Background: an optimization exercise with open tools, aiming at small area. Do not read the settings as production practice.
RTL that was checked went through simulation tests only; none was proved equivalent to the original.
The series may have gaps, and a smaller design here may also do less where the tests do not look.
Only the layout flow was run in runs 2, 3, 5 and 6; the RTL was not checked for function there.

## design/flow/config.mk

```make
export PLATFORM = sky130hd
export DESIGN_NAME = router13
export DESIGN_NICKNAME = router13
export VERILOG_FILES = /design/flow/design.v
export SDC_FILE = /design/flow/constraint.sdc
export NUM_CORES = 4
export LEC_CHECK = 0
export CAP_MARGIN = 20
export CORE_MARGIN = 2
export CORE_UTILIZATION = 40
export PLACE_DENSITY = 0.6
export SLEW_MARGIN = 20
```

## design/flow/constraint.sdc

```tcl
create_clock -name core_clock -period 5.0 [get_ports {clk}]
set_input_delay 1.0000 -clock core_clock [delete_from_list [all_inputs] [get_ports {clk}]]
set_output_delay 1.0000 -clock core_clock [all_outputs]
set_load 0.01 [all_outputs]
```

## design/flow/design.v

```verilog
module fifo13(input clk,resetn,wr_en,sreset_0,re_enb,lfd_state,
              input [7:0]d_in,
              output empty,full,
              output reg[7:0]d_out);
reg[3:0]read_poin;
reg[3:0]write_poin;
reg [4:0]fifo_counter;
reg [6:0]pkt_count;
reg lfd_s;
reg[8:0]mem[15:0];
integer i;
wire do_write,do_read;
assign empty=(fifo_counter==5'b0)?1'b1:1'b0;
assign full=(fifo_counter==5'b10000)?1'b1:1'b0;
assign do_write=wr_en && (!full);
assign do_read=re_enb && (!empty);
always@(posedge clk)
begin
if(!resetn)
lfd_s<=1'b0;
else
lfd_s<=lfd_state;
end
always@(posedge clk)
begin
if(!resetn || sreset_0)
begin
for(i=0;i<16;i=i+1)
mem[i]<=9'b0;
write_poin<=4'b0;
read_poin<=4'b0;
fifo_counter<=5'b0;
pkt_count<=7'b0;
d_out<=8'b0;
end
else
begin
if(do_write)
begin
mem[write_poin]<={lfd_s,d_in};
write_poin<=write_poin+1'b1;
end
if(do_read)
begin
d_out<=mem[read_poin][7:0];
read_poin<=read_poin+1'b1;
if(mem[read_poin][8])
pkt_count<={1'b0,mem[read_poin][7:2]}+7'd1;
else if(pkt_count!=7'd0)
pkt_count<=pkt_count-7'd1;
end
else if(pkt_count==7'd0)
d_out<=8'b0;
if(do_write && !do_read)
fifo_counter<=fifo_counter+1'b1;
else if(do_read && !do_write)
fifo_counter<=fifo_counter-1'b1;
end
end
endmodule
module fsm13( input clk,resetn,pktvalid,
            input fifofull,fifoempty0,fifoempty1,fifoempty2,lowpktvalid,
            input [1:0]data,
            input [1:0]addr,
            output detectadd,ldstate,lafstate,lpstate,fullstate,writeenreg,rstintreg,lfdstate,busy);
reg [2:0]state,nextstate;
localparam
dadress = 3'b000,
lfirstdata   = 3'b001,
waittillempty=3'b010,
loaddata=3'b011,
loadparity=3'b100,
checkparity=3'b101,
fifofullstate=3'b110,
loadafterdata=3'b111;
wire data_empty,addr_empty;
assign data_empty=(data==2'b00)?fifoempty0:(data==2'b01)?fifoempty1:(data==2'b10)?fifoempty2:1'b0;
assign addr_empty=(addr==2'b00)?fifoempty0:(addr==2'b01)?fifoempty1:(addr==2'b10)?fifoempty2:1'b0;
always@(posedge clk)
begin
if(!resetn)
state<=dadress;
else
state<=nextstate;
end
always@(*)
begin
case(state)
dadress : if(pktvalid && (data!=2'b11) && data_empty)
           nextstate=lfirstdata;
          else if(pktvalid && (data!=2'b11))
           nextstate=waittillempty;
          else
           nextstate=dadress;
lfirstdata: nextstate=loaddata;
waittillempty: if(addr_empty)
              nextstate=lfirstdata;
             else
              nextstate=waittillempty;
loaddata: if(fifofull)
           nextstate=fifofullstate;
          else if(!pktvalid)
           nextstate=loadparity;
          else
           nextstate=loaddata;
loadparity: if(fifofull)
             nextstate=loadparity;
            else
             nextstate=checkparity;
checkparity: nextstate=dadress;
fifofullstate: if(!fifofull)
              nextstate=loadafterdata;
              else
                nextstate=fifofullstate;
loadafterdata: if(lowpktvalid)
                 nextstate=loadparity;
               else
                 nextstate=loaddata;
default: nextstate=dadress;
endcase
end
assign detectadd=(state==dadress)? 1'b1 :1'b0;
assign ldstate=(state==loaddata)?1'b1 : 1'b0;
assign lfdstate=(state==lfirstdata)?1'b1:1'b0;
assign lafstate=(state==loadafterdata)?1'b1:1'b0;
assign lpstate=(state==loadparity)?1'b1:1'b0;
assign fullstate=(state==fifofullstate)?1'b1:1'b0;
assign writeenreg=((state==loaddata)||(state==loadparity)||(state==loadafterdata))?1'b1:1'b0;
assign rstintreg=((state==checkparity))?1'b1:1'b0;
assign busy = ((state==lfirstdata)||(state==loadparity)||(state==fifofullstate)||(state==loadafterdata)||(state==waittillempty)||(state==checkparity))?1'b1:1'b0;
endmodule
module syn13(input [1:0]data_in,
             input clk,resetn,detect_add,wr_en_reg,pkt_valid,ren0,ren1,ren2,full0,full1,full2,empty0,empty1,empty2,
             output  validout_0,validout_1,validout_2,
             output reg sreset_0,sreset_1,sreset_2,
             output fifo_full,
             output [2:0]write_enb,
             output reg [1:0]addr);
integer readcount0;
integer readcount1;
integer readcount2;
assign validout_0=~empty0;
assign validout_1=~empty1;
assign validout_2=~empty2;
always@(posedge clk)
begin
if(!resetn)
addr<=2'b00;
else if(detect_add && pkt_valid)
addr<=data_in;
end
assign fifo_full=(addr==2'b00)?full0:(addr==2'b01)?full1:(addr==2'b10)?full2:1'b0;
assign write_enb=(!wr_en_reg)?3'b000:
                 (addr==2'b00)?3'b001:
                 (addr==2'b01)?3'b010:
                 (addr==2'b10)?3'b100:3'b000;
always@(posedge clk)
begin
if(!resetn)
	begin
	readcount0<=0;
	sreset_0<=1'b0;
	end
else if(~validout_0 || ren0)
	begin
	readcount0<=0;
	sreset_0<=1'b0;
	end
else if(readcount0==30)
	begin
	sreset_0<=1'b1;
	readcount0<=0;
	end
else
	begin
	readcount0<=readcount0+1;
	sreset_0<=1'b0;
	end
end
always@(posedge clk)
begin
if(!resetn)
	begin
	readcount1<=0;
	sreset_1<=1'b0;
	end
else if(~validout_1 || ren1)
	begin
	readcount1<=0;
	sreset_1<=1'b0;
	end
else if(readcount1==30)
	begin
	sreset_1<=1'b1;
	readcount1<=0;
	end
else
	begin
	readcount1<=readcount1+1;
	sreset_1<=1'b0;
	end
end
always@(posedge clk)
begin
if(!resetn)
	begin
	readcount2<=0;
	sreset_2<=1'b0;
	end
else if(~validout_2 || ren2)
	begin
	readcount2<=0;
	sreset_2<=1'b0;
	end
else if(readcount2==30)
	begin
	sreset_2<=1'b1;
	readcount2<=0;
	end
else
	begin
	readcount2<=readcount2+1;
	sreset_2<=1'b0;
	end
end
endmodule
module register13(input clk,resetn,pktvalid,fifofull,rstintreg,detectadd,ldstate,lafstate,lpstate,fullstate,lfdstate,
                  input [7:0]datain,
                  output reg lowpktvalid,error,
                  output reg [7:0]dout);
reg [7:0]temp,temp2,intparity,packetparity;
always@(posedge clk)
begin
if(!resetn)
  lowpktvalid<=1'b0;
else if(rstintreg)
  lowpktvalid<=1'b0;
else if(ldstate && (!pktvalid))
  lowpktvalid<=1'b1;
end
always@(posedge clk)
begin
if(!resetn)
  begin
  dout<=8'b0;
  temp<=8'b0;
  temp2<=8'b0;
  end
else
  begin
  if(detectadd && pktvalid)
    temp<=datain;
  if(lfdstate)
    dout<=temp;
  else if(ldstate && (!fifofull))
    dout<=datain;
  else if(lafstate)
    dout<=temp2;
  if(ldstate && fifofull)
    temp2<=datain;
  end
end
always@(posedge clk)
begin
if(!resetn)
  intparity<=8'b0;
else if(detectadd)
  intparity<=datain;
else if(ldstate && pktvalid)
  intparity<=intparity^datain;
end
always@(posedge clk)
begin
if(!resetn)
  packetparity<=8'b0;
else if((!pktvalid) && (ldstate))
  packetparity<=datain;
end
always@(posedge clk)
begin
if(!resetn)
  error<=1'b0;
else if(lpstate)
  error<=(packetparity!=intparity)?1'b1:1'b0;
end
endmodule
module router13(input clk,resetn,read_enb_0,read_enb_1,read_enb_2,pkt_valid,
              input [7:0]data_in,
              output [7:0]data_out_0,data_out_1,data_out_2,
              output vld_out_0,vld_out_1,vld_out_2,error,busy);
wire [2:0]write_enb;
wire [1:0]datain;
wire [1:0]addr;
wire detect_add,wr_en_reg,full0,full1,full2,empty0,empty1,empty2,soft_reset_0,
         soft_reset_1,soft_reset_2,fifo_full;
wire low_pkt_valid,ld_state,laf_state,lp_state,full_state,rst_int_reg,lfd_state;
wire [7:0]d_in;
assign datain={data_in[1],data_in[0]};
syn13 synchronizer(datain,clk,resetn,detect_add,wr_en_reg,pkt_valid,read_enb_0,read_enb_1,read_enb_2,full0,full1,full2,empty0,empty1,empty2,vld_out_0,vld_out_1,vld_out_2,
             soft_reset_0,soft_reset_1,soft_reset_2,fifo_full,write_enb,addr);
fsm13 fsm1(clk,resetn,pkt_valid,
           fifo_full,empty0,empty1,empty2,low_pkt_valid,
          datain,addr,detect_add,ld_state,laf_state,lp_state,full_state,wr_en_reg,rst_int_reg,lfd_state,busy);
fifo13 fifo1(clk,resetn,write_enb[0],soft_reset_0,read_enb_0,lfd_state,
        d_in,empty0,full0,data_out_0);
fifo13 fifo2(clk,resetn,write_enb[1],soft_reset_1,read_enb_1,lfd_state,
        d_in,empty1,full1,data_out_1);
fifo13 fifo3(clk,resetn,write_enb[2],soft_reset_2,read_enb_2,lfd_state,
        d_in,empty2,full2,data_out_2);
register13 register(clk,resetn,pkt_valid,fifo_full,rst_int_reg,detect_add,ld_state,laf_state,lp_state,full_state,lfd_state,data_in,low_pkt_valid,error,d_in);
endmodule
```

## design/flow/run.sh

```bash
#!/bin/bash
# synth_recipe.tcl (not shown) runs the flow's synth.tcl, then flattens the netlist and writes it again
# the make line also repeats each setting of config.mk as NAME=value (left out here)
make -C /OpenROAD-flow-scripts/flow DESIGN_CONFIG=/design/flow/config.mk WORK_HOME=/design/flow/orfs CLKGATE_MAP_FILE= SYNTH_SCRIPT=/design/flow/synth_recipe.tcl finish
```

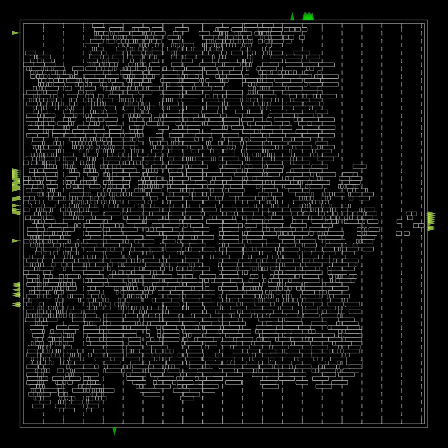
Fig. 1. Placed standard cells (run 1).
final sequential cell count: 673
Core ar.: 0.0772 mm²
Final Non-Filler Cells: 3736

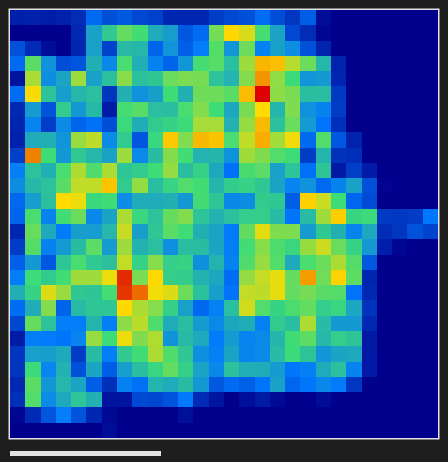
Fig. 2. Wiring heat map (run 1).
Scale bar: 100 µm. The die is cut into 28 by 28 equal tiles; dark blue is low, red is high, scaled to the fullest tile. Values are wire area over tile area, all layers added.
The mean over all tiles is 0.15. 23% of the tiles are over half the peak. The fullest tile reaches 0.49. 23% of the tiles are nearly empty. The emptiest ninth of the die: north-east.

==> results.ini, run 1 <==
[critical_path]
path_class = reg2reg
crit_arrival_ns = 4.27
critPathMaxFanout = 11
regToRegEndpoint = fifo2.fifo_counter[4]
reg2reg_from = fsm1.state[2]
r2r_cells = 11
crit_path_start = fsm1.state[2]
worstSetupStartpointType = flop
reg2reg_slack_ns = 1.27
required_ns = 5.54

[detailed_routing]
first_pass_iters = 5
vias = 20300
via_per_inst = 5.43
drtAntennaViolNets = 0
wl_per_cell_um = 20.0
drc_errors = 0
routed_wl_um = 74800

[placement]
port_buffers = 42
hpwlAfterDp_um = 48500
place_congestion = 0.815
post-place-ws_ns = 1.05

[sta]
period_share_pct = 74.6
fin_skew_ns = 0.0192
hold_viol_final = 0
fin_ws_ns = 1.27
relSlewSlack_pct = 27.9
finalSetupViolCount = 0
fin_crit_ns = 3.73
max_clock_freq_mhz = 268
maxSlewViolCount = 0
hold_slack_ns = 0.458
worst_slew_pin_slew_ns = 1.08
rsz0062_at_grt = false

[yosys]
yosysTopAreaCellShare_pct = 41.8
synth_commonest_cells = 432 x edfxtp_1, 302 x and2_1, 241 x dfxtp_1
syn_nets = 2696
seq_area_frac_synth_pct = 57.3
synth.avg_cell_area_um2 = 11.8
ys_ff_latch = 673
synth-edff-count = 432
yosysUniqueCellTypes = 74
synth_top_flop_cell = edfxtp_1
yosys.area.top_type = edfxtp_1
yosysMostFrequentCell = edfxtp_1
synthArstFlopShare_pct = 0
netlist_area_mm2 = 0.0311
yosysWarnings = 4

[min_path]
hold-path-endpoint = register.temp[2]
worstHoldStart = register.temp[2]
hold_path.class = reg2reg
min_path_cells = 2

[die]
die_w_um = 283
rows = 102
initial_core_util_pct = 40.2
die_h_um = 283
dieArea_mm2 = 0.0799
io_pins = 43

[cells_and_area]
drive_above_1_share_pct = 12.1
syn2layout_area_growth_pct = 12.8
final_nets = 2693
fillCellCount = 6923

[cts]
cts_buffers = 74
cts_sinks = 673
path_clk_slew_ns = 0.06
postCtsHoldBufs = 0
cts-resized-gates = 0
clk_path_buf_depth = 3
post_cts_buffers = 0
cts.htree.levels = 3
worstSkewPairLatency_ns = 0.62
cts_tree = done

[grt]
track_usage_pct = 18.9
grt_pass1_vias = 20100
grt_max_degree = 50
antenna_found_initial = 0
overflow = 0
grt_pass1_wl_um = 117000

[run_status]
status = finished clean

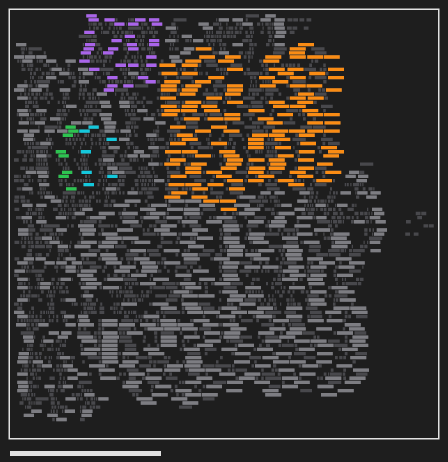
Fig. 3. Where the registers sit (run 1).
Scale bar: 100 µm. Other sequential cells in the stronger grey, the rest of the logic in the fainter grey.
Key: `register.temp` = cyan [placed flops 7]; `register.temp2` = green [placed flops 8]; `fifo1.mem` = orange [placed flops 144, where north]; `synchronizer.readcount0` = purple [placed flops 32, where north-west]

==> run 1: how the worst max path moves through the flow <==
stage	depth (start not counted)	slack, ns	end
4_1_cts	11	1.27	fifo2.fifo_counter[4]
6_report	11	1.27	fifo2.fifo_counter[4]
5_1_grt	11	1.01	fifo2.fifo_counter[4]
2_1_floorplan	14	1.64	fifo2.fifo_counter[4]
3_3_place_gp	7	1.09	fifo3.mem[6][4]
3_5_place_dp	7	1.05	fifo3.mem[6][5]
==> run 1: cells in the final DEF, fill, tap and decap left out, types with 43 or more instances in the layout <==
cell	n
a21oi_1	97
a22oi_1	48
and2_1	302
and3_1	167
buf_4	57
clkbuf_16	75
dfxtp_1	232
edfxtp_1	432
ha_1	43
mux4_2	118
nand2_1	175
nand3_1	89
nor2_1	227
o21ai_0	73
xnor2_1	45
xor2_1	82
==> run 1: cells by family (layout without fill, tap and decap cells) <==
kind of cell | after synthesis | count (layout) | share of synthesized area [%]
compound gates | 307 | 307 | 6.07
xor+xnor | 127 | 127 | 3.58
fa+ha+maj | 46 | 46 | 1.93
buf+inv | 223 | 282 | 2.84
flops | 673 | 673 | 57.3
mux | 126 | 126 | 8.82
other cells | 0 | 1 | 0
simple gates | 1134 | 1134 | 19.5
==> run 1: sequential cells by signal, indices dropped and copies added, names as in the netlist, 32 cells and up, named ones only <==
register	flops
synchronizer.readcount1	32
synchronizer.readcount0	32
fifo3.mem	144
fifo1.mem	144
fifo2.mem	144
synchronizer.readcount2	32
==> run 1: worst max-delay path, cell delays in order (launching register included) <==
cell and delay, ns:
dfxtp_1 0.52, or3b_1 0.49, a21oi_1 0.47, o211a_1 0.50, ha_1 0.26, inv_1 0.10
fa_1 0.41, a21o_1 0.17, a21oi_1 0.19, xnor2_1 0.10, or3_1 0.30, a21oi_1 0.14
==> run 1: layer usage <==
metal	vias to the layer above	global-route usage [%]	share of wire [%]
met5	-	0	0
met4	0	5.52	2.1
met3	102	2.52	5.2
met2	547	31.5	48
met1	10100	25.9	44
li1	9536	-	-
==> run 1: stage by stage <==
step / util [%] / instance area, µm² / std cells
final: 45.4 / 35000 / 3736
after global routing: 45.4 / 35000 / 3735
after CTS: 45.4 / 35000 / 3734
after detailed placement: 42.1 / 32500 / 3596
after global placement: 42.1 / 32500 / 3595
after floorplan: - / 31100 / 2636
==> run 1: layout make-up <==
cell class / count / area (µm²) / area share, %
diodes: 1 / 2.50 / 0.00714
inverters: 43 / 161 / 0.461
clock inverters: 34 / 383 / 1.09
repair buffers: 101 / 880 / 2.51
multi-input cells: 1740 / 12400 / 35.4
clock buffers: 104 / 2100 / 5.99
flip-flops and latches: 673 / 17800 / 50.8
well taps: 1040 / 1300 / 3.71
==> run 2, diff against run 1 <==
==> design/flow/design.v (replaced) <==
module router13(input clk,resetn,read_enb_0,read_enb_1,read_enb_2,pkt_valid,
              input [7:0]data_in,
              output [7:0]data_out_0,data_out_1,data_out_2,
              output vld_out_0,vld_out_1,vld_out_2,error,busy);
localparam DA=3'b000, LFD=3'b001, WTE=3'b010, LD=3'b011,
           LP=3'b100, CP=3'b101, FFS=3'b110, LAF=3'b111;
reg [2:0]state,nextstate;
reg [1:0]addr;
reg [7:0]dout,temp2,par;
reg lpv,lfd_s,error_r;
wire [2:0]empty,full;
wire st_da=(state==DA), st_ld=(state==LD), st_lp=(state==LP), st_laf=(state==LAF);
wire wr_st=st_ld|st_lp|st_laf;
wire [1:0]din_a=data_in[1:0];
wire data_empty=(din_a==2'd0)?empty[0]:(din_a==2'd1)?empty[1]:(din_a==2'd2)?empty[2]:1'b0;
wire addr_empty=(addr==2'd0)?empty[0]:(addr==2'd1)?empty[1]:(addr==2'd2)?empty[2]:1'b0;
wire fifo_full=(addr==2'd0)?full[0]:(addr==2'd1)?full[1]:(addr==2'd2)?full[2]:1'b0;
wire [2:0]we={wr_st&&addr==2'd2,wr_st&&addr==2'd1,wr_st&&addr==2'd0};
always@(posedge clk)
  if(!resetn) state<=DA; else state<=nextstate;
always@(*)
  case(state)
  DA: nextstate=(pkt_valid&&din_a!=2'b11)?(data_empty?LFD:WTE):DA;
  LFD: nextstate=LD;
  WTE: nextstate=addr_empty?LFD:WTE;
  LD: nextstate=fifo_full?FFS:(!pkt_valid?LP:LD);
  LP: nextstate=fifo_full?LP:CP;
  CP: nextstate=DA;
  FFS: nextstate=fifo_full?FFS:LAF;
  default: nextstate=lpv?LP:LD;
  endcase
assign busy=!(st_da|st_ld);
always@(posedge clk)
  if(!resetn) addr<=2'b00;
  else if(st_da&&pkt_valid) addr<=din_a;
always@(posedge clk)
  if(!resetn) lfd_s<=1'b0; else lfd_s<=(state==LFD);
always@(posedge clk)
begin
  if((st_da&&pkt_valid)||(st_ld&&!fifo_full)) dout<=data_in;
  else if(st_laf) dout<=temp2;
  if(st_ld&&fifo_full) temp2<=data_in;
  if(st_ld) lpv<=!pkt_valid;
end
always@(posedge clk)
  if(st_da) par<=data_in;
  else if(st_ld) par<=par^data_in;
always@(posedge clk)
  if(!resetn) error_r<=1'b0;
  else if(st_lp) error_r<=|par;
assign error=error_r;
wire [2:0]ren={read_enb_2,read_enb_1,read_enb_0};
wire [23:0]dq;
genvar n;
generate for(n=0;n<3;n=n+1) begin:f
  reg [7:0]mem[0:15];
  reg [4:0]rp,wp;
  reg [6:0]pc;
  reg hdr;
  reg [7:0]q;
  reg [4:0]cnt;
  reg sr;
  wire e=(rp==wp);
  wire fl=(rp[3:0]==wp[3:0])&&(rp[4]!=wp[4]);
  wire dw=we[n]&&!fl;
  wire dr=ren[n]&&!e;
  wire clr=!resetn||sr;
  reg [7:0]m;
  integer i;
  always@(*) begin
    m=8'd0;
    for(i=0;i<16;i=i+1) m=m|({8{rp[3:0]==i}}&mem[i]);
  end
  assign empty[n]=e;
  assign full[n]=fl;
  assign dq[8*n+:8]=q;
  always@(posedge clk)
    if(dw) mem[wp[3:0]]<=dout;
  always@(posedge clk)
    if(clr) begin
      rp<=5'd0; wp<=5'd0; pc<=7'd0; hdr<=1'b0; q<=8'd0;
    end else begin
      if(dw) wp<=wp+1'b1;
      if(dw&&lfd_s) hdr<=1'b1;
      else if(dr) hdr<=1'b0;
      if(dr) begin
        rp<=rp+1'b1;
        q<=m;
        if(hdr) pc<={1'b0,m[7:2]}+7'd1;
        else if(pc!=7'd0) pc<=pc-7'd1;
      end else if(pc==7'd0) q<=8'd0;
    end
  always@(posedge clk)
    if(!resetn||e||ren[n]) begin cnt<=5'd0; sr<=1'b0; end
    else if(cnt==5'd30) begin cnt<=5'd0; sr<=1'b1; end
    else begin cnt<=cnt+1'b1; sr<=1'b0; end
end endgenerate
assign data_out_0=dq[7:0];
assign data_out_1=dq[15:8];
assign data_out_2=dq[23:16];
assign vld_out_0=!empty[0];
assign vld_out_1=!empty[1];
assign vld_out_2=!empty[2];
endmodule
--- a/design/flow/config.mk
+++ b/design/flow/config.mk
@@ -7,6 +7,7 @@
 export LEC_CHECK = 0
 export CAP_MARGIN = 20
 export CORE_MARGIN = 2
-export CORE_UTILIZATION = 40
-export PLACE_DENSITY = 0.6
+export CORE_UTILIZATION = 60
+export CTS_BUF_LIST = sky130_fd_sc_hd__clkbuf_2 sky130_fd_sc_hd__clkbuf_4
+export PLACE_DENSITY = 0.7
 export SLEW_MARGIN = 20
==> results.ini, run 2 <==
[run_status]
status = finished clean

[yosys]
synth_commonest_cells = 409 x edfxtp_1, 133 x nand2_1, 127 x nor2_1
syn_nets = 1641  ; -39%
yosysWarnings = 1  ; -3
yosysMostFrequentCell = edfxtp_1
seq_area_frac_synth_pct = 67.4  ; +10 points
yosysUniqueCellTypes = 84  ; +14%
netlist_area_mm2 = 0.0213  ; -32%
yosys.area.top_type = edfxtp_1
synth.avg_cell_area_um2 = 13.4  ; +14%
yosys-top-cells-area = edfxtp_1 58%, dfxtp_1 9.7%, nand2_1 2.3%
synth_top_flop_cell = edfxtp_1
netlist_instances = 1589
yosysTopAreaCellShare_pct = 57.7  ; +16 points
ys_ff_latch = 512  ; -24%
synthArstFlopShare_pct = 0  ; unchanged
synth-edff-count = 409  ; -5.3%

[detailed_routing]
first_pass_iters = 8  ; +3
first_iter_violations = 1342
drc_errors = 0  ; unchanged
drtAntennaViolNets = 0  ; unchanged
via_per_inst = 6.22  ; +15%

[sta]
maxSlewViolCount = 0  ; unchanged
rsz0062_at_grt = false
finalSetupViolCount = 0  ; unchanged
fin_ws_ns = 1.13  ; -0.144 ns
setup-tns-final_ns = 0
worst_slew_pin_slew_ns = 1.10  ; +0.0208 ns
fin_crit_ns = 3.87  ; +0.144 ns
relSlewSlack_pct = 26.2  ; -1.7 points
hold_viol_final = 0  ; unchanged
fin_skew_ns = 0.0389  ; +0.0197 ns
max_clock_freq_mhz = 258  ; -3.7%
period_share_pct = 77.5  ; +2.9 points

[critical_path]
required_ns = 4.00  ; -1.54 ns
worstSetupStartpointType = flop
cp-end-kind = output pin
path_class = reg2out
r2r_cells = 7  ; -4
critPathMaxFanout = 40  ; +29
crit_arrival_ns = 2.87  ; -1.40 ns

[placement]
hpwlAfterDp_um = 30000  ; -38%
place_congestion = 0.846  ; +3.7%
port_buffers = 42  ; unchanged
post-place-ws_ns = 1.76  ; +0.705 ns

[cells_and_area]
fillCellCount = 2498  ; -64%
largest_reg_flops = 384
fin_util_pct = 68.8  ; +23 points
drive_above_1_share_pct = 16.8  ; +4.7 points
layout_commonest_cell = edfxtp_1
final_nets = 1758  ; -35%
layout_common_cells = 409 x edfxtp_1, 201 x clkbuf_4, 133 x nand2_1
syn2layout_area_growth_pct = 12.2

[die]
dieArea_mm2 = 0.0370  ; -54%
die_w_um = 192  ; -32%
die_h_um = 192  ; -32%
rows = 68  ; -33%
coreArea_mm2 = 0.0347  ; -55%
initial_core_util_pct = 61.3  ; +21 points
io_pins = 43  ; unchanged

[cts]
cts_tree = done
cts_buffers = 133  ; +80%
worstSkewPairLatency_ns = 0.80  ; +0.18 ns
cts_root_buffer = clkbuf_4
clk_path_buf_depth = 3  ; unchanged
cts.htree.levels = 4  ; +1
cts_sinks = 512  ; -24%
path_clk_slew_ns = 0.06  ; about the same
post_cts_buffers = 0  ; unchanged
cts-resized-gates = 0  ; unchanged
postCtsHoldBufs = 0  ; unchanged

[job]
maxCapViolCount = 0

[grt]
overflow = 0  ; unchanged
antenna_found_initial = 1  ; +1
grt_max_degree = 49  ; -2.0%
grt_pass1_vias = 13700  ; -32%
grt_pass1_wl_um = 77400  ; -34%

[min_path]
min_path_cells = 1  ; -1
hold_path.class = reg2reg

## run 2: changes by cell type in the layout (fill, tap and decap cells not counted), sizes merged, moves of 37 or more
cell | before | now
o21ai | 79 | 42
xor2 | 82 | 31
nor2 | 229 | 127
and3 | 167 | 7
mux4 | 118 | 9
clkbuf | 104 | 201
a21oi | 98 | 61
nand2 | 175 | 137
and2 | 304 | 4
a221oi | 1 | 41
dfxtp | 241 | 103
## run 2: logic make-up (layout without fill, tap and decap cells)
kind of cell,Yosys count,in the layout,share of synthesized area (%)
DFF,512,512,67.4
and+or+nand+nor,461,461,10.5
AOI/OAI and AO/OA,342,342,11.8
buffers and inverters,130,348,2.72
xor gates and xnor gates,65,65,2.75
muxes,41,41,2.56
adders and majority gates,38,38,2.24
other,0,1,0
## run 2: area by class of cell
cell class | instances | area [µm²] | area share, %
antenna | 1 | 2.50 | 0.0105
clock buffer | 201 | 1510 | 6.32
clock inverter | 35 | 239 | 1.00
inverter | 34 | 128 | 0.535
multi-input combinational | 947 | 6390 | 26.8
sequential | 512 | 14300 | 60.1
tap | 455 | 569 | 2.38
timing repair buffer | 78 | 691 | 2.89
## run 2: final timing paths
check	slack [ns]	startpoint	end
worst max-delay path	1.13	f[1].rp[2]	vld_out_1
worst min-delay path	0.46	f[0].cnt[0]	f[0].cnt[0]
worst max register to register	1.78	f[1].rp[2]	f[1].mem[5][0]
worst min register to register	0.46	f[0].cnt[0]	f[0].cnt[0]
## run 2: layer usage
layer | global-route usage (%) | share of wire, % | wire [µm]
met5 | 0 | 0 | 0
met4 | 9.84 | 2.1 | 1080
met3 | 7.16 | 9.3 | 4650
met2 | 43.1 | 47 | 23800
met1 | 38.9 | 41 | 20700
## run 2: critical path: stages (launching register included)
cell	delay, ns
dfxtp_1	0.31
buf_4	0.41
xor2_2	0.17
nor4_4	0.44
nand2_2	0.20
clkdlybuf4s50_1	0.53
## run 2: stage by stage
stage / cell area (µm²) / std cells / hold slack (ns)
2_1_floorplan: 21300 / 1589 / 0.430
3_3_place_gp: 22100 / 2026 / 0.444
3_5_place_dp: 22100 / 2026 / 0.454
4_1_cts: 23900 / 2262 / 0.467
5_1_grt: 23900 / 2263 / 0.486
6_report: 23900 / 2263 / 0.463
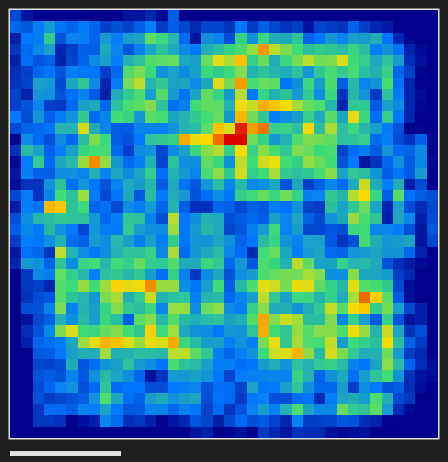
Fig. 4. Wiring heat map (run 2).
Scale bar: 50 µm. The die is cut into 38 by 38 equal tiles; dark blue is low, red is high, scaled to the fullest tile. Values are wire area over tile area, all layers added.
Post-Route WL: 50300 µm
wire per inst: 22.2 µm
Vias: 14100
Total GRT Usage: 27.9%

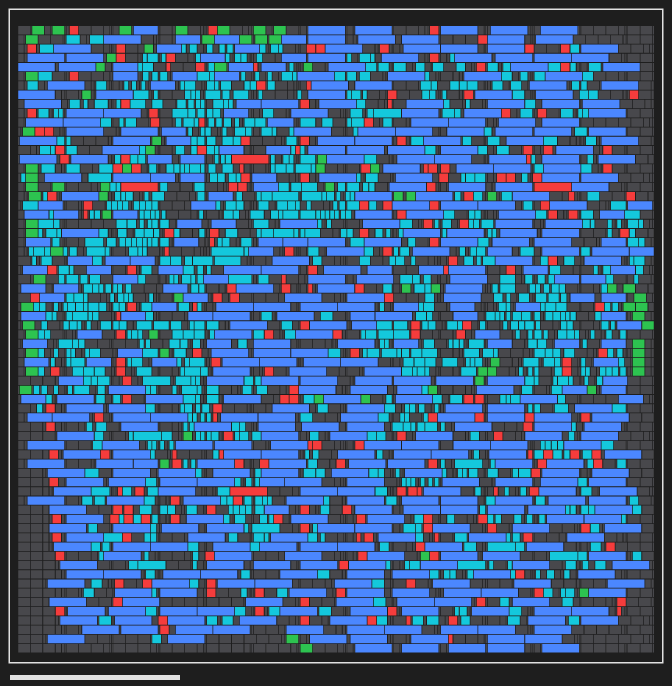
Fig. 5. Cells coloured by class (run 2).
Scale bar: 50 µm. Fill, decap, tap and diode cells in grey.
Key: clock drivers and dummy loads = red [cells 236, share of their area 7.5%]; sequential cells = blue [cells 512, share of their area 62%]; remaining buffers and delay cells = green [cells 78, share of their area 3.0%]; combinational and other logic = cyan [cells 981, share of their area 28%]

==> run 3, diff against run 2 <==
==> design/flow/config.mk (replaced) <==
export PLATFORM = sky130hd
export DESIGN_NAME = router13
export DESIGN_NICKNAME = router13
export VERILOG_FILES = /design/flow/design.v
export SDC_FILE = /design/flow/constraint.sdc
export NUM_CORES = 4
export LEC_CHECK = 0
export CAP_MARGIN = 20
export CORE_MARGIN = 2
export CORE_UTILIZATION = 40
export CTS_BUF_LIST = sky130_fd_sc_hd__clkbuf_4
export PLACE_DENSITY = 0.6
export SLEW_MARGIN = 20
==> results.ini, run 3 <==
[grt]
overflow = 0  ; unchanged
track_usage_pct = 19.5  ; -8.4 points
grt_max_degree = 49  ; unchanged

[cts]
path_clk_slew_ns = 0.06  ; about the same
cts_sinks = 512  ; unchanged
post_cts_buffers = 0  ; unchanged
cts.htree.levels = 4  ; unchanged
cts-resized-gates = 0  ; unchanged
clk_path_buf_depth = 3  ; unchanged
cts_root_buffer = clkbuf_4

[detailed_routing]
first_iter_violations = 1462  ; +8.9%
first_pass_iters = 6  ; -2
via_per_inst = 5.62  ; -9.6%
drc_errors = 0  ; unchanged

[yosys]
synth_commonest_cells = 409 x edfxtp_1, 133 x nand2_1, 127 x nor2_1
yosysUniqueCellTypes = 84  ; unchanged
ys_ff_latch = 512  ; unchanged
seq_area_frac_synth_pct = 67.4  ; unchanged
yosys.area.top_type = edfxtp_1
syn_nets = 1641  ; unchanged
synthArstFlopShare_pct = 0  ; unchanged
synth.avg_cell_area_um2 = 13.4  ; unchanged
yosysMostFrequentCell = edfxtp_1

[cells_and_area]
final_nets = 1765  ; +0.40%
largest_reg_flops = 384  ; unchanged
layout_common_cells = 409 x edfxtp_1, 207 x clkbuf_4, 133 x nand2_1
final_area_mm2 = 0.0243  ; +1.9%

[placement]
place_congestion = 0.865  ; +2.3%
placed_cell_area_mm2 = 0.0224  ; +1.3%

[sta]
rsz0062_at_grt = false
fin_skew_ns = 0.0557  ; +0.0168 ns
hold_viol_final = 0  ; unchanged
fin_ws_ns = 0.982  ; -0.144 ns

[die]
dieArea_mm2 = 0.0550  ; +49%
io_pins = 43  ; unchanged

[run_status]
status = finished clean

[min_path]
hold_path.class = reg2reg

[critical_path]
critPathMaxFanout = 25  ; -38%

run 3: cell counts after synthesis:
Identical to the previous run, type by type.
run 3: per-stage QoR:
stage | hold WS [ns] | util, %
after global placement | 0.445 | 42.6
after detailed placement | 0.456 | 42.6
after global routing | 0.486 | 46.3
after floorplan | 0.430 | -
final | 0.462 | 46.3
after CTS | 0.469 | 46.2
run 3: cell families after synthesis:
group / share of synthesized area [%]
mux: 2.56
flops: 67.4
xor+xnor: 2.75
simple gates: 10.5
compound gates: 11.8
buf+inv: 2.72
fa+ha+maj: 2.24
run 3: critical path, stage by stage, from the launching register on:
cell,delay (ns)
dfxtp_1,0.91
xnor2_1,0.20
nand4_1,0.21
nor2_1,0.23
inv_1,0.14
clkdlybuf4s50_1,0.51
run 3: layout make-up:
| type | instances | area (µm²) |
|---|---|---|
| Fill cell | 4771 | 28200 |
| Multi-Input combinational cell | 947 | 6370 |
| Inverter | 34 | 128 |
| Timing Repair Buffer | 83 | 726 |
| Antenna cell | 1 | 2.50 |
| Sequential cell | 512 | 14300 |
| Clock inverter | 30 | 338 |
| Tap cell | 688 | 861 |
| Clock buffer | 207 | 1550 |
run 3: final timing paths:
check             depth (start not counted)        start               to  slack [ns]
setup / recovery                          5   f[2].rp[2]        vld_out_2        0.98
hold / removal                            1  f[0].cnt[0]      f[0].cnt[0]        0.46
setup reg to reg                          6   f[1].rp[3]  f[1].mem[14][4]        1.64
hold reg to reg                           1  f[0].cnt[0]      f[0].cnt[0]        0.46
run 3: layer usage:
layer	routed length [µm]	vias to the layer above	global-route usage, %
li1	-	6435	-
met1	23400	6967	27.0
met2	24500	589	30.0
met3	4580	73	5.23
met4	903	0	6.17
met5	0	-	0
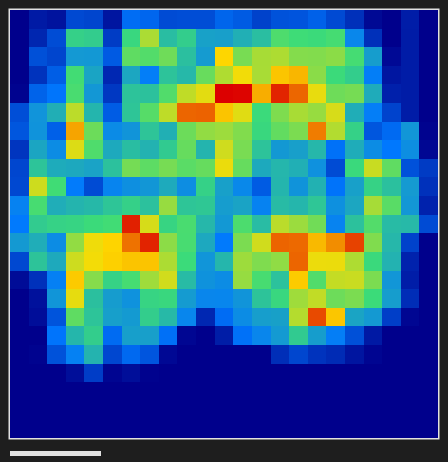
Fig. 6. Wiring heat map (run 3).
Scale bar: 50 µm. The die is cut into 23 by 23 equal tiles; dark blue is low, red is high, scaled to the fullest tile. Values are wire area over tile area, all layers added.
The mean over all tiles is 0.16. The densest ninth of the die: north. The fullest tile reaches 0.50. 25% of the tiles are nearly empty. 25% of the tiles are over half the peak.

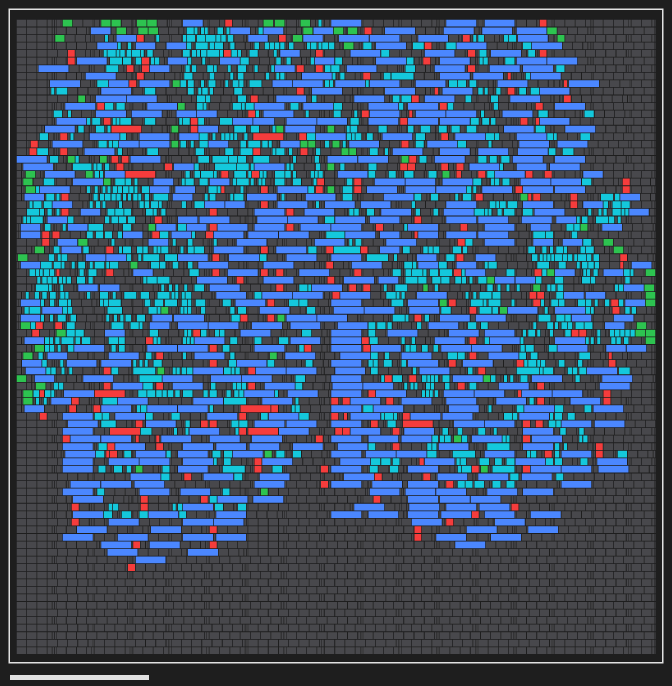
Fig. 7. Cells coloured by class (run 3).
Scale bar: 50 µm. Fill, decap, tap and diode cells in grey.
Key: sequential cells = blue [cells 512, share of their area 61%]; remaining buffers and delay cells = green [cells 83, share of their area 3.1%]; clock drivers and dummy loads = red [cells 237, share of their area 8.1%]; combinational and other logic = cyan [cells 981, share of their area 28%]

==> run 4, diff against run 3 <==
--- a/design/flow/design.v
+++ b/design/flow/design.v
@@ -65,12 +65,7 @@
   wire dw=we[n]&&!fl;
   wire dr=ren[n]&&!e;
   wire clr=!resetn||sr;
-  reg [7:0]m;
-  integer i;
-  always@(*) begin
-    m=8'd0;
-    for(i=0;i<16;i=i+1) m=m|({8{rp[3:0]==i}}&mem[i]);
-  end
+  wire [7:0]m=mem[rp[3:0]];
   assign empty[n]=e;
   assign full[n]=fl;
   assign dq[8*n+:8]=q;
--- a/design/flow/config.mk
+++ b/design/flow/config.mk
@@ -8,6 +8,5 @@
 export CAP_MARGIN = 20
 export CORE_MARGIN = 2
 export CORE_UTILIZATION = 40
-export CTS_BUF_LIST = sky130_fd_sc_hd__clkbuf_4
 export PLACE_DENSITY = 0.6
 export SLEW_MARGIN = 20
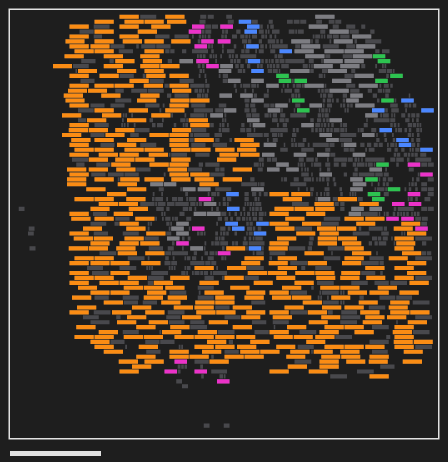
Fig. 8. Where the registers sit (run 4).
Scale bar: 50 µm. Other sequential cells in the stronger grey, the rest of the logic in the fainter grey.
Key: `f.pc` = blue [placed flops 21]; `f.q` = magenta [placed flops 24]; `f.cnt` = green [placed flops 15, where north-east]; `f.mem` = orange [placed flops 384, where all over the die]
Another 80 sequential cells are not coloured.

==> results.ini, run 4 <==
[cts]
cts-resized-gates = 0  ; unchanged
path_clk_slew_ns = 0.06  ; about the same
clk_path_buf_depth = 3  ; unchanged
cts_root_buffer = clkbuf_16
post_cts_buffers = 0  ; unchanged
cts.htree.levels = 2  ; -2
cts_sinks = 524  ; +2.3%

[cells_and_area]
syn2layout_area_growth_pct = 13.7
num_antenna_cells = 0  ; -1
largest_reg_flops = 384  ; unchanged
final_nets = 1490  ; -16%
final_area_mm2 = 0.0245  ; +0.92%
regArea_mm2 = 0.0146  ; +1.7%
fin_util_pct = 45.8  ; -0.49 points
layout_commonest_cell = edfxtp_1
layout_common_cells = 409 x edfxtp_1, 122 x nor2_1, 112 x dfxtp_1
multi_input_area_mm2 = 0.00656  ; +2.9%

[yosys]
synthMuxAreaShare_pct = 12.2  ; +9.6 points
yosys.area.top_type = edfxtp_1
synthArstFlopShare_pct = 0  ; unchanged
seq_area_frac_synth_pct = 67.6  ; +0.12 points
yosysMostFrequentCell = edfxtp_1
synth.avg_cell_area_um2 = 15.7  ; +17%
synth_top_family_by_area = multiplexers
yosys-top-cells-area = edfxtp_1 57%, dfxtp_1 11%, mux4_2 6.6%
syn_nets = 1418  ; -14%
ys_ff_latch = 524  ; +2.3%
synth_compound_area_share_pct = 5.63  ; -6.2 points
synthXorXnorAreaFrac_pct = 2.52  ; -0.23 points
synth_fa_ha_area_share_pct = 1.74  ; -0.50 points
netlist_area_mm2 = 0.0216
yosysUniqueCellTypes = 73  ; -13%
synth_commonest_cells = 409 x edfxtp_1, 122 x nor2_1, 115 x dfxtp_1

[detailed_routing]
wl_met3_um = 2250  ; -51%
vias = 11900
met1_length_um = 20900  ; -11%
via_per_inst = 5.47  ; -2.8%
first_iter_violations = 1027  ; -30%
met2WireLength_um = 22200  ; -9.3%
drc_errors = 0  ; unchanged
first_pass_iters = 7  ; +1
highest_layer = met4

[die]
dieArea_mm2 = 0.0558  ; +1.5%
initial_core_util_pct = 40.3
io_pins = 43  ; unchanged

[grt]
track_usage_pct = 16.8  ; -2.7 points
grt_max_degree = 49  ; unchanged
antenna_found_initial = 0
overflow = 0  ; unchanged

[critical_path]
path_class = reg2out
critPathMaxFanout = 10  ; -60%

[placement]
placed_cell_area_mm2 = 0.0228  ; +1.7%
place_congestion = 0.815  ; -5.8%

[sta]
fin_ws_ns = 1.24  ; +0.259 ns
fin_crit_ns = 3.76
fin_skew_ns = 0.0233  ; -0.0324 ns
hold_slack_ns = 0.463  ; +0.000924 ns
hold_viol_final = 0  ; unchanged
rsz0062_at_grt = false

[run_status]
status = finished clean

[min_path]
hold_path.class = reg2reg

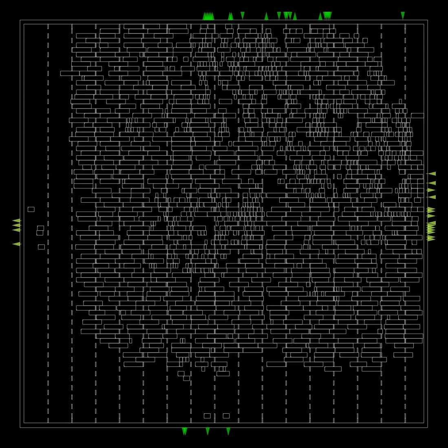
Fig. 9. Placed standard cells (run 4).
std cell rows: 85
Core ar.: 0.0536 mm²
Final Non-Filler Cells: 2184
fillers: 4665
final sequential cell count: 524

-- run 4: changes by cell type after synthesis, sizes merged, moves of 12 or more --
cell / change
buf: -28
a22oi: -33
dfxtp: +12
mux2i: -16
a22o: -13
nand2: -33
mux4: +95
nand3: -18
a221oi: -37
a21oi: -14
a222oi: -21
-- run 4: area by class of cell --
cell class              count  area share (%)
inverters                  31           0.474
clock inverters            30            1.28
clock buffers              67            5.82
flip-flops and latches    524            59.4
repair buffers             76            2.73
well taps                 696            3.55
multi-input cells         760            26.7
-- run 4: path summary, 6_finish.rpt --
kind	slack [ns]	end	cells after the start	startpoint
setup / recovery	1.24	vld_out_0	4	f[0].wp[3]
hold reg to reg	0.46	f[2].cnt[0]	1	f[2].cnt[0]
setup reg to reg	1.80	f[0].mem[3][5]	5	state[2]
hold / removal	0.46	f[2].cnt[0]	1	f[2].cnt[0]
-- run 4: layer usage --
layer | track usage [%] | vias to the layer above
met2 | 27.2 | 297
met5 | 0 | -
met4 | 5.73 | 0
met3 | 2.55 | 69
li1 | - | 5488
met1 | 23.4 | 6083
-- run 4: kinds of logic after synthesis --
| family | after synthesis |
|---|---|
| multiplexers | 113 |
| adder cells (fa/ha/maj) | 30 |
| flip-flops | 524 |
| XOR/XNOR | 62 |
| AND/OR/NAND/NOR | 377 |
| AO/OA/AOI/OAI | 178 |
| buffers and inverters | 90 |
-- run 4: critical path, stage by stage (launching register included) --
cell and delay (ns):
dfxtp_1 0.59, xor2_1 0.14, nor4_2 0.58, nand2_1 0.26
clkdlybuf4s50_1 0.59
==> run 5, diff against run 4 <==
--- a/design/flow/design.v
+++ b/design/flow/design.v
@@ -55,17 +55,23 @@
 generate for(n=0;n<3;n=n+1) begin:f
   reg [7:0]mem[0:15];
   reg [4:0]rp,wp;
-  reg [6:0]pc;
-  reg hdr;
+  reg [5:0]pc;       
+  reg pnz;           
+  reg hdr;           
   reg [7:0]q;
-  reg [4:0]cnt;
-  reg sr;
+  reg [4:0]cnt;      
+  wire sr=&cnt;
   wire e=(rp==wp);
   wire fl=(rp[3:0]==wp[3:0])&&(rp[4]!=wp[4]);
   wire dw=we[n]&&!fl;
   wire dr=ren[n]&&!e;
   wire clr=!resetn||sr;
-  wire [7:0]m=mem[rp[3:0]];
+  reg [7:0]m;
+  integer i;
+  always@(*) begin
+    m=8'd0;
+    for(i=0;i<16;i=i+1) m=m|({8{rp[3:0]==i}}&mem[i]);
+  end
   assign empty[n]=e;
   assign full[n]=fl;
   assign dq[8*n+:8]=q;
@@ -73,7 +79,7 @@
     if(dw) mem[wp[3:0]]<=dout;
   always@(posedge clk)
     if(clr) begin
-      rp<=5'd0; wp<=5'd0; pc<=7'd0; hdr<=1'b0; q<=8'd0;
+      rp<=5'd0; wp<=5'd0; pnz<=1'b0; hdr<=1'b0; q<=8'd0;
     end else begin
       if(dw) wp<=wp+1'b1;
       if(dw&&lfd_s) hdr<=1'b1;
@@ -81,14 +87,17 @@
       if(dr) begin
         rp<=rp+1'b1;
         q<=m;
-        if(hdr) pc<={1'b0,m[7:2]}+7'd1;
-        else if(pc!=7'd0) pc<=pc-7'd1;
-      end else if(pc==7'd0) q<=8'd0;
+        if(hdr) begin pc<=m[7:2]; pnz<=1'b1; end
+        else if(pnz) begin
+          pc<=pc-1'b1;
+          if(pc==6'd0) pnz<=1'b0;
+        end
+      end else if(!pnz) q<=8'd0;
     end
   always@(posedge clk)
-    if(!resetn||e||ren[n]) begin cnt<=5'd0; sr<=1'b0; end
-    else if(cnt==5'd30) begin cnt<=5'd0; sr<=1'b1; end
-    else begin cnt<=cnt+1'b1; sr<=1'b0; end
+    if(!resetn||e||ren[n]) cnt<=5'd0;
+    else if(sr) cnt<=5'd1;
+    else cnt<=cnt+1'b1;
 end endgenerate
 assign data_out_0=dq[7:0];
 assign data_out_1=dq[15:8];
==> design/flow/flow/run.sh (new file) <==
#!/bin/bash
# Standard ORFS layout with port buffers of the smallest buffer and a clock
# tree of clkbuf_8 leaf clusters without dummy loads.
export BUFFER_PORTS_ARGS="-buffer_cell sky130_fd_sc_hd__buf_1"
export CTS_ARGS="-sink_clustering_enable -repair_clock_nets -dont_use_dummy_load -buf_list sky130_fd_sc_hd__clkbuf_8 -sink_clustering_size ${CTS_SIZE:-18} -sink_clustering_max_diameter ${CTS_DIAM:-70}"
bash standard.sh > standard.log 2>&1
==> design/flow/standard.sh (new file) <==
#!/bin/bash
# synth_recipe.tcl (not shown) runs the flow's synth.tcl, then flattens the netlist and writes it again
# the make line also repeats each setting of config.mk as NAME=value (left out here)
make -C /OpenROAD-flow-scripts/flow DESIGN_CONFIG=/design/flow/config.mk WORK_HOME=/design/flow/orfs CLKGATE_MAP_FILE= SYNTH_SCRIPT=/design/flow/synth_recipe.tcl "${@:-finish}"
==> design/flow/config.mk (replaced) <==
export PLATFORM = sky130hd
export DESIGN_NAME = router13
export DESIGN_NICKNAME = router13
export VERILOG_FILES = /design/flow/design.v
export SDC_FILE = /design/flow/constraint.sdc
export NUM_CORES = 4
export LEC_CHECK = 0
export CAP_MARGIN = 5
export CORE_MARGIN = 2
export CORE_UTILIZATION = 60
export GPL_TIMING_DRIVEN = 0
export PLACE_DENSITY = 0.7
export SLEW_MARGIN = 5
removed: design/flow/run.sh
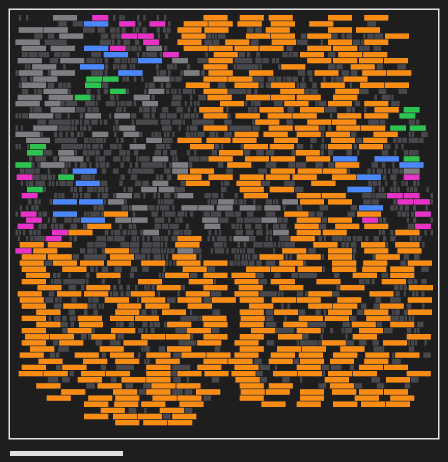
Fig. 10. Where the registers sit (run 5).
Scale bar: 50 µm. Other sequential cells in the stronger grey, the rest of the logic in the fainter grey.
Key: `f.pc` = blue [placed flops 18]; `f.cnt` = green [placed flops 15]; `f.mem` = orange [placed flops 384, where all over the die]; `f.q` = magenta [placed flops 24]
Another 68 sequential cells are not coloured.

==> results.ini, run 5 <==
[run_status]
status = finished clean

[detailed_routing]
first_iter_violations = 1664  ; +62%
via_per_inst = 6.47  ; +18%
drtAntennaViolNets = 0
drc_errors = 0  ; unchanged
first_pass_iters = 9  ; +2

[grt]
overflow = 0  ; unchanged
grt_pass1_wl_um = 76100
grt_max_degree = 30  ; -39%
antenna_found_initial = 0  ; unchanged

[yosys]
yosysMostFrequentCell = edfxtp_1
synth.avg_cell_area_um2 = 14.2  ; -9.6%
yosysTopAreaCellShare_pct = 61.9
synth_commonest_cells = 427 x edfxtp_1, 114 x nor2_1, 103 x nand2_1
syn_nets = 1507  ; +6.3%
yosys-top-cells-area = edfxtp_1 62%, dfxtp_1 7.9%, a222oi_1 2.2%
ys_ff_latch = 509  ; -2.9%
synth-edff-count = 427
seq_area_frac_synth_pct = 69.9  ; +2.3 points
yosysWarnings = 1
yosys.area.top_type = edfxtp_1
netlist_area_mm2 = 0.0207  ; -4.1%
synthArstFlopShare_pct = 0  ; unchanged
netlist_instances = 1458
yosysUniqueCellTypes = 68  ; -6.8%

[sta]
max_clock_freq_mhz = 273
period_share_pct = 73.4
fin_ws_ns = 1.33  ; +0.0893 ns
hold_viol_final = 0  ; unchanged
fin_skew_ns = 0.0405  ; +0.0172 ns
relSlewSlack_pct = 14.1
rsz0062_at_grt = false
maxSlewViolCount = 0
fin_crit_ns = 3.67  ; -0.0893 ns
setup-tns-final_ns = 0

[cells_and_area]
layout_commonest_cell = edfxtp_1
multi_input_area_mm2 = 0.00582  ; -11%
num_antenna_cells = 0  ; unchanged
regArea_mm2 = 0.0145  ; -0.85%
final_nets = 1608  ; +7.9%
layout_common_cells = 427 x edfxtp_1, 114 x nor2_1, 103 x nand2_1
largest_reg_flops = 384  ; unchanged
fillCellCount = 2520  ; -46%
syn2layout_area_growth_pct = 8.05

[critical_path]
path_class = reg2out
crit_arrival_ns = 2.67
critPathMaxFanout = 10  ; unchanged
required_ns = 4.00
worstSetupStartpointType = flop
cp-end-kind = output pin

[cts]
cts.htree.levels = 2  ; unchanged
path_clk_slew_ns = 0.07  ; about the same
cts_sinks = 509  ; -2.9%
cts-resized-gates = 0  ; unchanged
clk_path_buf_depth = 3  ; unchanged
cts_root_buffer = clkbuf_8
post_cts_buffers = 0  ; unchanged
postCtsHoldBufs = 0

[die]
rows = 68  ; -20%
die_h_um = 190
initial_core_util_pct = 60.4  ; +20 points
coreArea_mm2 = 0.0343  ; -36%
io_pins = 43  ; unchanged
dieArea_mm2 = 0.0360  ; -36%

[min_path]
hold_path.class = reg2reg

[job]
maxCapViolCount = 0

[placement]
place_congestion = 0.871  ; +7.0%
port_buffers = 42

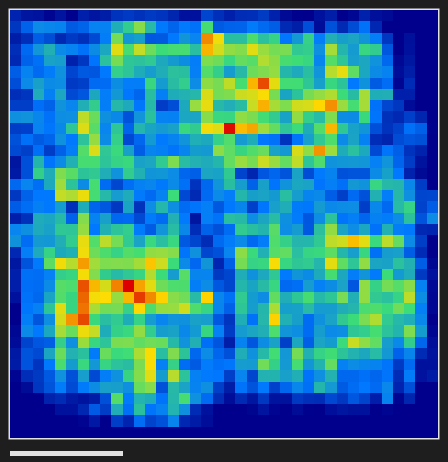
Fig. 11. Wiring heat map (run 5).
Scale bar: 50 µm. The die is cut into 38 by 38 equal tiles; dark blue is low, red is high, scaled to the fullest tile. Values are wire area over tile area, all layers added.
Total GRT Usage: 28.3%
Vias: 13000
wire per inst: 25.3 µm
Post-Route WL: 50800 µm

run 5: layer usage:
metal	wire length [µm]	global-route usage (%)	vias up
met5	0	0	-
met4	1060	7.16	0
met3	5050	5.28	84
met2	24100	45.2	693
met1	20600	40.8	6433
li1	-	-	5807
run 5: through the flow:
stage	cells	util, %	hold WS, ns	area, µm²
floorplan	1458	-	0.436	20700
global placement	1955	62.5	0.455	21400
detailed placement	1977	63.8	0.467	21900
CTS	2012	65.2	0.483	22400
global route	2012	65.2	0.514	22400
finish	2012	65.2	0.480	22400
run 5: layout make-up:
| class | count | area share [%] |
|---|---|---|
| multi-input cells | 827 | 26.0 |
| plain buffers | 88 | 1.57 |
| repair buffers | 64 | 2.48 |
| flip-flops and latches | 509 | 64.7 |
| well taps | 455 | 2.54 |
| inverters | 34 | 0.571 |
| clock buffers | 35 | 2.15 |
run 5: worst paths after layout:
| check | startpoint | end | slack [ns] | depth (start not counted) |
|---|---|---|---|---|
| max | state[1] | busy | 1.33 | 5 |
| min | f[1].q[7] | f[1].q[7] | 0.48 | 2 |
| max reg2reg | f[1].rp[1] | f[1].pc[4] | 1.71 | 11 |
| min reg2reg | f[1].q[7] | f[1].q[7] | 0.48 | 2 |
run 5: logic make-up (layout without fill, tap and decap cells):
kind of cell | after synthesis | count (layout) | share of synthesized area, %
multiplexers | 56 | 56 | 3.54
flip-flops | 509 | 509 | 69.9
AND/OR/NAND/NOR | 365 | 365 | 8.30
AO/OA/AOI/OAI | 305 | 305 | 11.1
adder cells (fa/ha/maj) | 35 | 35 | 2.12
XOR/XNOR | 66 | 66 | 2.79
buffers and inverters | 122 | 221 | 2.31
run 5: worst max-delay path: stages (launching register included):
cell and delay [ns]:
dfxtp_1 0.42, clkbuf_1 0.41, nand2_1 0.33, o21ai_1 0.73, inv_1 0.09, buf_1 0.15
Fig. 12: run 5, nets reached from selected ports
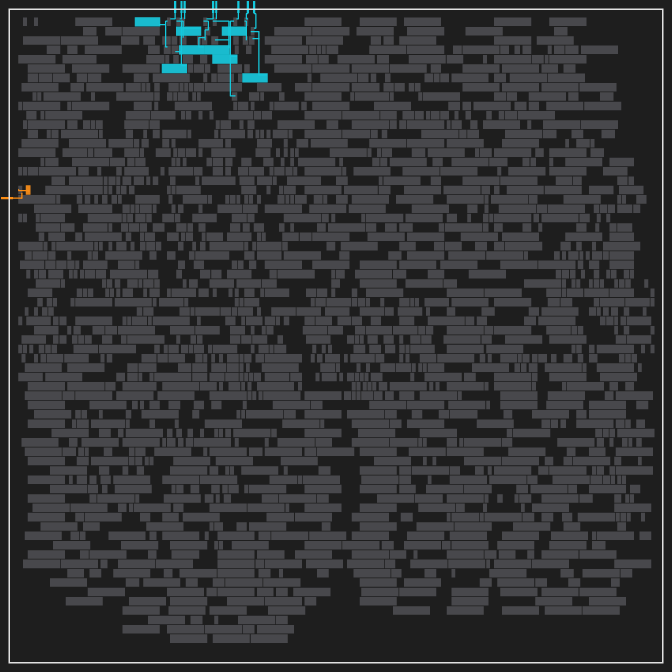

==> run 6, diff against run 5 <==
--- a/design/flow/config.mk
+++ b/design/flow/config.mk
@@ -5,9 +5,9 @@
 export SDC_FILE = /design/flow/constraint.sdc
 export NUM_CORES = 4
 export LEC_CHECK = 0
-export CAP_MARGIN = 5
+export CAP_MARGIN = 20
 export CORE_MARGIN = 2
 export CORE_UTILIZATION = 60
 export GPL_TIMING_DRIVEN = 0
 export PLACE_DENSITY = 0.7
-export SLEW_MARGIN = 5
+export SLEW_MARGIN = 20
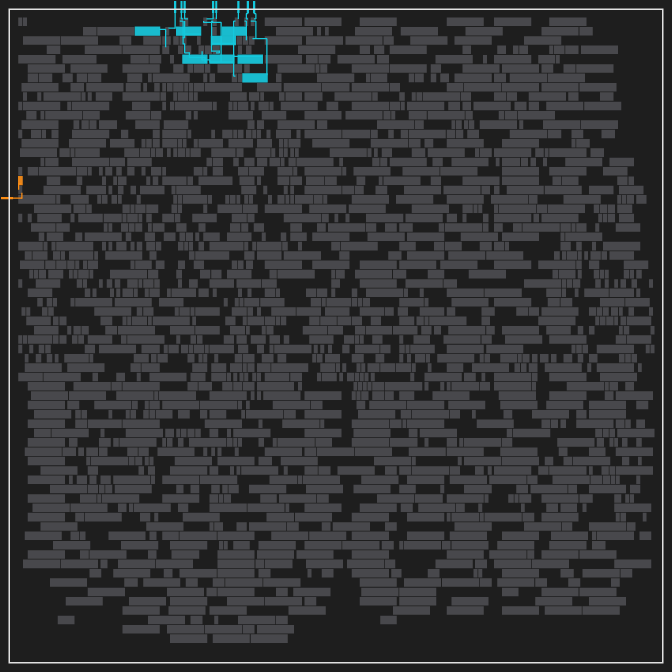
Fig. 13. Nets reached from selected ports (run 6).
Key: `busy` = orange [direction output, edge west, end cells 1, buffers 1, wire 6.90 µm]; `data_out_0` = cyan [direction output, edge north, end cells 8, buffers 8, wire 165 µm]

==> results.ini, run 6 <==
[cells_and_area]
fillCellCount = 2480  ; -1.6%
final_area_mm2 = 0.0223  ; -0.17%
layout_common_cells = 427 x edfxtp_1, 113 x nor2_1, 103 x nand2_1
final_nets = 1613  ; +0.31%
regArea_mm2 = 0.0145  ; unchanged
fin_util_pct = 65.1  ; -0.11 points
layout_commonest_cell = edfxtp_1
drive_above_1_share_pct = 8.90
largest_reg_flops = 384  ; unchanged
num_antenna_cells = 0  ; unchanged
syn2layout_area_growth_pct = 7.86
multi_input_area_mm2 = 0.00583  ; +0.13%

[placement]
place_congestion = 0.871  ; unchanged
port_buffers = 42  ; unchanged
placed_cell_area_mm2 = 0.0218  ; -0.18%
hpwlAfterDp_um = 34800

[cts]
cts.htree.levels = 2  ; unchanged
cts_sinks = 509  ; unchanged
cts-resized-gates = 0  ; unchanged
worstSkewPairLatency_ns = 0.57
path_clk_slew_ns = 0.08  ; about the same
cts_root_buffer = clkbuf_8
postCtsHoldBufs = 0  ; unchanged
clk_path_buf_depth = 3  ; unchanged
cts_buffers = 35
post_cts_buffers = 0  ; unchanged

[critical_path]
crit_slowest_cell = o21ai_1
reg2reg_slack_ns = 1.62  ; -0.09 ns
cpPeakStageDelay_ns = 0.68  ; -0.05 ns
cp-endpoint = busy
reg2reg_from = f[1].rp[0]
critPathMaxFanout = 10  ; unchanged
critical_path.cell_chain = clkbuf_1 > nand2_1 > o21ai_1 > inv_1 > buf_1
worstSetupStartpointType = flop
required_ns = 4.00  ; about the same
r2r_cells = 11  ; unchanged
regToRegEndpoint = f[1].pc[4]
crit_path_start = state[1]
cp-end-kind = output pin
path_class = reg2out
crit_arrival_ns = 2.60  ; -0.07 ns

[run_status]
status = finished clean

[yosys]
netlist_area_mm2 = 0.0207  ; unchanged
synth_top_flop_cell = edfxtp_1
syn_nets = 1507  ; unchanged
ys_ff_latch = 509  ; unchanged
yosysUniqueCellTypes = 68  ; unchanged
synthArstFlopShare_pct = 0  ; unchanged
synth_commonest_cells = 427 x edfxtp_1, 114 x nor2_1, 103 x nand2_1
synth.avg_cell_area_um2 = 14.2  ; unchanged
yosys.area.top_type = edfxtp_1
yosysMostFrequentCell = edfxtp_1
yosysWarnings = 1  ; unchanged
seq_area_frac_synth_pct = 69.9  ; unchanged
yosysTopAreaCellShare_pct = 61.9  ; unchanged
synth-edff-count = 427  ; unchanged
netlist_instances = 1458  ; unchanged
yosys-top-cells-area = edfxtp_1 62%, dfxtp_1 7.9%, a222oi_1 2.2%

[sta]
max_clock_freq_mhz = 277  ; +1.8%
setup-tns-final_ns = 0  ; unchanged
finalSetupViolCount = 0
fin_skew_ns = 0.0432  ; +0.00270 ns
hold_viol_final = 0  ; unchanged
period_share_pct = 72.1  ; -1.3 points
worst_slew_pin_slew_ns = 1.13
rsz0062_at_grt = false
fin_crit_ns = 3.60  ; -0.0656 ns
maxSlewViolCount = 0  ; unchanged
relSlewSlack_pct = 24.5  ; +10 points

[die]
initial_core_util_pct = 60.4  ; unchanged
dieArea_mm2 = 0.0360  ; unchanged
die_w_um = 190
coreArea_mm2 = 0.0343  ; unchanged
io_pins = 43  ; unchanged
rows = 68  ; unchanged
die_h_um = 190  ; unchanged

[grt]
grt_max_degree = 25  ; -17%
grt_pass1_vias = 12700
antenna_found_initial = 0  ; unchanged
overflow = 0  ; unchanged
grt_pass1_wl_um = 76400  ; +0.43%
track_usage_pct = 28.5  ; +0.15 points

[job]
maxCapViolCount = 0  ; unchanged

[detailed_routing]
drtAntennaViolNets = 0  ; unchanged
routed_wl_um = 50800  ; about the same
first_iter_violations = 1936  ; +16%
via_per_inst = 6.53  ; +0.90%
wl_per_cell_um = 25.2  ; -0.27%
vias = 13200  ; +1.2%
first_pass_iters = 7  ; -2
drc_errors = 0  ; unchanged

[min_path]
min_path_cells = 2  ; unchanged
hold_path.class = reg2reg

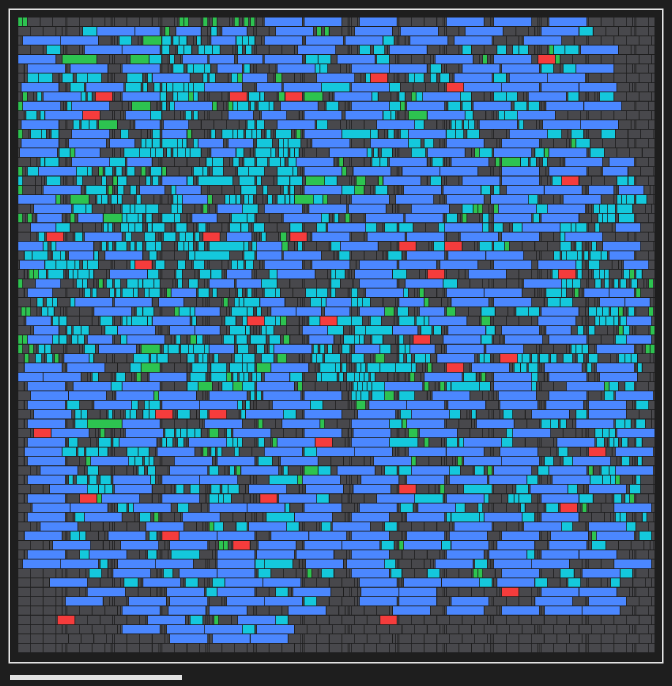
Fig. 14. Cells coloured by class (run 6).
Scale bar: 50 µm. Fill, decap, tap and diode cells in grey.
Key: remaining buffers and delay cells = green [cells 157, share of their area 3.9%]; combinational and other logic = cyan [cells 861, share of their area 27%]; clock drivers = red [cells 35, share of their area 2.2%]; sequential cells = blue [cells 509, share of their area 66%]

run 6: cell types whose count changed in the layout (fill, tap and decap cells not counted), sizes merged:
cell,previous run,this run
buf,92,97
run 6: cell families (layout without fill, tap and decap cells):
group	count (synthesis)	in the layout	share of synthesized area (%)
compound gates	305	305	11.1
xor+xnor	66	66	2.79
fa+ha+maj	35	35	2.12
buf+inv	122	226	2.31
flops	509	509	69.9
mux	56	56	3.54
simple gates	365	365	8.30
run 6: per-layer routing:
layer / GRT usage, % / routed length, µm / up-vias
met2: 45.0 / 23600 / 716
li1: - / - / 5807
met4: 8.62 / 1430 / 0
met1: 40.8 / 20800 / 6535
met3: 5.37 / 5020 / 109
met5: 0 / 0 / -
run 6: critical path, delay by kind of cell, from the launching register on:
| kind | cells | cell delay (ns) |
|---|---|---|
| flops | 1 | 0.42 |
| buf+inv | 3 | 0.62 |
| simple gates | 1 | 0.33 |
| compound gates | 1 | 0.68 |
run 6: worst min-delay path by stage:
stage | startpoint | end | slack (ns)
after detailed placement | f[1].q[7] | f[1].q[7] | 0.47
after CTS | f[1].q[7] | f[1].q[7] | 0.49
after global routing | f[0].q[5] | f[0].q[5] | 0.52
final | f[1].q[7] | f[1].q[7] | 0.48
after global placement | f[2].cnt[0] | f[2].cnt[0] | 0.46
after floorplan | f[2].cnt[0] | f[2].cnt[0] | 0.44
run 6: final cells by class:
cell class              instances  area share (%)
flip-flops and latches        509            64.8
multi-input cells             827            26.1
well taps                     455            2.55
repair buffers                 69            2.28
clock buffers                  35            2.16
plain buffers                  88            1.57
inverters                      34           0.571
run 6: through the flow:
step | cells | hold WS [ns] | setup slack (ns)
finish | 2017 | 0.481 | 1.40
global route | 2017 | 0.518 | 1.15
CTS | 2016 | 0.485 | 1.38
detailed placement | 1981 | 0.467 | 1.75
global placement | 1955 | 0.455 | 1.32
floorplan | 1458 | 0.436 | 2.23
==> run 7, diff against run 6 <==
--- a/design/flow/design.v
+++ b/design/flow/design.v
@@ -54,15 +54,16 @@
 genvar n;
 generate for(n=0;n<3;n=n+1) begin:f
   reg [7:0]mem[0:15];
-  reg [4:0]rp,wp;
+  reg [3:0]rp,wp;    
+  reg rw,ww;         
   reg [5:0]pc;       
   reg pnz;           
   reg hdr;           
   reg [7:0]q;
   reg [4:0]cnt;      
-  wire sr=&cnt;
-  wire e=(rp==wp);
-  wire fl=(rp[3:0]==wp[3:0])&&(rp[4]!=wp[4]);
+  wire sr=(cnt==5'b10000);
+  wire e=(rp==wp)&&(rw==ww);
+  wire fl=(rp==wp)&&(rw!=ww);
   wire dw=we[n]&&!fl;
   wire dr=ren[n]&&!e;
   wire clr=!resetn||sr;
@@ -70,22 +71,26 @@
   integer i;
   always@(*) begin
     m=8'd0;
-    for(i=0;i<16;i=i+1) m=m|({8{rp[3:0]==i}}&mem[i]);
+    for(i=0;i<16;i=i+1) m=m|({8{rp==i}}&mem[i]);
   end
   assign empty[n]=e;
   assign full[n]=fl;
   assign dq[8*n+:8]=q;
   always@(posedge clk)
-    if(dw) mem[wp[3:0]]<=dout;
+    if(dw) mem[wp]<=dout;
   always@(posedge clk)
     if(clr) begin
-      rp<=5'd0; wp<=5'd0; pnz<=1'b0; hdr<=1'b0; q<=8'd0;
+      rp<=4'd0; wp<=4'd0; rw<=1'b0; ww<=1'b0; pnz<=1'b0; hdr<=1'b0; q<=8'd0;
     end else begin
-      if(dw) wp<=wp+1'b1;
+      if(dw) begin
+        wp<={wp[2:0],wp[3]^wp[2]^(wp[2:0]==3'd0)};
+        if(wp==4'b1000) ww<=!ww;
+      end
       if(dw&&lfd_s) hdr<=1'b1;
       else if(dr) hdr<=1'b0;
       if(dr) begin
-        rp<=rp+1'b1;
+        rp<={rp[2:0],rp[3]^rp[2]^(rp[2:0]==3'd0)};
+        if(rp==4'b1000) rw<=!rw;
         q<=m;
         if(hdr) begin pc<=m[7:2]; pnz<=1'b1; end
         else if(pnz) begin
@@ -96,8 +101,7 @@
     end
   always@(posedge clk)
     if(!resetn||e||ren[n]) cnt<=5'd0;
-    else if(sr) cnt<=5'd1;
-    else cnt<=cnt+1'b1;
+    else cnt<={cnt[3:0],cnt[4]^cnt[2]^(cnt[3:0]==4'd0)};
 end endgenerate
 assign data_out_0=dq[7:0];
 assign data_out_1=dq[15:8];
--- a/design/flow/config.mk
+++ b/design/flow/config.mk
@@ -7,7 +7,6 @@
 export LEC_CHECK = 0
 export CAP_MARGIN = 20
 export CORE_MARGIN = 2
-export CORE_UTILIZATION = 60
-export GPL_TIMING_DRIVEN = 0
-export PLACE_DENSITY = 0.7
+export CORE_UTILIZATION = 75
+export PLACE_DENSITY = 0.85
 export SLEW_MARGIN = 20
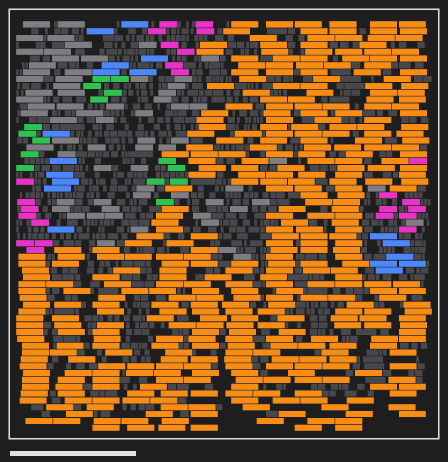
Fig. 15. Where the registers sit (run 7).
Scale bar: 50 µm. Other sequential cells in the stronger grey, the rest of the logic in the fainter grey.
sequential cell area share: 66.7%
fin util: 80.2%
Storage cell area: 0.0145 mm²

==> results.ini, run 7 <==
[yosys]
seq_area_frac_synth_pct = 69.8  ; -0.11 points
synth-edff-count = 427  ; unchanged
netlist_area_mm2 = 0.0207  ; +0.16%
syn_nets = 1497  ; -0.66%
yosysMostFrequentCell = edfxtp_1
ys_ff_latch = 509  ; unchanged
synthArstFlopShare_pct = 0  ; unchanged
netlist_instances = 1453  ; -0.34%
synth_top_flop_cell = edfxtp_1
yosys-top-cells-area = edfxtp_1 62%, dfxtp_1 7.9%, ha_1 1.8%
yosys.area.top_type = edfxtp_1
yosysWarnings = 1  ; unchanged
yosysTopAreaCellShare_pct = 61.8  ; -0.097 points
synth_commonest_cells = 427 x edfxtp_1, 99 x nand2_1, 82 x dfxtp_1
yosysUniqueCellTypes = 70  ; +2.9%
synth.avg_cell_area_um2 = 14.3  ; +0.50%

[cts]
cts_tree = done
cts_root_buffer = clkbuf_8
worstSkewPairLatency_ns = 0.56  ; about the same
cts_buffers = 34  ; -2.9%
clk_path_buf_depth = 3  ; unchanged
path_clk_slew_ns = 0.10  ; +0.02 ns
postCtsHoldBufs = 0  ; unchanged
cts-resized-gates = 0  ; unchanged
cts.htree.levels = 2  ; unchanged
post_cts_buffers = 0  ; unchanged
cts_sinks = 509  ; unchanged

[sta]
hold_viol_final = 0  ; unchanged
rsz0062_at_grt = false
worst_slew_pin_slew_ns = 1.05  ; -0.0811 ns
relSlewSlack_pct = 29.7  ; +5.2 points
fin_crit_ns = 3.53  ; -0.0757 ns
max_clock_freq_mhz = 283  ; +2.1%
maxSlewViolCount = 0  ; unchanged
period_share_pct = 70.6  ; -1.5 points
finalSetupViolCount = 0  ; unchanged
fin_skew_ns = 0.0285  ; -0.0147 ns
setup-tns-final_ns = 0  ; unchanged

[placement]
dp.cells = 1776  ; -10%
place_congestion = 0.857  ; -1.7%
hpwlAfterDp_um = 28700  ; -17%
port_buffers = 42  ; unchanged

[cells_and_area]
largest_reg_flops = 384  ; unchanged
final_cells = 1812  ; -10%
drive_above_1_share_pct = 8.50  ; -0.40 points
layout_commonest_cell = edfxtp_1
layout_common_cells = 427 x edfxtp_1, 99 x nand2_1, 82 x dfxtp_1
syn2layout_area_growth_pct = 4.55
final_nets = 1516  ; -6.0%

[critical_path]
critPathMaxFanout = 23  ; +13
required_ns = 4.00  ; about the same
worstSetupStartpointType = flop
path_class = reg2out
cp-end-kind = output pin
crit_arrival_ns = 2.53  ; -0.07 ns

[die]
rows = 60  ; -12%
io_pins = 43  ; unchanged
die_w_um = 170  ; -10%
dieArea_mm2 = 0.0290  ; -19%
initial_core_util_pct = 76.7  ; +16 points
die_h_um = 170  ; -10%
coreArea_mm2 = 0.0270  ; -21%

[grt]
grt_pass1_vias = 12300  ; -3.7%
grt_pass1_wl_um = 70800  ; -7.3%
grt_max_degree = 49  ; +96%
overflow = 0  ; unchanged
antenna_found_initial = 1  ; +1
track_usage_pct = 32.6  ; +4.2 points

[detailed_routing]
via_per_inst = 7.14  ; +9.4%
first_pass_iters = 7  ; unchanged
drc_errors = 0  ; unchanged
drtAntennaViolNets = 0  ; unchanged
routed_wl_um = 46200  ; -9.0%
wl_per_cell_um = 25.5  ; +1.3%
vias = 12900  ; -1.8%
first_iter_violations = 1944  ; +0.41%

[job]
maxCapViolCount = 0  ; unchanged

[min_path]
hold_path.class = reg2reg

[run_status]
status = finished clean

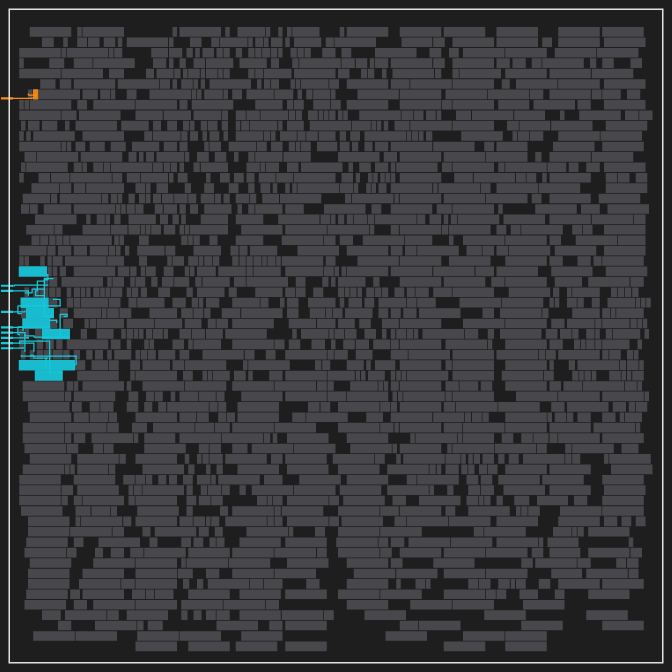
Fig. 16. Nets reached from selected ports (run 7).
Key: `data_out_0` = cyan [direction output, edge west, end cells 8, buffers 8, wire 177 µm]; `busy` = orange [direction output, edge west, end cells 1, buffers 1, wire 7.90 µm]

==> run 7: path summary, 6_finish.rpt <==
path                            slack (ns)   startpoint  depth (start not counted)              end
worst max register to register        1.67     state[2]                          5  f[1].mem[12][3]
worst min register to register        0.46  f[2].cnt[3]                          1      f[2].cnt[4]
worst max-delay path                  1.47   f[0].rp[0]                          4        vld_out_0
worst min-delay path                  0.46  f[2].cnt[3]                          1      f[2].cnt[4]
==> run 7: logic make-up (layout without fill, tap and decap cells) <==
| kind of cell | Yosys count | in the layout | share of synthesized area (%) |
|---|---|---|---|
| other cells | 0 | 1 | 0 |
| xor+xnor | 40 | 40 | 1.78 |
| flops | 509 | 509 | 69.8 |
| fa+ha+maj | 30 | 30 | 1.81 |
| mux | 63 | 63 | 3.95 |
| buf+inv | 122 | 139 | 2.43 |
| compound gates | 347 | 347 | 12.1 |
| simple gates | 342 | 342 | 8.15 |
==> run 7: final cells by class <==
class                   count  area [µm²]
well taps                 341         427
diodes                      1        2.50
repair buffers             76         410
inverters                  29         109
multi-input cells         822        5800
fillers                  1513        5350
flip-flops and latches    509       14500
clock buffers              34         468
==> run 7: per-layer routing <==
metal  GRT usage (%)  up-vias  part of all wire, %
met3            5.35      104                   12
li1                -     5680                    -
met4            10.4        0                  3.4
met2            51.1      859                   47
met5               0        -                    0
met1            48.0     6293                   38
==> run 7: metrics by stage <==
| stage | worst slack [ns] | area, µm² | hold slack, ns |
|---|---|---|---|
| global route | 1.30 | 21700 | 0.476 |
| finish | 1.47 | 21700 | 0.462 |
| floorplan | 2.28 | 20700 | 0.421 |
| detailed placement | 1.70 | 21200 | 0.438 |
| CTS | 1.47 | 21600 | 0.461 |
| global placement | 1.84 | 21200 | 0.424 |
==> run 7: critical path: stages, from the launching register on <==
cell and delay (ns):
dfxtp_1 0.98, xnor2_1 0.21, nand4_2 0.27, or2_2 0.38, buf_1 0.14
==> run 8, diff against run 7 <==
--- a/design/flow/config.mk
+++ b/design/flow/config.mk
@@ -7,6 +7,6 @@
 export LEC_CHECK = 0
 export CAP_MARGIN = 20
 export CORE_MARGIN = 2
-export CORE_UTILIZATION = 75
-export PLACE_DENSITY = 0.85
+export CORE_UTILIZATION = 60
+export PLACE_DENSITY = 0.7
 export SLEW_MARGIN = 20
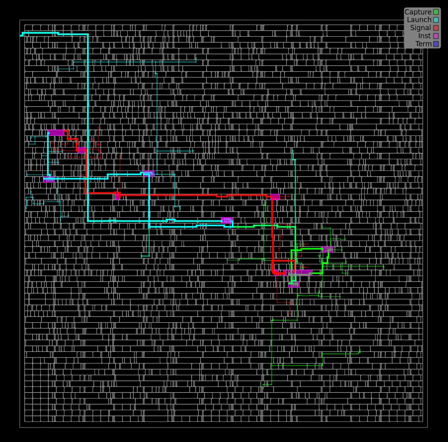
Fig. 17. The worst timing path (run 8).
fin util: 63.7%
clock period minus final worst setup slack: 3.45 ns
Final WS setup: 1.55 ns
setup TNS: 0 ns

==> results.ini, run 8 <==
[run_status]
status = finished clean

[yosys]
yosys.area.top_type = edfxtp_1
yosys.area_share.simple_pct = 8.15  ; unchanged
synth_top_family_by_area = compound AO/OA/AOI/OAI gates
synth_fa_ha_area_share_pct = 1.81  ; unchanged
synth_compound_area_share_pct = 12.1  ; unchanged
ys_ff_latch = 509  ; unchanged
netlist_instances = 1453  ; unchanged
synthXorXnorAreaFrac_pct = 1.78  ; unchanged
yosys-top-cells-area = edfxtp_1 62%, dfxtp_1 7.9%, ha_1 1.8%
seq_area_frac_synth_pct = 69.8  ; unchanged
syn_nets = 1497  ; unchanged
yosysMostFrequentCell = edfxtp_1
synth_top_flop_cell = edfxtp_1
yosysWarnings = 1  ; unchanged
yosysUniqueCellTypes = 70  ; unchanged
synth-edff-count = 427  ; unchanged

[sta]
finalSetupViolCount = 0  ; unchanged
worst_slew_pin_slew_ns = 1.10  ; +0.0483 ns
rsz0062_at_grt = false
hold_viol_final = 0  ; unchanged
max_clock_freq_mhz = 290  ; +2.3%
maxSlewViolCount = 0  ; unchanged

[cells_and_area]
final_nets = 1520  ; +0.26%
largest_reg_flops = 384  ; unchanged
layout_common_cells = 427 x edfxtp_1, 99 x nand2_1, 82 x dfxtp_1
drive_above_1_share_pct = 8.55  ; +0.045 points
layout_commonest_cell = edfxtp_1

[cts]
clk_path_buf_depth = 3  ; unchanged
post_cts_buffers = 0  ; unchanged
cts_sinks = 509  ; unchanged

[grt]
grt_pass1_vias = 12100  ; -1.0%
busiest_layer = met2
grtUsageMet2_pct = 41.5  ; -9.6 points

[detailed_routing]
drc_errors = 0  ; unchanged
first_pass_iters = 9  ; +2
routed_wl_um = 47800  ; +3.3%
first_iter_violations = 1637  ; -16%
vias = 12700  ; -1.7%

[min_path]
hold_path.class = reg2reg
min_path_cells = 2  ; +1

[die]
die_w_um = 190  ; +12%
initial_core_util_pct = 60.5  ; -16 points
coreArea_mm2 = 0.0343  ; +27%
dieArea_mm2 = 0.0361  ; +24%
rows = 68  ; +13%

[placement]
port_buffers = 42  ; unchanged
hpwlAfterDp_um = 29400  ; +2.4%

[critical_path]
critical_path.cell_chain = or3b_1 > a21oi_1 > a21boi_2 > nand2_1 > nor3_1
crit_slowest_cell = nor3_1
r2r_cells = 5  ; unchanged

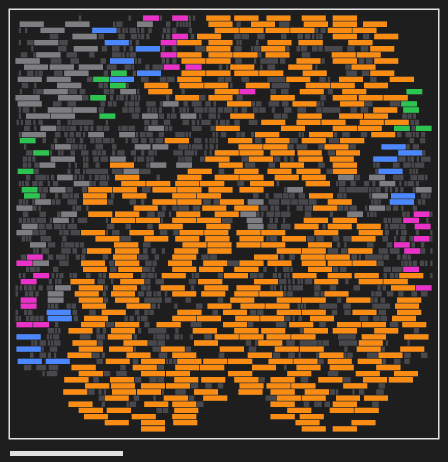
Fig. 18. Where the registers sit (run 8).
Scale bar: 50 µm. Other sequential cells in the stronger grey, the rest of the logic in the fainter grey.
Key: `f.pc` = blue [placed flops 18, where all over the die]; `f.q` = magenta [placed flops 24, where all over the die]; `f.mem` = orange [placed flops 384]; `f.cnt` = green [placed flops 15]

-- run 8: worst paths after layout --
path / from / slack (ns) / to
worst max-delay path: state[2] / 1.55 / f[1].mem[4][4]
worst min-delay path: f[2].cnt[2] / 0.46 / f[2].cnt[3]
worst max register to register: state[2] / 1.55 / f[1].mem[4][4]
worst min register to register: f[2].cnt[2] / 0.46 / f[2].cnt[3]
-- run 8: per-stage QoR --
step	instances	cell area, µm²	hold slack [ns]	setup slack (ns)
final	1929	21800	0.465	1.55
after global routing	1929	21800	0.480	1.39
after CTS	1928	21800	0.460	1.58
after detailed placement	1893	21300	0.438	1.58
after global placement	1893	21300	0.432	1.75
after floorplan	1453	20700	0.421	2.28
-- run 8: area by class of cell --
cell class / instances / area, µm²
multi-input cells: 822 / 5790
fillers: 2589 / 12400
well taps: 455 / 569
repair buffers: 79 / 435
inverters: 29 / 109
flip-flops and latches: 509 / 14500
clock buffers: 35 / 482
-- run 8: critical path: cells and delay by family (launching register included) --
family | cells | cell delay [ns]
AOI/OAI and AO/OA | 2 | 0.87
DFF | 1 | 0.66
and+or+nand+nor | 3 | 1.56
-- run 8: logic make-up (layout without fill, tap and decap cells) --
family / count (synthesis) / count (layout)
fa+ha+maj: 30 / 30
mux: 63 / 63
compound gates: 347 / 347
xor+xnor: 40 / 40
simple gates: 342 / 342
buf+inv: 122 / 143
flops: 509 / 509
-- run 8: metal layers --
metal,wire (µm),up-vias
met5,0,-
met4,1290,0
met3,4180,87
met2,22000,624
met1,20300,6324
li1,-,5681
==> run 9, diff against run 8 <==
==> design/flow/flow/run.sh (replaced) <==
#!/bin/bash
# The standard layout (standard.sh) with three changes:
#  - synthesis maps logic with an area-oriented ABC script (flow/abc_area.script);
#    everything else in synthesis, registers included, is the standard synthesis
#  - port buffers use the smallest buffer
#  - the clock tree uses clkbuf_8 leaf clusters and no dummy loads
set -e
here=$(pwd)
{
  echo 'proc abc {args} {'
  echo '  set i [lsearch -exact $args -script]'
  echo "  if {\$i >= 0} { set args [lreplace \$args [expr {\$i + 1}] [expr {\$i + 1}] $here/flow/abc_area.script] }"
  echo '  yosys abc {*}$args'
  echo '}'
  cat synth_recipe.tcl
} > area_synth.tcl
sed "s#SYNTH_SCRIPT=[^ ]*#SYNTH_SCRIPT=$here/area_synth.tcl#" standard.sh > area_standard.sh
export BUFFER_PORTS_ARGS="-buffer_cell sky130_fd_sc_hd__buf_1"
export CTS_ARGS="-sink_clustering_enable -repair_clock_nets -dont_use_dummy_load -buf_list sky130_fd_sc_hd__clkbuf_8 -sink_clustering_size 18 -sink_clustering_max_diameter 70"
bash area_standard.sh > standard.log 2>&1
==> design/flow/flow/abc_area.script (new file) <==
strash
&get -n
&st
&dch
&nf -a
&st
&dch
&nf -a
&put
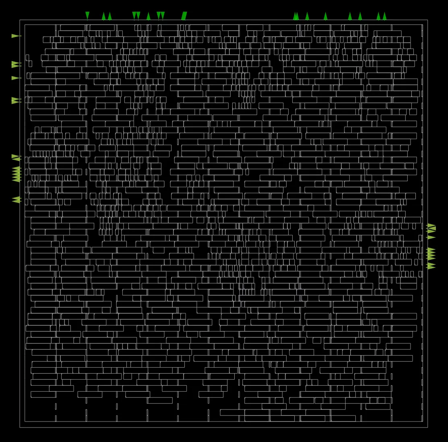
Fig. 19. Placed standard cells (run 9).
tapcell count: 442
sequential cell area share: 69.1%
fillers: 2388

==> results.ini, run 9 <==
[run_status]
status = finished clean

[cts]
post_cts_buffers = 0  ; unchanged
clk_path_buf_depth = 3  ; unchanged

[cells_and_area]
regArea_mm2 = 0.0145  ; unchanged
layout_commonest_cell = edfxtp_1
multi_input_area_mm2 = 0.00500  ; -14%
largest_reg_flops = 384  ; unchanged
fin_util_pct = 64.9  ; +1.1 points
drive_above_1_share_pct = 5.03  ; -3.5 points
final_nets = 1419  ; -6.6%

[placement]
post-place-ws_ns = 1.64  ; +0.0544 ns
hpwlAfterDp_um = 28900  ; -1.7%

[sta]
maxSlewViolCount = 0  ; unchanged
max_clock_freq_mhz = 281  ; -3.3%
hold_viol_final = 0  ; unchanged
fin_crit_ns = 3.56  ; +0.117 ns
rsz0062_at_grt = false
setup-tns-final_ns = 0  ; unchanged
finalSetupViolCount = 0  ; unchanged

[die]
initial_core_util_pct = 60.5  ; about the same
dieArea_mm2 = 0.0340  ; -5.7%
die_w_um = 184  ; -2.9%
rows = 66  ; -2.9%
coreArea_mm2 = 0.0323  ; -5.8%

[detailed_routing]
vias = 11700  ; -7.7%
first_pass_iters = 9  ; unchanged
first_iter_violations = 1706  ; +4.2%
drc_errors = 0  ; unchanged

[yosys]
yosys.area.top_type = edfxtp_1
netlist_instances = 1273  ; -12%
ys_ff_latch = 509  ; unchanged
syn_nets = 1317  ; -12%
synth_top_flop_cell = edfxtp_1
yosysMostFrequentCell = edfxtp_1
yosys-top-cells-area = edfxtp_1 66%, dfxtp_1 8.4%, a222oi_1 3.7%

[min_path]
hold_path.class = reg2reg
hold-path-endpoint = f[2].cnt[3]
worstHoldStart = f[2].cnt[2]
min_path_cells = 2  ; unchanged

[grt]
antenna_found_initial = 0
grt_pass1_vias = 11100  ; -8.1%

[critical_path]
crit_slowest_cell = dfxtp_1
r2r_cells = 6  ; +1
regToRegEndpoint = dout[2]
cp_top_family = simple AND/OR/NAND/NOR gates
critical_path.cell_chain = xnor2_1 > nand4_1 > nor2_1 > clkinv_1 > buf_1
path_buf_inv = 2  ; +2

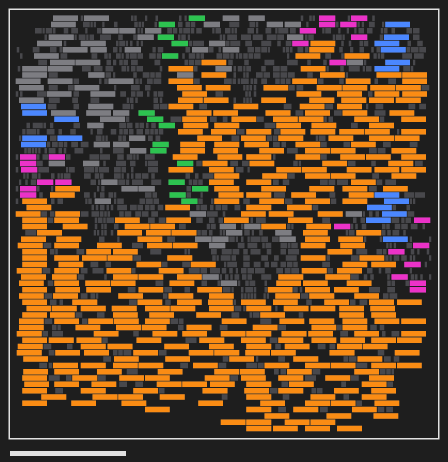
Fig. 20. Where the registers sit (run 9).
Scale bar: 50 µm. Other sequential cells in the stronger grey, the rest of the logic in the fainter grey.
Key: `f.cnt` = green [placed flops 15]; `f.mem` = orange [placed flops 384, where all over the die]; `f.pc` = blue [placed flops 18]; `f.q` = magenta [placed flops 24]

==> run 9: cell types whose count changed after synthesis, sizes merged, moves of 20 or more <==
cell    previous run  this run
a21oi             71        19
buf               49         0
clkbuf            44         0
a222oi            35        72
clkinv             0        33
inv               29         0
mux2i             29         1
nand2             99        74
nor2              79       102
o21ai             60        37
and3b              2        24
a22oi             49        69
==> run 9: logic make-up (layout without fill, tap and decap cells) <==
group	count (synthesis)	count (layout)	synth area share [%]
DFF	509	509	74.1
muxes	10	10	0.570
buffers and inverters	33	133	0.634
and+or+nand+nor	388	388	10.4
adders and majority gates	30	30	1.92
other	0	1	0
xor gates and xnor gates	41	41	1.84
AOI/OAI and AO/OA	262	262	10.5
==> run 9: how the worst max path moves through the flow <==
stage               start         end  slack, ns  depth (start not counted)
6_report       f[1].rp[1]   vld_out_1       1.44                          5
5_1_grt        f[1].rp[0]   vld_out_1       1.31                          5
4_1_cts        f[1].rp[1]   vld_out_1       1.45                          5
3_5_place_dp   f[1].rp[0]     dout[5]       1.64                          6
3_3_place_gp       resetn  f[0].pc[0]       1.83                          4
2_1_floorplan  f[0].rp[1]     dout[0]       2.38                          6
==> run 9: final cells by class <==
type,count,area share (%)
diodes,1,0.0119
clock buffers,34,2.23
inverters,33,0.591
multi-input cells,731,23.9
flip-flops and latches,509,69.1
well taps,442,2.64
repair buffers,66,1.61
==> run 9: per-layer routing <==
| metal | vias up | track usage, % | wire, µm |
|---|---|---|---|
| met5 | - | 0 | 0 |
| met4 | 0 | 5.47 | 710 |
| met3 | 47 | 5.41 | 4090 |
| met2 | 510 | 43.4 | 21700 |
| met1 | 5875 | 39.3 | 19000 |
| li1 | 5306 | - | - |
==> run 9: through the flow <==
step | hold WS (ns) | cells | cell area (µm²)
finish | 0.463 | 1816 | 20900
detailed placement | 0.449 | 1781 | 20400
CTS | 0.463 | 1815 | 20900
floorplan | 0.428 | 1273 | 19500
global placement | 0.439 | 1781 | 20400
global route | 0.486 | 1815 | 20900
==> run 9: worst reg2reg max path: stages (launching register included) <==
cell     delay (ns)
dfxtp_1        0.70
xnor2_1        0.19
nand4_1        0.34
nor3b_1        0.48
nor3_1         0.18
a21oi_1        0.70
nand2_1        0.45
Fig. 21: run 9, the worst timing path
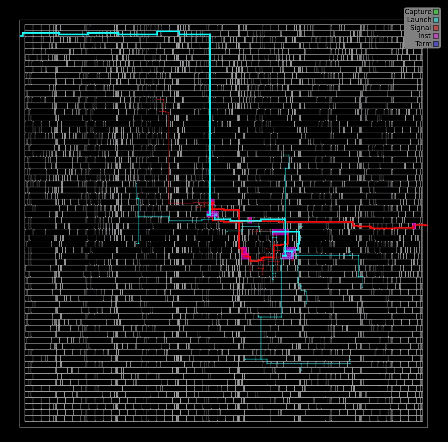

==> run 10, diff against run 9 <==
--- a/design/flow/config.mk
+++ b/design/flow/config.mk
@@ -7,6 +7,6 @@
 export LEC_CHECK = 0
 export CAP_MARGIN = 20
 export CORE_MARGIN = 2
-export CORE_UTILIZATION = 60
-export PLACE_DENSITY = 0.7
+export CORE_UTILIZATION = 75
+export PLACE_DENSITY = 0.85
 export SLEW_MARGIN = 20
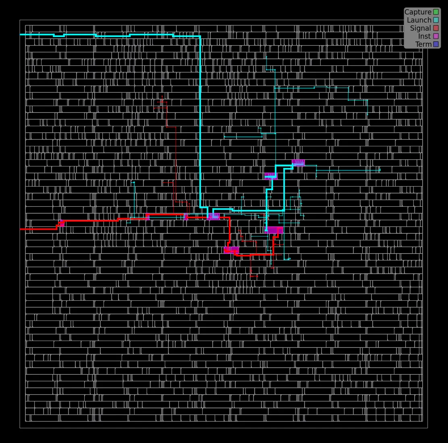
Fig. 22. The worst timing path (run 10).
fin util: 80.5%
clock period minus final worst setup slack: 3.52 ns
Final WS setup: 1.48 ns

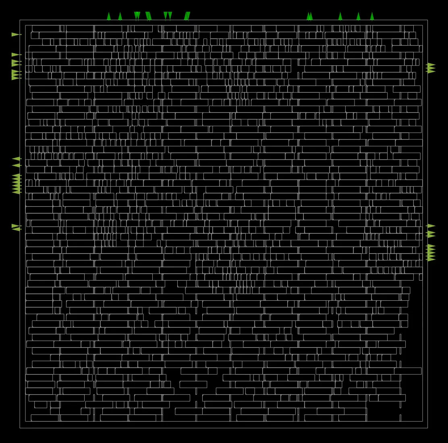
Fig. 23. Placed standard cells (run 10).
Core ar.: 0.0258 mm²
fillers: 1416

==> results.ini, run 10 <==
[yosys]
ys_ff_latch = 509  ; unchanged
yosysTopAreaCellShare_pct = 65.7
yosysUniqueCellTypes = 44
yosys-top-cells-area = edfxtp_1 66%, dfxtp_1 8.4%, a222oi_1 3.7%
yosysMostFrequentCell = edfxtp_1
yosysWarnings = 1
netlist_instances = 1273  ; unchanged
synthArstFlopShare_pct = 0
synth_top_flop_cell = edfxtp_1
synth_commonest_cells = 427 x edfxtp_1, 102 x nor2_1, 82 x dfxtp_1
yosys.area.top_type = edfxtp_1
netlist_area_mm2 = 0.0195
syn_nets = 1317  ; unchanged
synth.avg_cell_area_um2 = 15.3

[cts]
postCtsHoldBufs = 0
clk_path_buf_depth = 3  ; unchanged
worstSkewPairLatency_ns = 0.56
cts-resized-gates = 0
path_clk_slew_ns = 0.11
cts_root_buffer = clkbuf_8
cts_tree = done
cts_sinks = 509
post_cts_buffers = 0  ; unchanged

[grt]
busiest_layer = met2
grt_pass1_wl_um = 66200
overflow = 0
grt_pass1_vias = 11400  ; +2.3%
grtUsageMet2_pct = 54.0  ; +11 points
use_met3_pct = 5.14  ; -0.27 points
global_route.usage.met1_pct = 46.6  ; +7.3 points
antenna_found_initial = 1  ; +1
grt_max_degree = 49
track_usage_pct = 33.1

[detailed_routing]
vias = 12100  ; +3.1%
via_per_inst = 7.09
first_pass_iters = 8  ; -1
wl_per_cell_um = 26.0
first_iter_violations = 2283  ; +34%
drc_errors = 0  ; unchanged

[cells_and_area]
largest_reg_flops = 384  ; unchanged
drive_above_1_share_pct = 4.88  ; -0.15 points
layout_commonest_cell = edfxtp_1
num_antenna_cells = 0  ; -1
final_cells = 1708  ; -5.9%
final_nets = 1419  ; unchanged
regArea_mm2 = 0.0145  ; unchanged
syn2layout_area_growth_pct = 6.50
layout_common_cells = 427 x edfxtp_1, 102 x nor2_1, 82 x dfxtp_1
multi_input_area_mm2 = 0.00499  ; -0.20%

[sta]
setup-tns-final_ns = 0  ; unchanged
rsz0062_at_grt = false
maxSlewViolCount = 0  ; unchanged
max_clock_freq_mhz = 284  ; +1.1%
finalSetupViolCount = 0  ; unchanged
fin_skew_ns = 0.0356
relSlewSlack_pct = 21.4
hold_viol_final = 0  ; unchanged

[placement]
hpwlAfterDp_um = 28800  ; -0.33%
dp.cells = 1674  ; -6.0%
place_congestion = 0.924
post-place-ws_ns = 1.70  ; +0.0582 ns

[critical_path]
required_ns = 4.00
path_class = reg2out
reg2reg_slack_ns = 1.57
cpPeakStageDelay_ns = 0.69
critical_path.cell_chain = xnor2_1 > nand4_1 > nor2_1 > clkinv_1 > buf_1
regToRegEndpoint = dout[2]
crit_arrival_ns = 2.52
crit_slowest_cell = dfxtp_1
cp-end-kind = output pin
r2r_cells = 6  ; unchanged
critPathMaxFanout = 20

[min_path]
worstHoldStart = f[1].q[1]
hold_path.class = reg2reg
min_path_cells = 2  ; unchanged
hold-path-endpoint = f[1].q[1]

[die]
initial_core_util_pct = 75.6  ; +15 points
dieArea_mm2 = 0.0273  ; -20%
rows = 59  ; -11%
die_w_um = 165  ; -10%
io_pins = 43

[job]
maxCapViolCount = 0

[run_status]
status = finished clean

## run 10: cell type report
cell class	instances	area share (%)
Tap cell	335	2.02
Inverter	33	0.596
Sequential cell	509	69.5
Multi-Input combinational cell	731	24.0
Timing Repair Buffer	66	1.62
Clock buffer	34	2.25
## run 10: kinds of logic after synthesis
| group | after synthesis | synth area share (%) |
|---|---|---|
| AND/OR/NAND/NOR | 388 | 10.4 |
| flip-flops | 509 | 74.1 |
| XOR/XNOR | 41 | 1.84 |
| buffers and inverters | 33 | 0.634 |
| AO/OA/AOI/OAI | 262 | 10.5 |
| multiplexers | 10 | 0.570 |
| adder cells (fa/ha/maj) | 30 | 1.92 |
## run 10: per-layer routing
metal,part of all wire (%),wire length (µm)
met5,0.029,13
met4,3.2,1420
met3,11,5110
met2,49,21600
met1,37,16400
## run 10: worst max path at each step
| stage | startpoint | end | slack, ns | depth (start not counted) |
|---|---|---|---|---|
| 5_1_grt | f[1].rp[0] | dout[5] | 1.30 | 6 |
| 2_1_floorplan | f[0].rp[1] | dout[0] | 2.38 | 6 |
| 6_report | f[1].rp[1] | vld_out_1 | 1.48 | 5 |
| 3_5_place_dp | f[1].rp[1] | dout[2] | 1.70 | 6 |
| 4_1_cts | state[1] | busy | 1.45 | 4 |
| 3_3_place_gp | resetn | f[0].pc[1] | 1.88 | 4 |
## run 10: critical path: cells and delay by family (launching register included)
kind                      cells  cell delay (ns)
DFF                           1             0.69
buffers and inverters         2             0.35
and+or+nand+nor               2             0.73
xor gates and xnor gates      1             0.18
## run 10: metrics by stage
step | area, µm² | utilization [%] | hold WS [ns]
4_1_cts | 20800 | 80.4 | 0.462
3_5_place_dp | 20300 | 78.6 | 0.448
3_3_place_gp | 20300 | 78.6 | 0.440
6_report | 20800 | 80.5 | 0.460
2_1_floorplan | 19500 | - | 0.428
5_1_grt | 20800 | 80.5 | 0.485
Fig. 24: run 10, cells coloured by class
Scale bar: 50 µm. Fill, decap, tap and diode cells in grey.
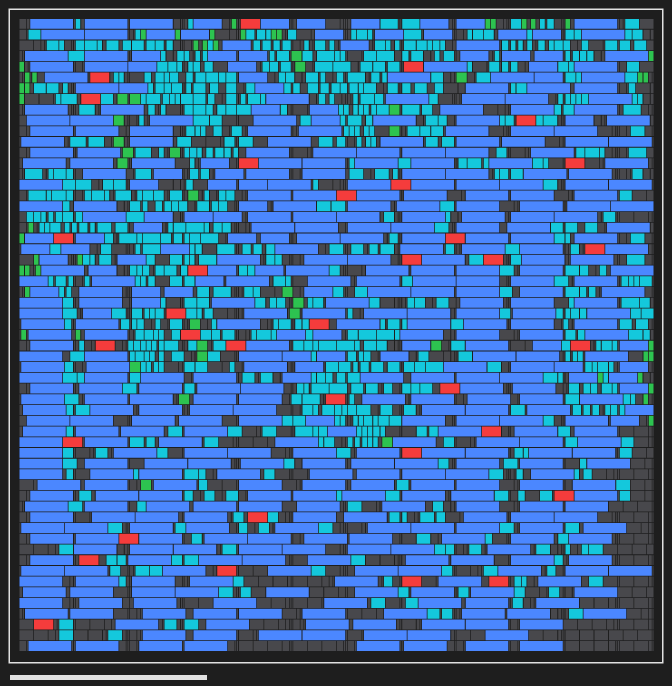

==> run 11, diff against run 10 <==
--- a/design/flow/design.v
+++ b/design/flow/design.v
@@ -51,19 +51,40 @@
 assign error=error_r;
 wire [2:0]ren={read_enb_2,read_enb_1,read_enb_0};
 wire [23:0]dq;
+function [4:0]pos(input integer k);
+  case(k)
+    0: pos=5'd0;
+    1: pos=5'd1;
+    2: pos=5'd2;
+    3: pos=5'd4;
+    4: pos=5'd9;
+    5: pos=5'd18;
+    6: pos=5'd5;
+    7: pos=5'd11;
+    8: pos=5'd22;
+    9: pos=5'd12;
+    10: pos=5'd25;
+    11: pos=5'd19;
+    12: pos=5'd7;
+    13: pos=5'd15;
+    14: pos=5'd31;
+    15: pos=5'd30;
+    16: pos=5'd28;
+    default: pos=5'd0;
+  endcase
+endfunction
 genvar n;
 generate for(n=0;n<3;n=n+1) begin:f
   reg [7:0]mem[0:15];
-  reg [3:0]rp,wp;    
-  reg rw,ww;         
+  reg [4:0]cnt;      
   reg [5:0]pc;       
   reg pnz;           
   reg hdr;           
   reg [7:0]q;
-  reg [4:0]cnt;      
-  wire sr=(cnt==5'b10000);
-  wire e=(rp==wp)&&(rw==ww);
-  wire fl=(rp==wp)&&(rw!=ww);
+  reg [4:0]tmr;      
+  wire sr=(tmr==5'b10000);
+  wire e=(cnt==5'd0);
+  wire fl=(cnt==5'd28);
   wire dw=we[n]&&!fl;
   wire dr=ren[n]&&!e;
   wire clr=!resetn||sr;
@@ -71,26 +92,25 @@
   integer i;
   always@(*) begin
     m=8'd0;
-    for(i=0;i<16;i=i+1) m=m|({8{rp==i}}&mem[i]);
+    for(i=0;i<16;i=i+1) m=m|({8{cnt==pos(i+1)}}&mem[i]);
   end
   assign empty[n]=e;
   assign full[n]=fl;
   assign dq[8*n+:8]=q;
   always@(posedge clk)
-    if(dw) mem[wp]<=dout;
+    if(dw) begin
+      mem[0]<=dout;
+      for(i=1;i<16;i=i+1) mem[i]<=mem[i-1];
+    end
   always@(posedge clk)
     if(clr) begin
-      rp<=4'd0; wp<=4'd0; rw<=1'b0; ww<=1'b0; pnz<=1'b0; hdr<=1'b0; q<=8'd0;
+      cnt<=5'd0; pnz<=1'b0; hdr<=1'b0; q<=8'd0;
     end else begin
-      if(dw) begin
-        wp<={wp[2:0],wp[3]^wp[2]^(wp[2:0]==3'd0)};
-        if(wp==4'b1000) ww<=!ww;
-      end
+      if(dw&&!dr) cnt<={cnt[3:0],cnt[4]^cnt[2]^(cnt[3:0]==4'd0)};
+      else if(dr&&!dw) cnt<={cnt[0]^cnt[3]^(cnt[4:1]==4'd0),cnt[4:1]};
       if(dw&&lfd_s) hdr<=1'b1;
       else if(dr) hdr<=1'b0;
       if(dr) begin
-        rp<={rp[2:0],rp[3]^rp[2]^(rp[2:0]==3'd0)};
-        if(rp==4'b1000) rw<=!rw;
         q<=m;
         if(hdr) begin pc<=m[7:2]; pnz<=1'b1; end
         else if(pnz) begin
@@ -100,8 +120,8 @@
       end else if(!pnz) q<=8'd0;
     end
   always@(posedge clk)
-    if(!resetn||e||ren[n]) cnt<=5'd0;
-    else cnt<={cnt[3:0],cnt[4]^cnt[2]^(cnt[3:0]==4'd0)};
+    if(!resetn||e||ren[n]) tmr<=5'd0;
+    else tmr<={tmr[3:0],tmr[4]^tmr[2]^(tmr[3:0]==4'd0)};
 end endgenerate
 assign data_out_0=dq[7:0];
 assign data_out_1=dq[15:8];
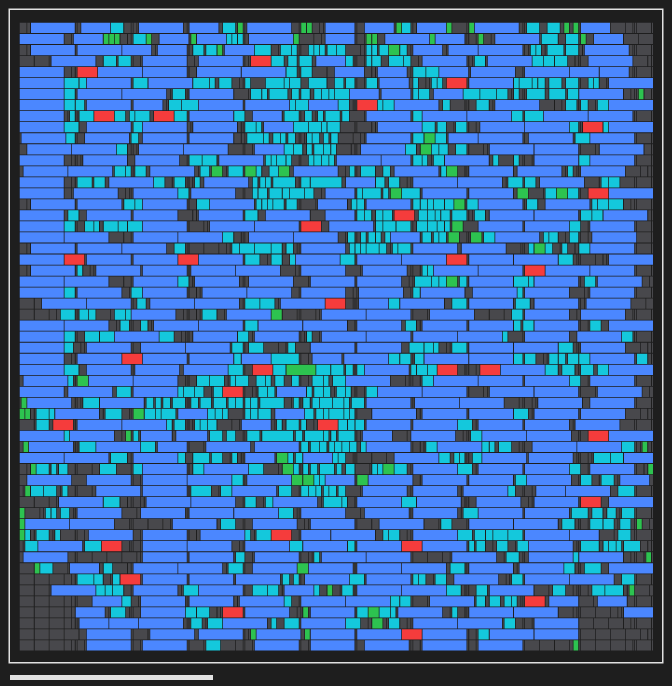
Fig. 25. Cells coloured by class (run 11).
Scale bar: 50 µm. Fill, decap, tap and diode cells in grey.
Key: combinational and other logic = cyan [cells 642, share of their area 23%]; clock drivers = red [cells 31, share of their area 2.2%]; remaining buffers and delay cells = green [cells 71, share of their area 2.0%]; sequential cells = blue [cells 494, share of their area 73%]

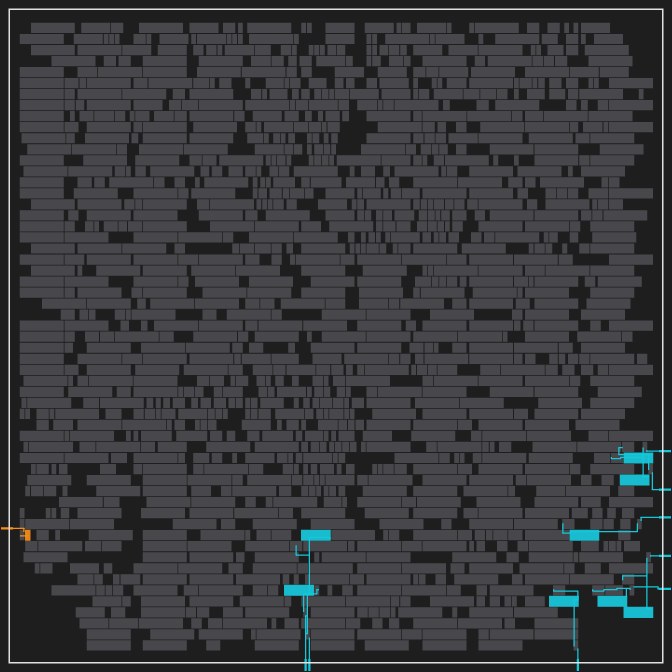
Fig. 26. Nets reached from selected ports (run 11).
Top Ports: 43
IO Port Bufs: 42

==> results.ini, run 11 <==
[cells_and_area]
layout_commonest_cell = edfxtp_1
regArea_mm2 = 0.0142  ; -2.1%
fin_util_pct = 81.6  ; +1.1 points
multi_input_area_mm2 = 0.00433  ; -13%
syn2layout_area_growth_pct = 7.22
fillCellCount = 1229  ; -13%
num_antenna_cells = 0  ; unchanged
drive_above_1_share_pct = 6.14  ; +1.3 points

[die]
coreArea_mm2 = 0.0242  ; -6.2%
dieArea_mm2 = 0.0259  ; -5.4%
rows = 57  ; -3.4%
initial_core_util_pct = 76.1  ; +0.49 points

[yosys]
netlist_instances = 1136  ; -11%
yosysUniqueCellTypes = 47  ; +6.8%
synthArstFlopShare_pct = 0  ; unchanged
yosysTopAreaCellShare_pct = 69.5  ; +3.8 points
synth.avg_cell_area_um2 = 16.2  ; +5.9%
netlist_area_mm2 = 0.0184  ; -5.5%
yosysMostFrequentCell = edfxtp_1

[sta]
fin_crit_ns = 3.23  ; -0.298 ns
hold_viol_final = 0  ; unchanged
maxSlewViolCount = 0  ; unchanged
relSlewSlack_pct = 29.7  ; +8.4 points
setup-tns-final_ns = 0  ; unchanged
fin_skew_ns = 0.0378  ; +0.00226 ns
fin_ws_ns = 1.77  ; +0.298 ns

[critical_path]
crit_path_start = state[1]
required_ns = 4.00  ; about the same
r2r_cells = 8  ; +2
path_class = reg2out
critPathMaxFanout = 9  ; -55%
regToRegEndpoint = f[0].hdr

[grt]
overflow = 0  ; unchanged
antenna_found_initial = 0  ; -1
grt_max_degree = 131  ; +170%
track_usage_pct = 31.4  ; -1.6 points
grt_pass1_vias = 10800  ; -4.9%

[cts]
clk_path_buf_depth = 3  ; unchanged
cts_sinks = 494  ; -2.9%
cts-resized-gates = 0  ; unchanged
cts_tree = done
worstSkewPairLatency_ns = 0.64  ; +0.08 ns

[detailed_routing]
drc_errors = 0  ; unchanged
wl_per_cell_um = 25.8  ; -1.1%
via_per_inst = 7.13  ; +0.62%
first_iter_violations = 2083  ; -8.8%
vias = 11100  ; -8.0%
first_pass_iters = 6  ; -2

[placement]
post-place-ws_ns = 2.04  ; +0.339 ns
place_congestion = 0.881  ; -4.6%

[run_status]
status = finished clean

[run 11: cell types whose count changed in the layout (fill, tap and decap cells not counted), moves of 17 or more]
cell,before,now
a22oi_1,69,94
dfxtp_1,82,65
o21ai_0,36,15
xnor2_1,37,13
nor2_1,102,68
and3b_1,24,1
ha_1,30,9
nand3_1,11,32
a222oi_1,72,55
[run 11: worst min-delay path by stage]
stage,depth (start not counted),slack (ns),to,start
after floorplan,0,0.42,f[0].mem[7][1],f[0].mem[6][1]
after global placement,0,0.43,f[0].mem[6][1],f[0].mem[5][1]
after detailed placement,0,0.43,f[1].mem[9][1],f[1].mem[8][1]
after CTS,0,0.45,f[0].mem[1][0],f[0].mem[0][0]
after global routing,0,0.45,f[0].mem[1][1],f[0].mem[0][1]
final,0,0.45,f[0].mem[1][0],f[0].mem[0][0]
[run 11: layer usage]
metal  GRT usage [%]  share of wire (%)  vias to the layer above
met5               0                  0                        -
met1            46.6                 38                     5394
li1                -                  -                     4838
met4            12.5                3.6                        0
met2            47.4                 46                      785
met3            6.30                 12                      120
[run 11: area by class of cell]
| cell class | count | area share, % |
|---|---|---|
| sequential | 494 | 71.6 |
| multi-input combinational | 624 | 21.9 |
| clock buffer | 31 | 2.16 |
| tap | 324 | 2.05 |
| timing repair buffer | 71 | 1.96 |
| inverter | 18 | 0.342 |
[run 11: per-stage QoR]
| step | instance area, µm² | std cells |
|---|---|---|
| 3_3_place_gp | 19300 | 1531 |
| 4_1_cts | 19800 | 1562 |
| 5_1_grt | 19800 | 1562 |
| 2_1_floorplan | 18500 | 1136 |
| 3_5_place_dp | 19300 | 1531 |
| 6_report | 19800 | 1562 |
[run 11: cell families (layout without fill, tap and decap cells)]
| logic type | after synthesis | count (layout) | synth area share (%) |
|---|---|---|---|
| AO/OA/AOI/OAI | 246 | 246 | 10.6 |
| XOR/XNOR | 24 | 24 | 1.14 |
| adder cells (fa/ha/maj) | 9 | 9 | 0.610 |
| buffers and inverters | 18 | 120 | 0.366 |
| flip-flops | 494 | 494 | 76.8 |
| multiplexers | 29 | 29 | 1.72 |
| AND/OR/NAND/NOR | 316 | 316 | 8.78 |
[run 11: worst max-delay path, stage by stage (launching register included)]
cell and delay (ns):
dfxtp_1 0.43, or3_1 0.55, o21ai_0 0.19, buf_4 0.23
clkinv_1 0.07, buf_1 0.12
==> run 12, diff against run 11 <==
--- a/design/flow/config.mk
+++ b/design/flow/config.mk
@@ -5,8 +5,8 @@
 export SDC_FILE = /design/flow/constraint.sdc
 export NUM_CORES = 4
 export LEC_CHECK = 0
-export CAP_MARGIN = 20
+export CAP_MARGIN = 5
 export CORE_MARGIN = 2
 export CORE_UTILIZATION = 75
 export PLACE_DENSITY = 0.85
-export SLEW_MARGIN = 20
+export SLEW_MARGIN = 5
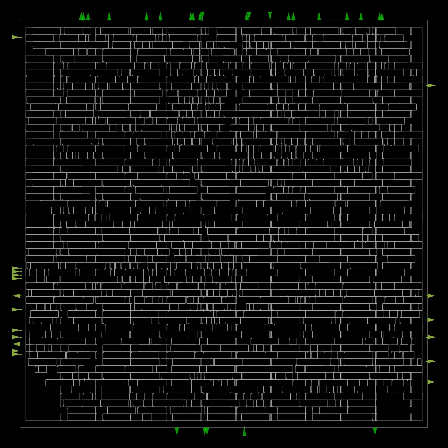
Fig. 27. Placed standard cells (run 12).
fillers: 1230
fin util: 81.5%
sequential cell area share: 71.7%
Final Non-Filler Cells: 1562

==> results.ini, run 12 <==
[cts]
clk_path_buf_depth = 3  ; unchanged
cts-resized-gates = 0  ; unchanged
cts_tree = done
cts_sinks = 494  ; unchanged

[placement]
dp.cells = 1531  ; unchanged
placed_cell_area_mm2 = 0.0193  ; unchanged
post-place-ws_ns = 2.04  ; unchanged
port_buffers = 42  ; unchanged

[critical_path]
crit_slowest_cell = or3_1
path_buf_inv = 3  ; unchanged
path_class = reg2out
critical_path.cell_chain = or3_1 > o21ai_0 > buf_4 > clkinv_1 > buf_1

[sta]
setup-tns-final_ns = 0  ; unchanged
hold_viol_final = 0  ; unchanged
relSlewSlack_pct = 4.32  ; -25 points
fin_skew_ns = 0.0403  ; +0.00249 ns

[detailed_routing]
wl_per_cell_um = 25.9  ; +0.62%
first_pass_iters = 8  ; +2
vias = 11200  ; +0.92%

[grt]
global_route.usage.met1_pct = 46.6  ; unchanged
use_met3_pct = 6.30  ; unchanged
grt_max_degree = 131  ; unchanged
antenna_found_initial = 0  ; unchanged
busiest_layer = met2
overflow = 0  ; unchanged
track_usage_pct = 31.4  ; unchanged
grtUsageMet2_pct = 47.4  ; unchanged

[run_status]
status = finished clean

[yosys]
yosysTopAreaCellShare_pct = 69.5  ; unchanged
yosysUniqueCellTypes = 47  ; unchanged
netlist_area_mm2 = 0.0184  ; unchanged
netlist_instances = 1136  ; unchanged

[die]
coreArea_mm2 = 0.0242  ; unchanged

[cells_and_area]
multi_input_area_mm2 = 0.00431  ; -0.32%
regArea_mm2 = 0.0142  ; unchanged
drive_above_1_share_pct = 6.06  ; -0.081 points
layout_commonest_cell = edfxtp_1
num_antenna_cells = 0  ; unchanged
syn2layout_area_growth_pct = 7.14  ; about the same

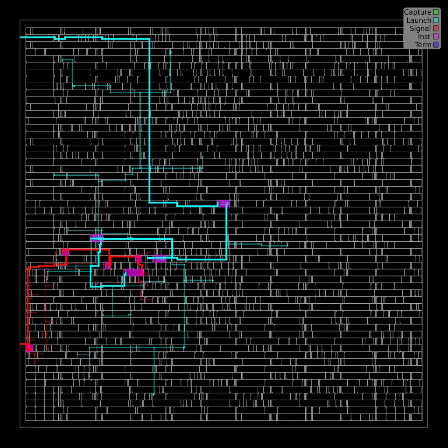
Fig. 28. The worst timing path (run 12).
clock period minus final worst setup slack: 3.22 ns
Final WS setup: 1.78 ns

==> run 12: cell counts after synthesis <==
No cell type changed its count.
==> run 12: layout make-up <==
class / count / share of cell area [%]
repair buffers: 71 / 1.96
well taps: 324 / 2.05
inverters: 18 / 0.342
flip-flops and latches: 494 / 71.7
multi-input cells: 624 / 21.8
clock buffers: 31 / 2.16
==> run 12: logic make-up after synthesis <==
| logic type | share of synthesized area, % |
|---|---|
| AOI/OAI and AO/OA | 10.6 |
| muxes | 1.72 |
| xor gates and xnor gates | 1.14 |
| DFF | 76.8 |
| adders and majority gates | 0.610 |
| buffers and inverters | 0.366 |
| and+or+nand+nor | 8.78 |
==> run 12: final timing paths <==
kind	cells past startpoint	slack, ns	startpoint	endpoint
worst max-delay path	5	1.78	state[1]	busy
worst min-delay path	0	0.45	f[0].mem[0][0]	f[0].mem[1][0]
worst max register to register	11	1.99	f[2].cnt[2]	f[2].cnt[4]
worst min register to register	0	0.45	f[0].mem[0][0]	f[0].mem[1][0]
==> run 12: worst register-to-register path, cell delays in order, from the launching register on <==
cell,delay (ns)
dfxtp_1,0.45
nand3_1,0.19
nor3_2,0.05
buf_4,0.22
nor3b_4,0.25
buf_12,0.50
ha_1,0.57
nor2_1,0.09
a21oi_1,0.17
xnor2_1,0.14
nor2_1,0.07
a211oi_1,0.20
==> run 12: metal layers <==
layer / part of all wire, % / routed length [µm] / vias up
met5: 0 / 0 / -
met4: 4.1 / 1660 / 0
met3: 12 / 4880 / 141
met2: 46 / 18500 / 821
met1: 38 / 15400 / 5436
li1: - / - / 4841

==> screenshots <==
Placed standard cells.
Plate I
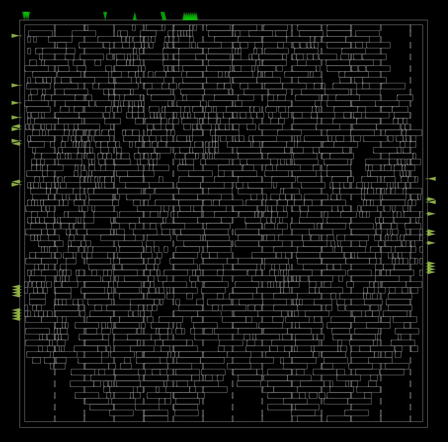
Plate II
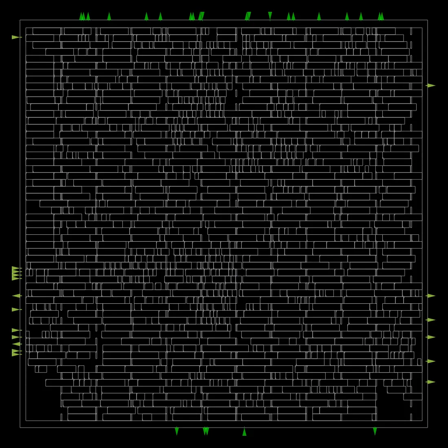
Plate III
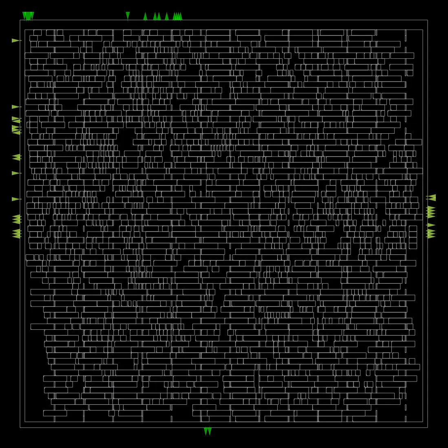
Plate IV
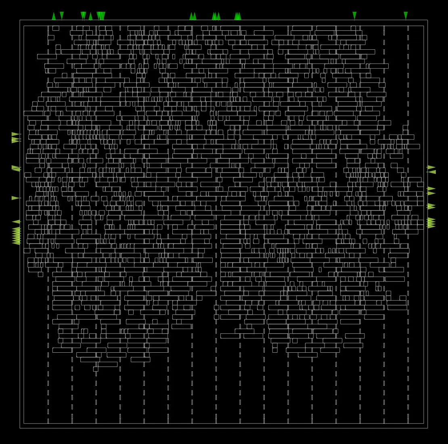
run 11: Plate II
run 8: Plate I
run 3: Plate IV
run 2: Plate III
- fewest cells: Plate II
- lowest utilization: Plate IV


## Gallery

Wiring heat map.
panel A
Scale bar: 50 µm. The die is cut into 38 by 38 equal tiles; dark blue is low, red is high, scaled to the fullest tile. Values are wire area over tile area, all layers added.
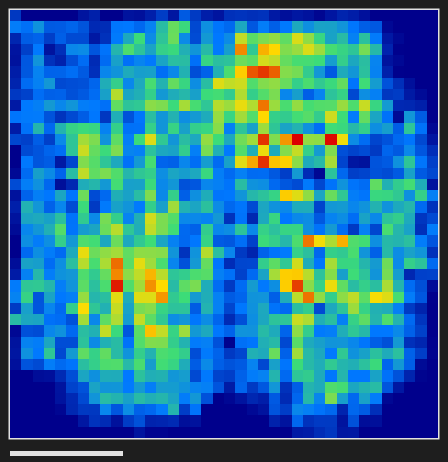
panel B
Scale bar: 50 µm. The die is cut into 32 by 32 equal tiles; dark blue is low, red is high, scaled to the fullest tile. Values are wire area over tile area, all layers added.
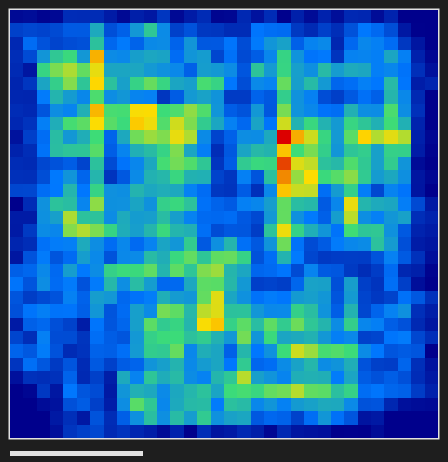
panel C
Scale bar: 50 µm. The die is cut into 24 by 24 equal tiles; dark blue is low, red is high, scaled to the fullest tile. Values are wire area over tile area, all layers added.
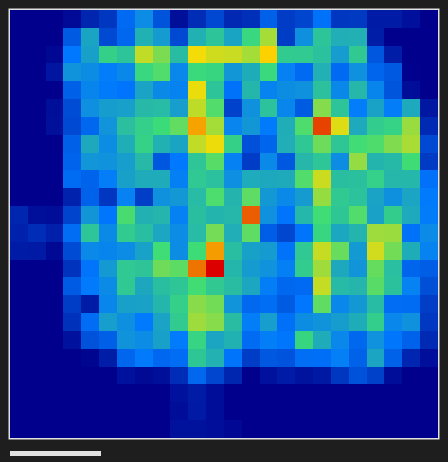
panel D
Scale bar: 50 µm. The die is cut into 33 by 33 equal tiles; dark blue is low, red is high, scaled to the fullest tile. Values are wire area over tile area, all layers added.
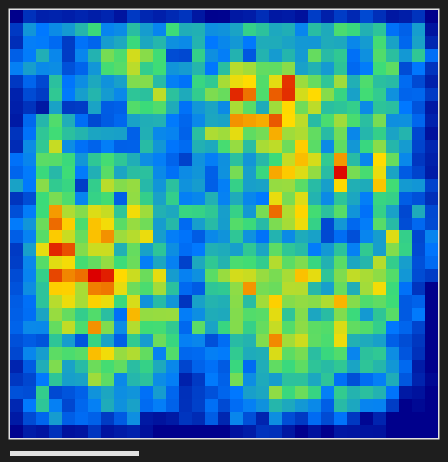
- panel B = run 12
- panel D = run 10
- panel C = run 4
- panel A = run 8
Of these, largest die: panel C

==> port drivers added, routing unchanged <==
No port has a modelled driver above. Below, the same layouts with a new extraction and two added sets of constraints.
Step 1: set_driving_cell puts a clkbuf_16 on clk and a buf_2 on each other input, an assumption about the parent block.
Step 2, shift: input delay + t, output delay - t, t = (earliest + latest rising clock arrival at the registers) / 2. This alone moves slack from input paths to output paths.
a / b / c = ideal ports / drivers / drivers and shift; a / b = the first two.
run | shift t [ns] | setup WS [ns] | worst setup path at the end | worst data-port slew with drivers (ns)
run 1 | 0.676 | 1.270 / 1.270 / 1.047 | input to register | 0.04
run 2 | 0.837 | 1.125 / 1.074 / 1.776 | register to register | 0.03
run 3 | 0.887 | 0.982 / 0.931 / 1.638 | register to register | 0.04
run 4 | 0.655 | 1.241 / 1.186 / 1.798 | register to register | 0.04
run 5 | 0.607 | 1.330 / 1.278 / 1.708 | register to register | 0.05
run 6 | 0.602 | 1.396 / 1.346 / 1.618 | register to register | 0.05
run 7 | 0.592 | 1.472 / 1.426 / 1.674 | register to register | 0.09
run 8 | 0.607 | 1.552 / 1.552 / 1.552 | register to register | 0.05
run 9 | 0.597 | 1.435 / 1.387 / 1.627 | register to register | 0.11
run 10 | 0.585 | 1.476 / 1.431 / 1.569 | register to register | 0.03
run 11 | 0.664 | 1.774 / 1.728 / 2.010 | register to register | 0.05
run 12 | 0.665 | 1.785 / 1.740 / 1.995 | register to register | 0.05
After both steps every run listed still meets setup and hold. For run 1, which loses most, drivers alone change the setup slack by 0.000 ns; drivers and shift together by -0.223 ns.
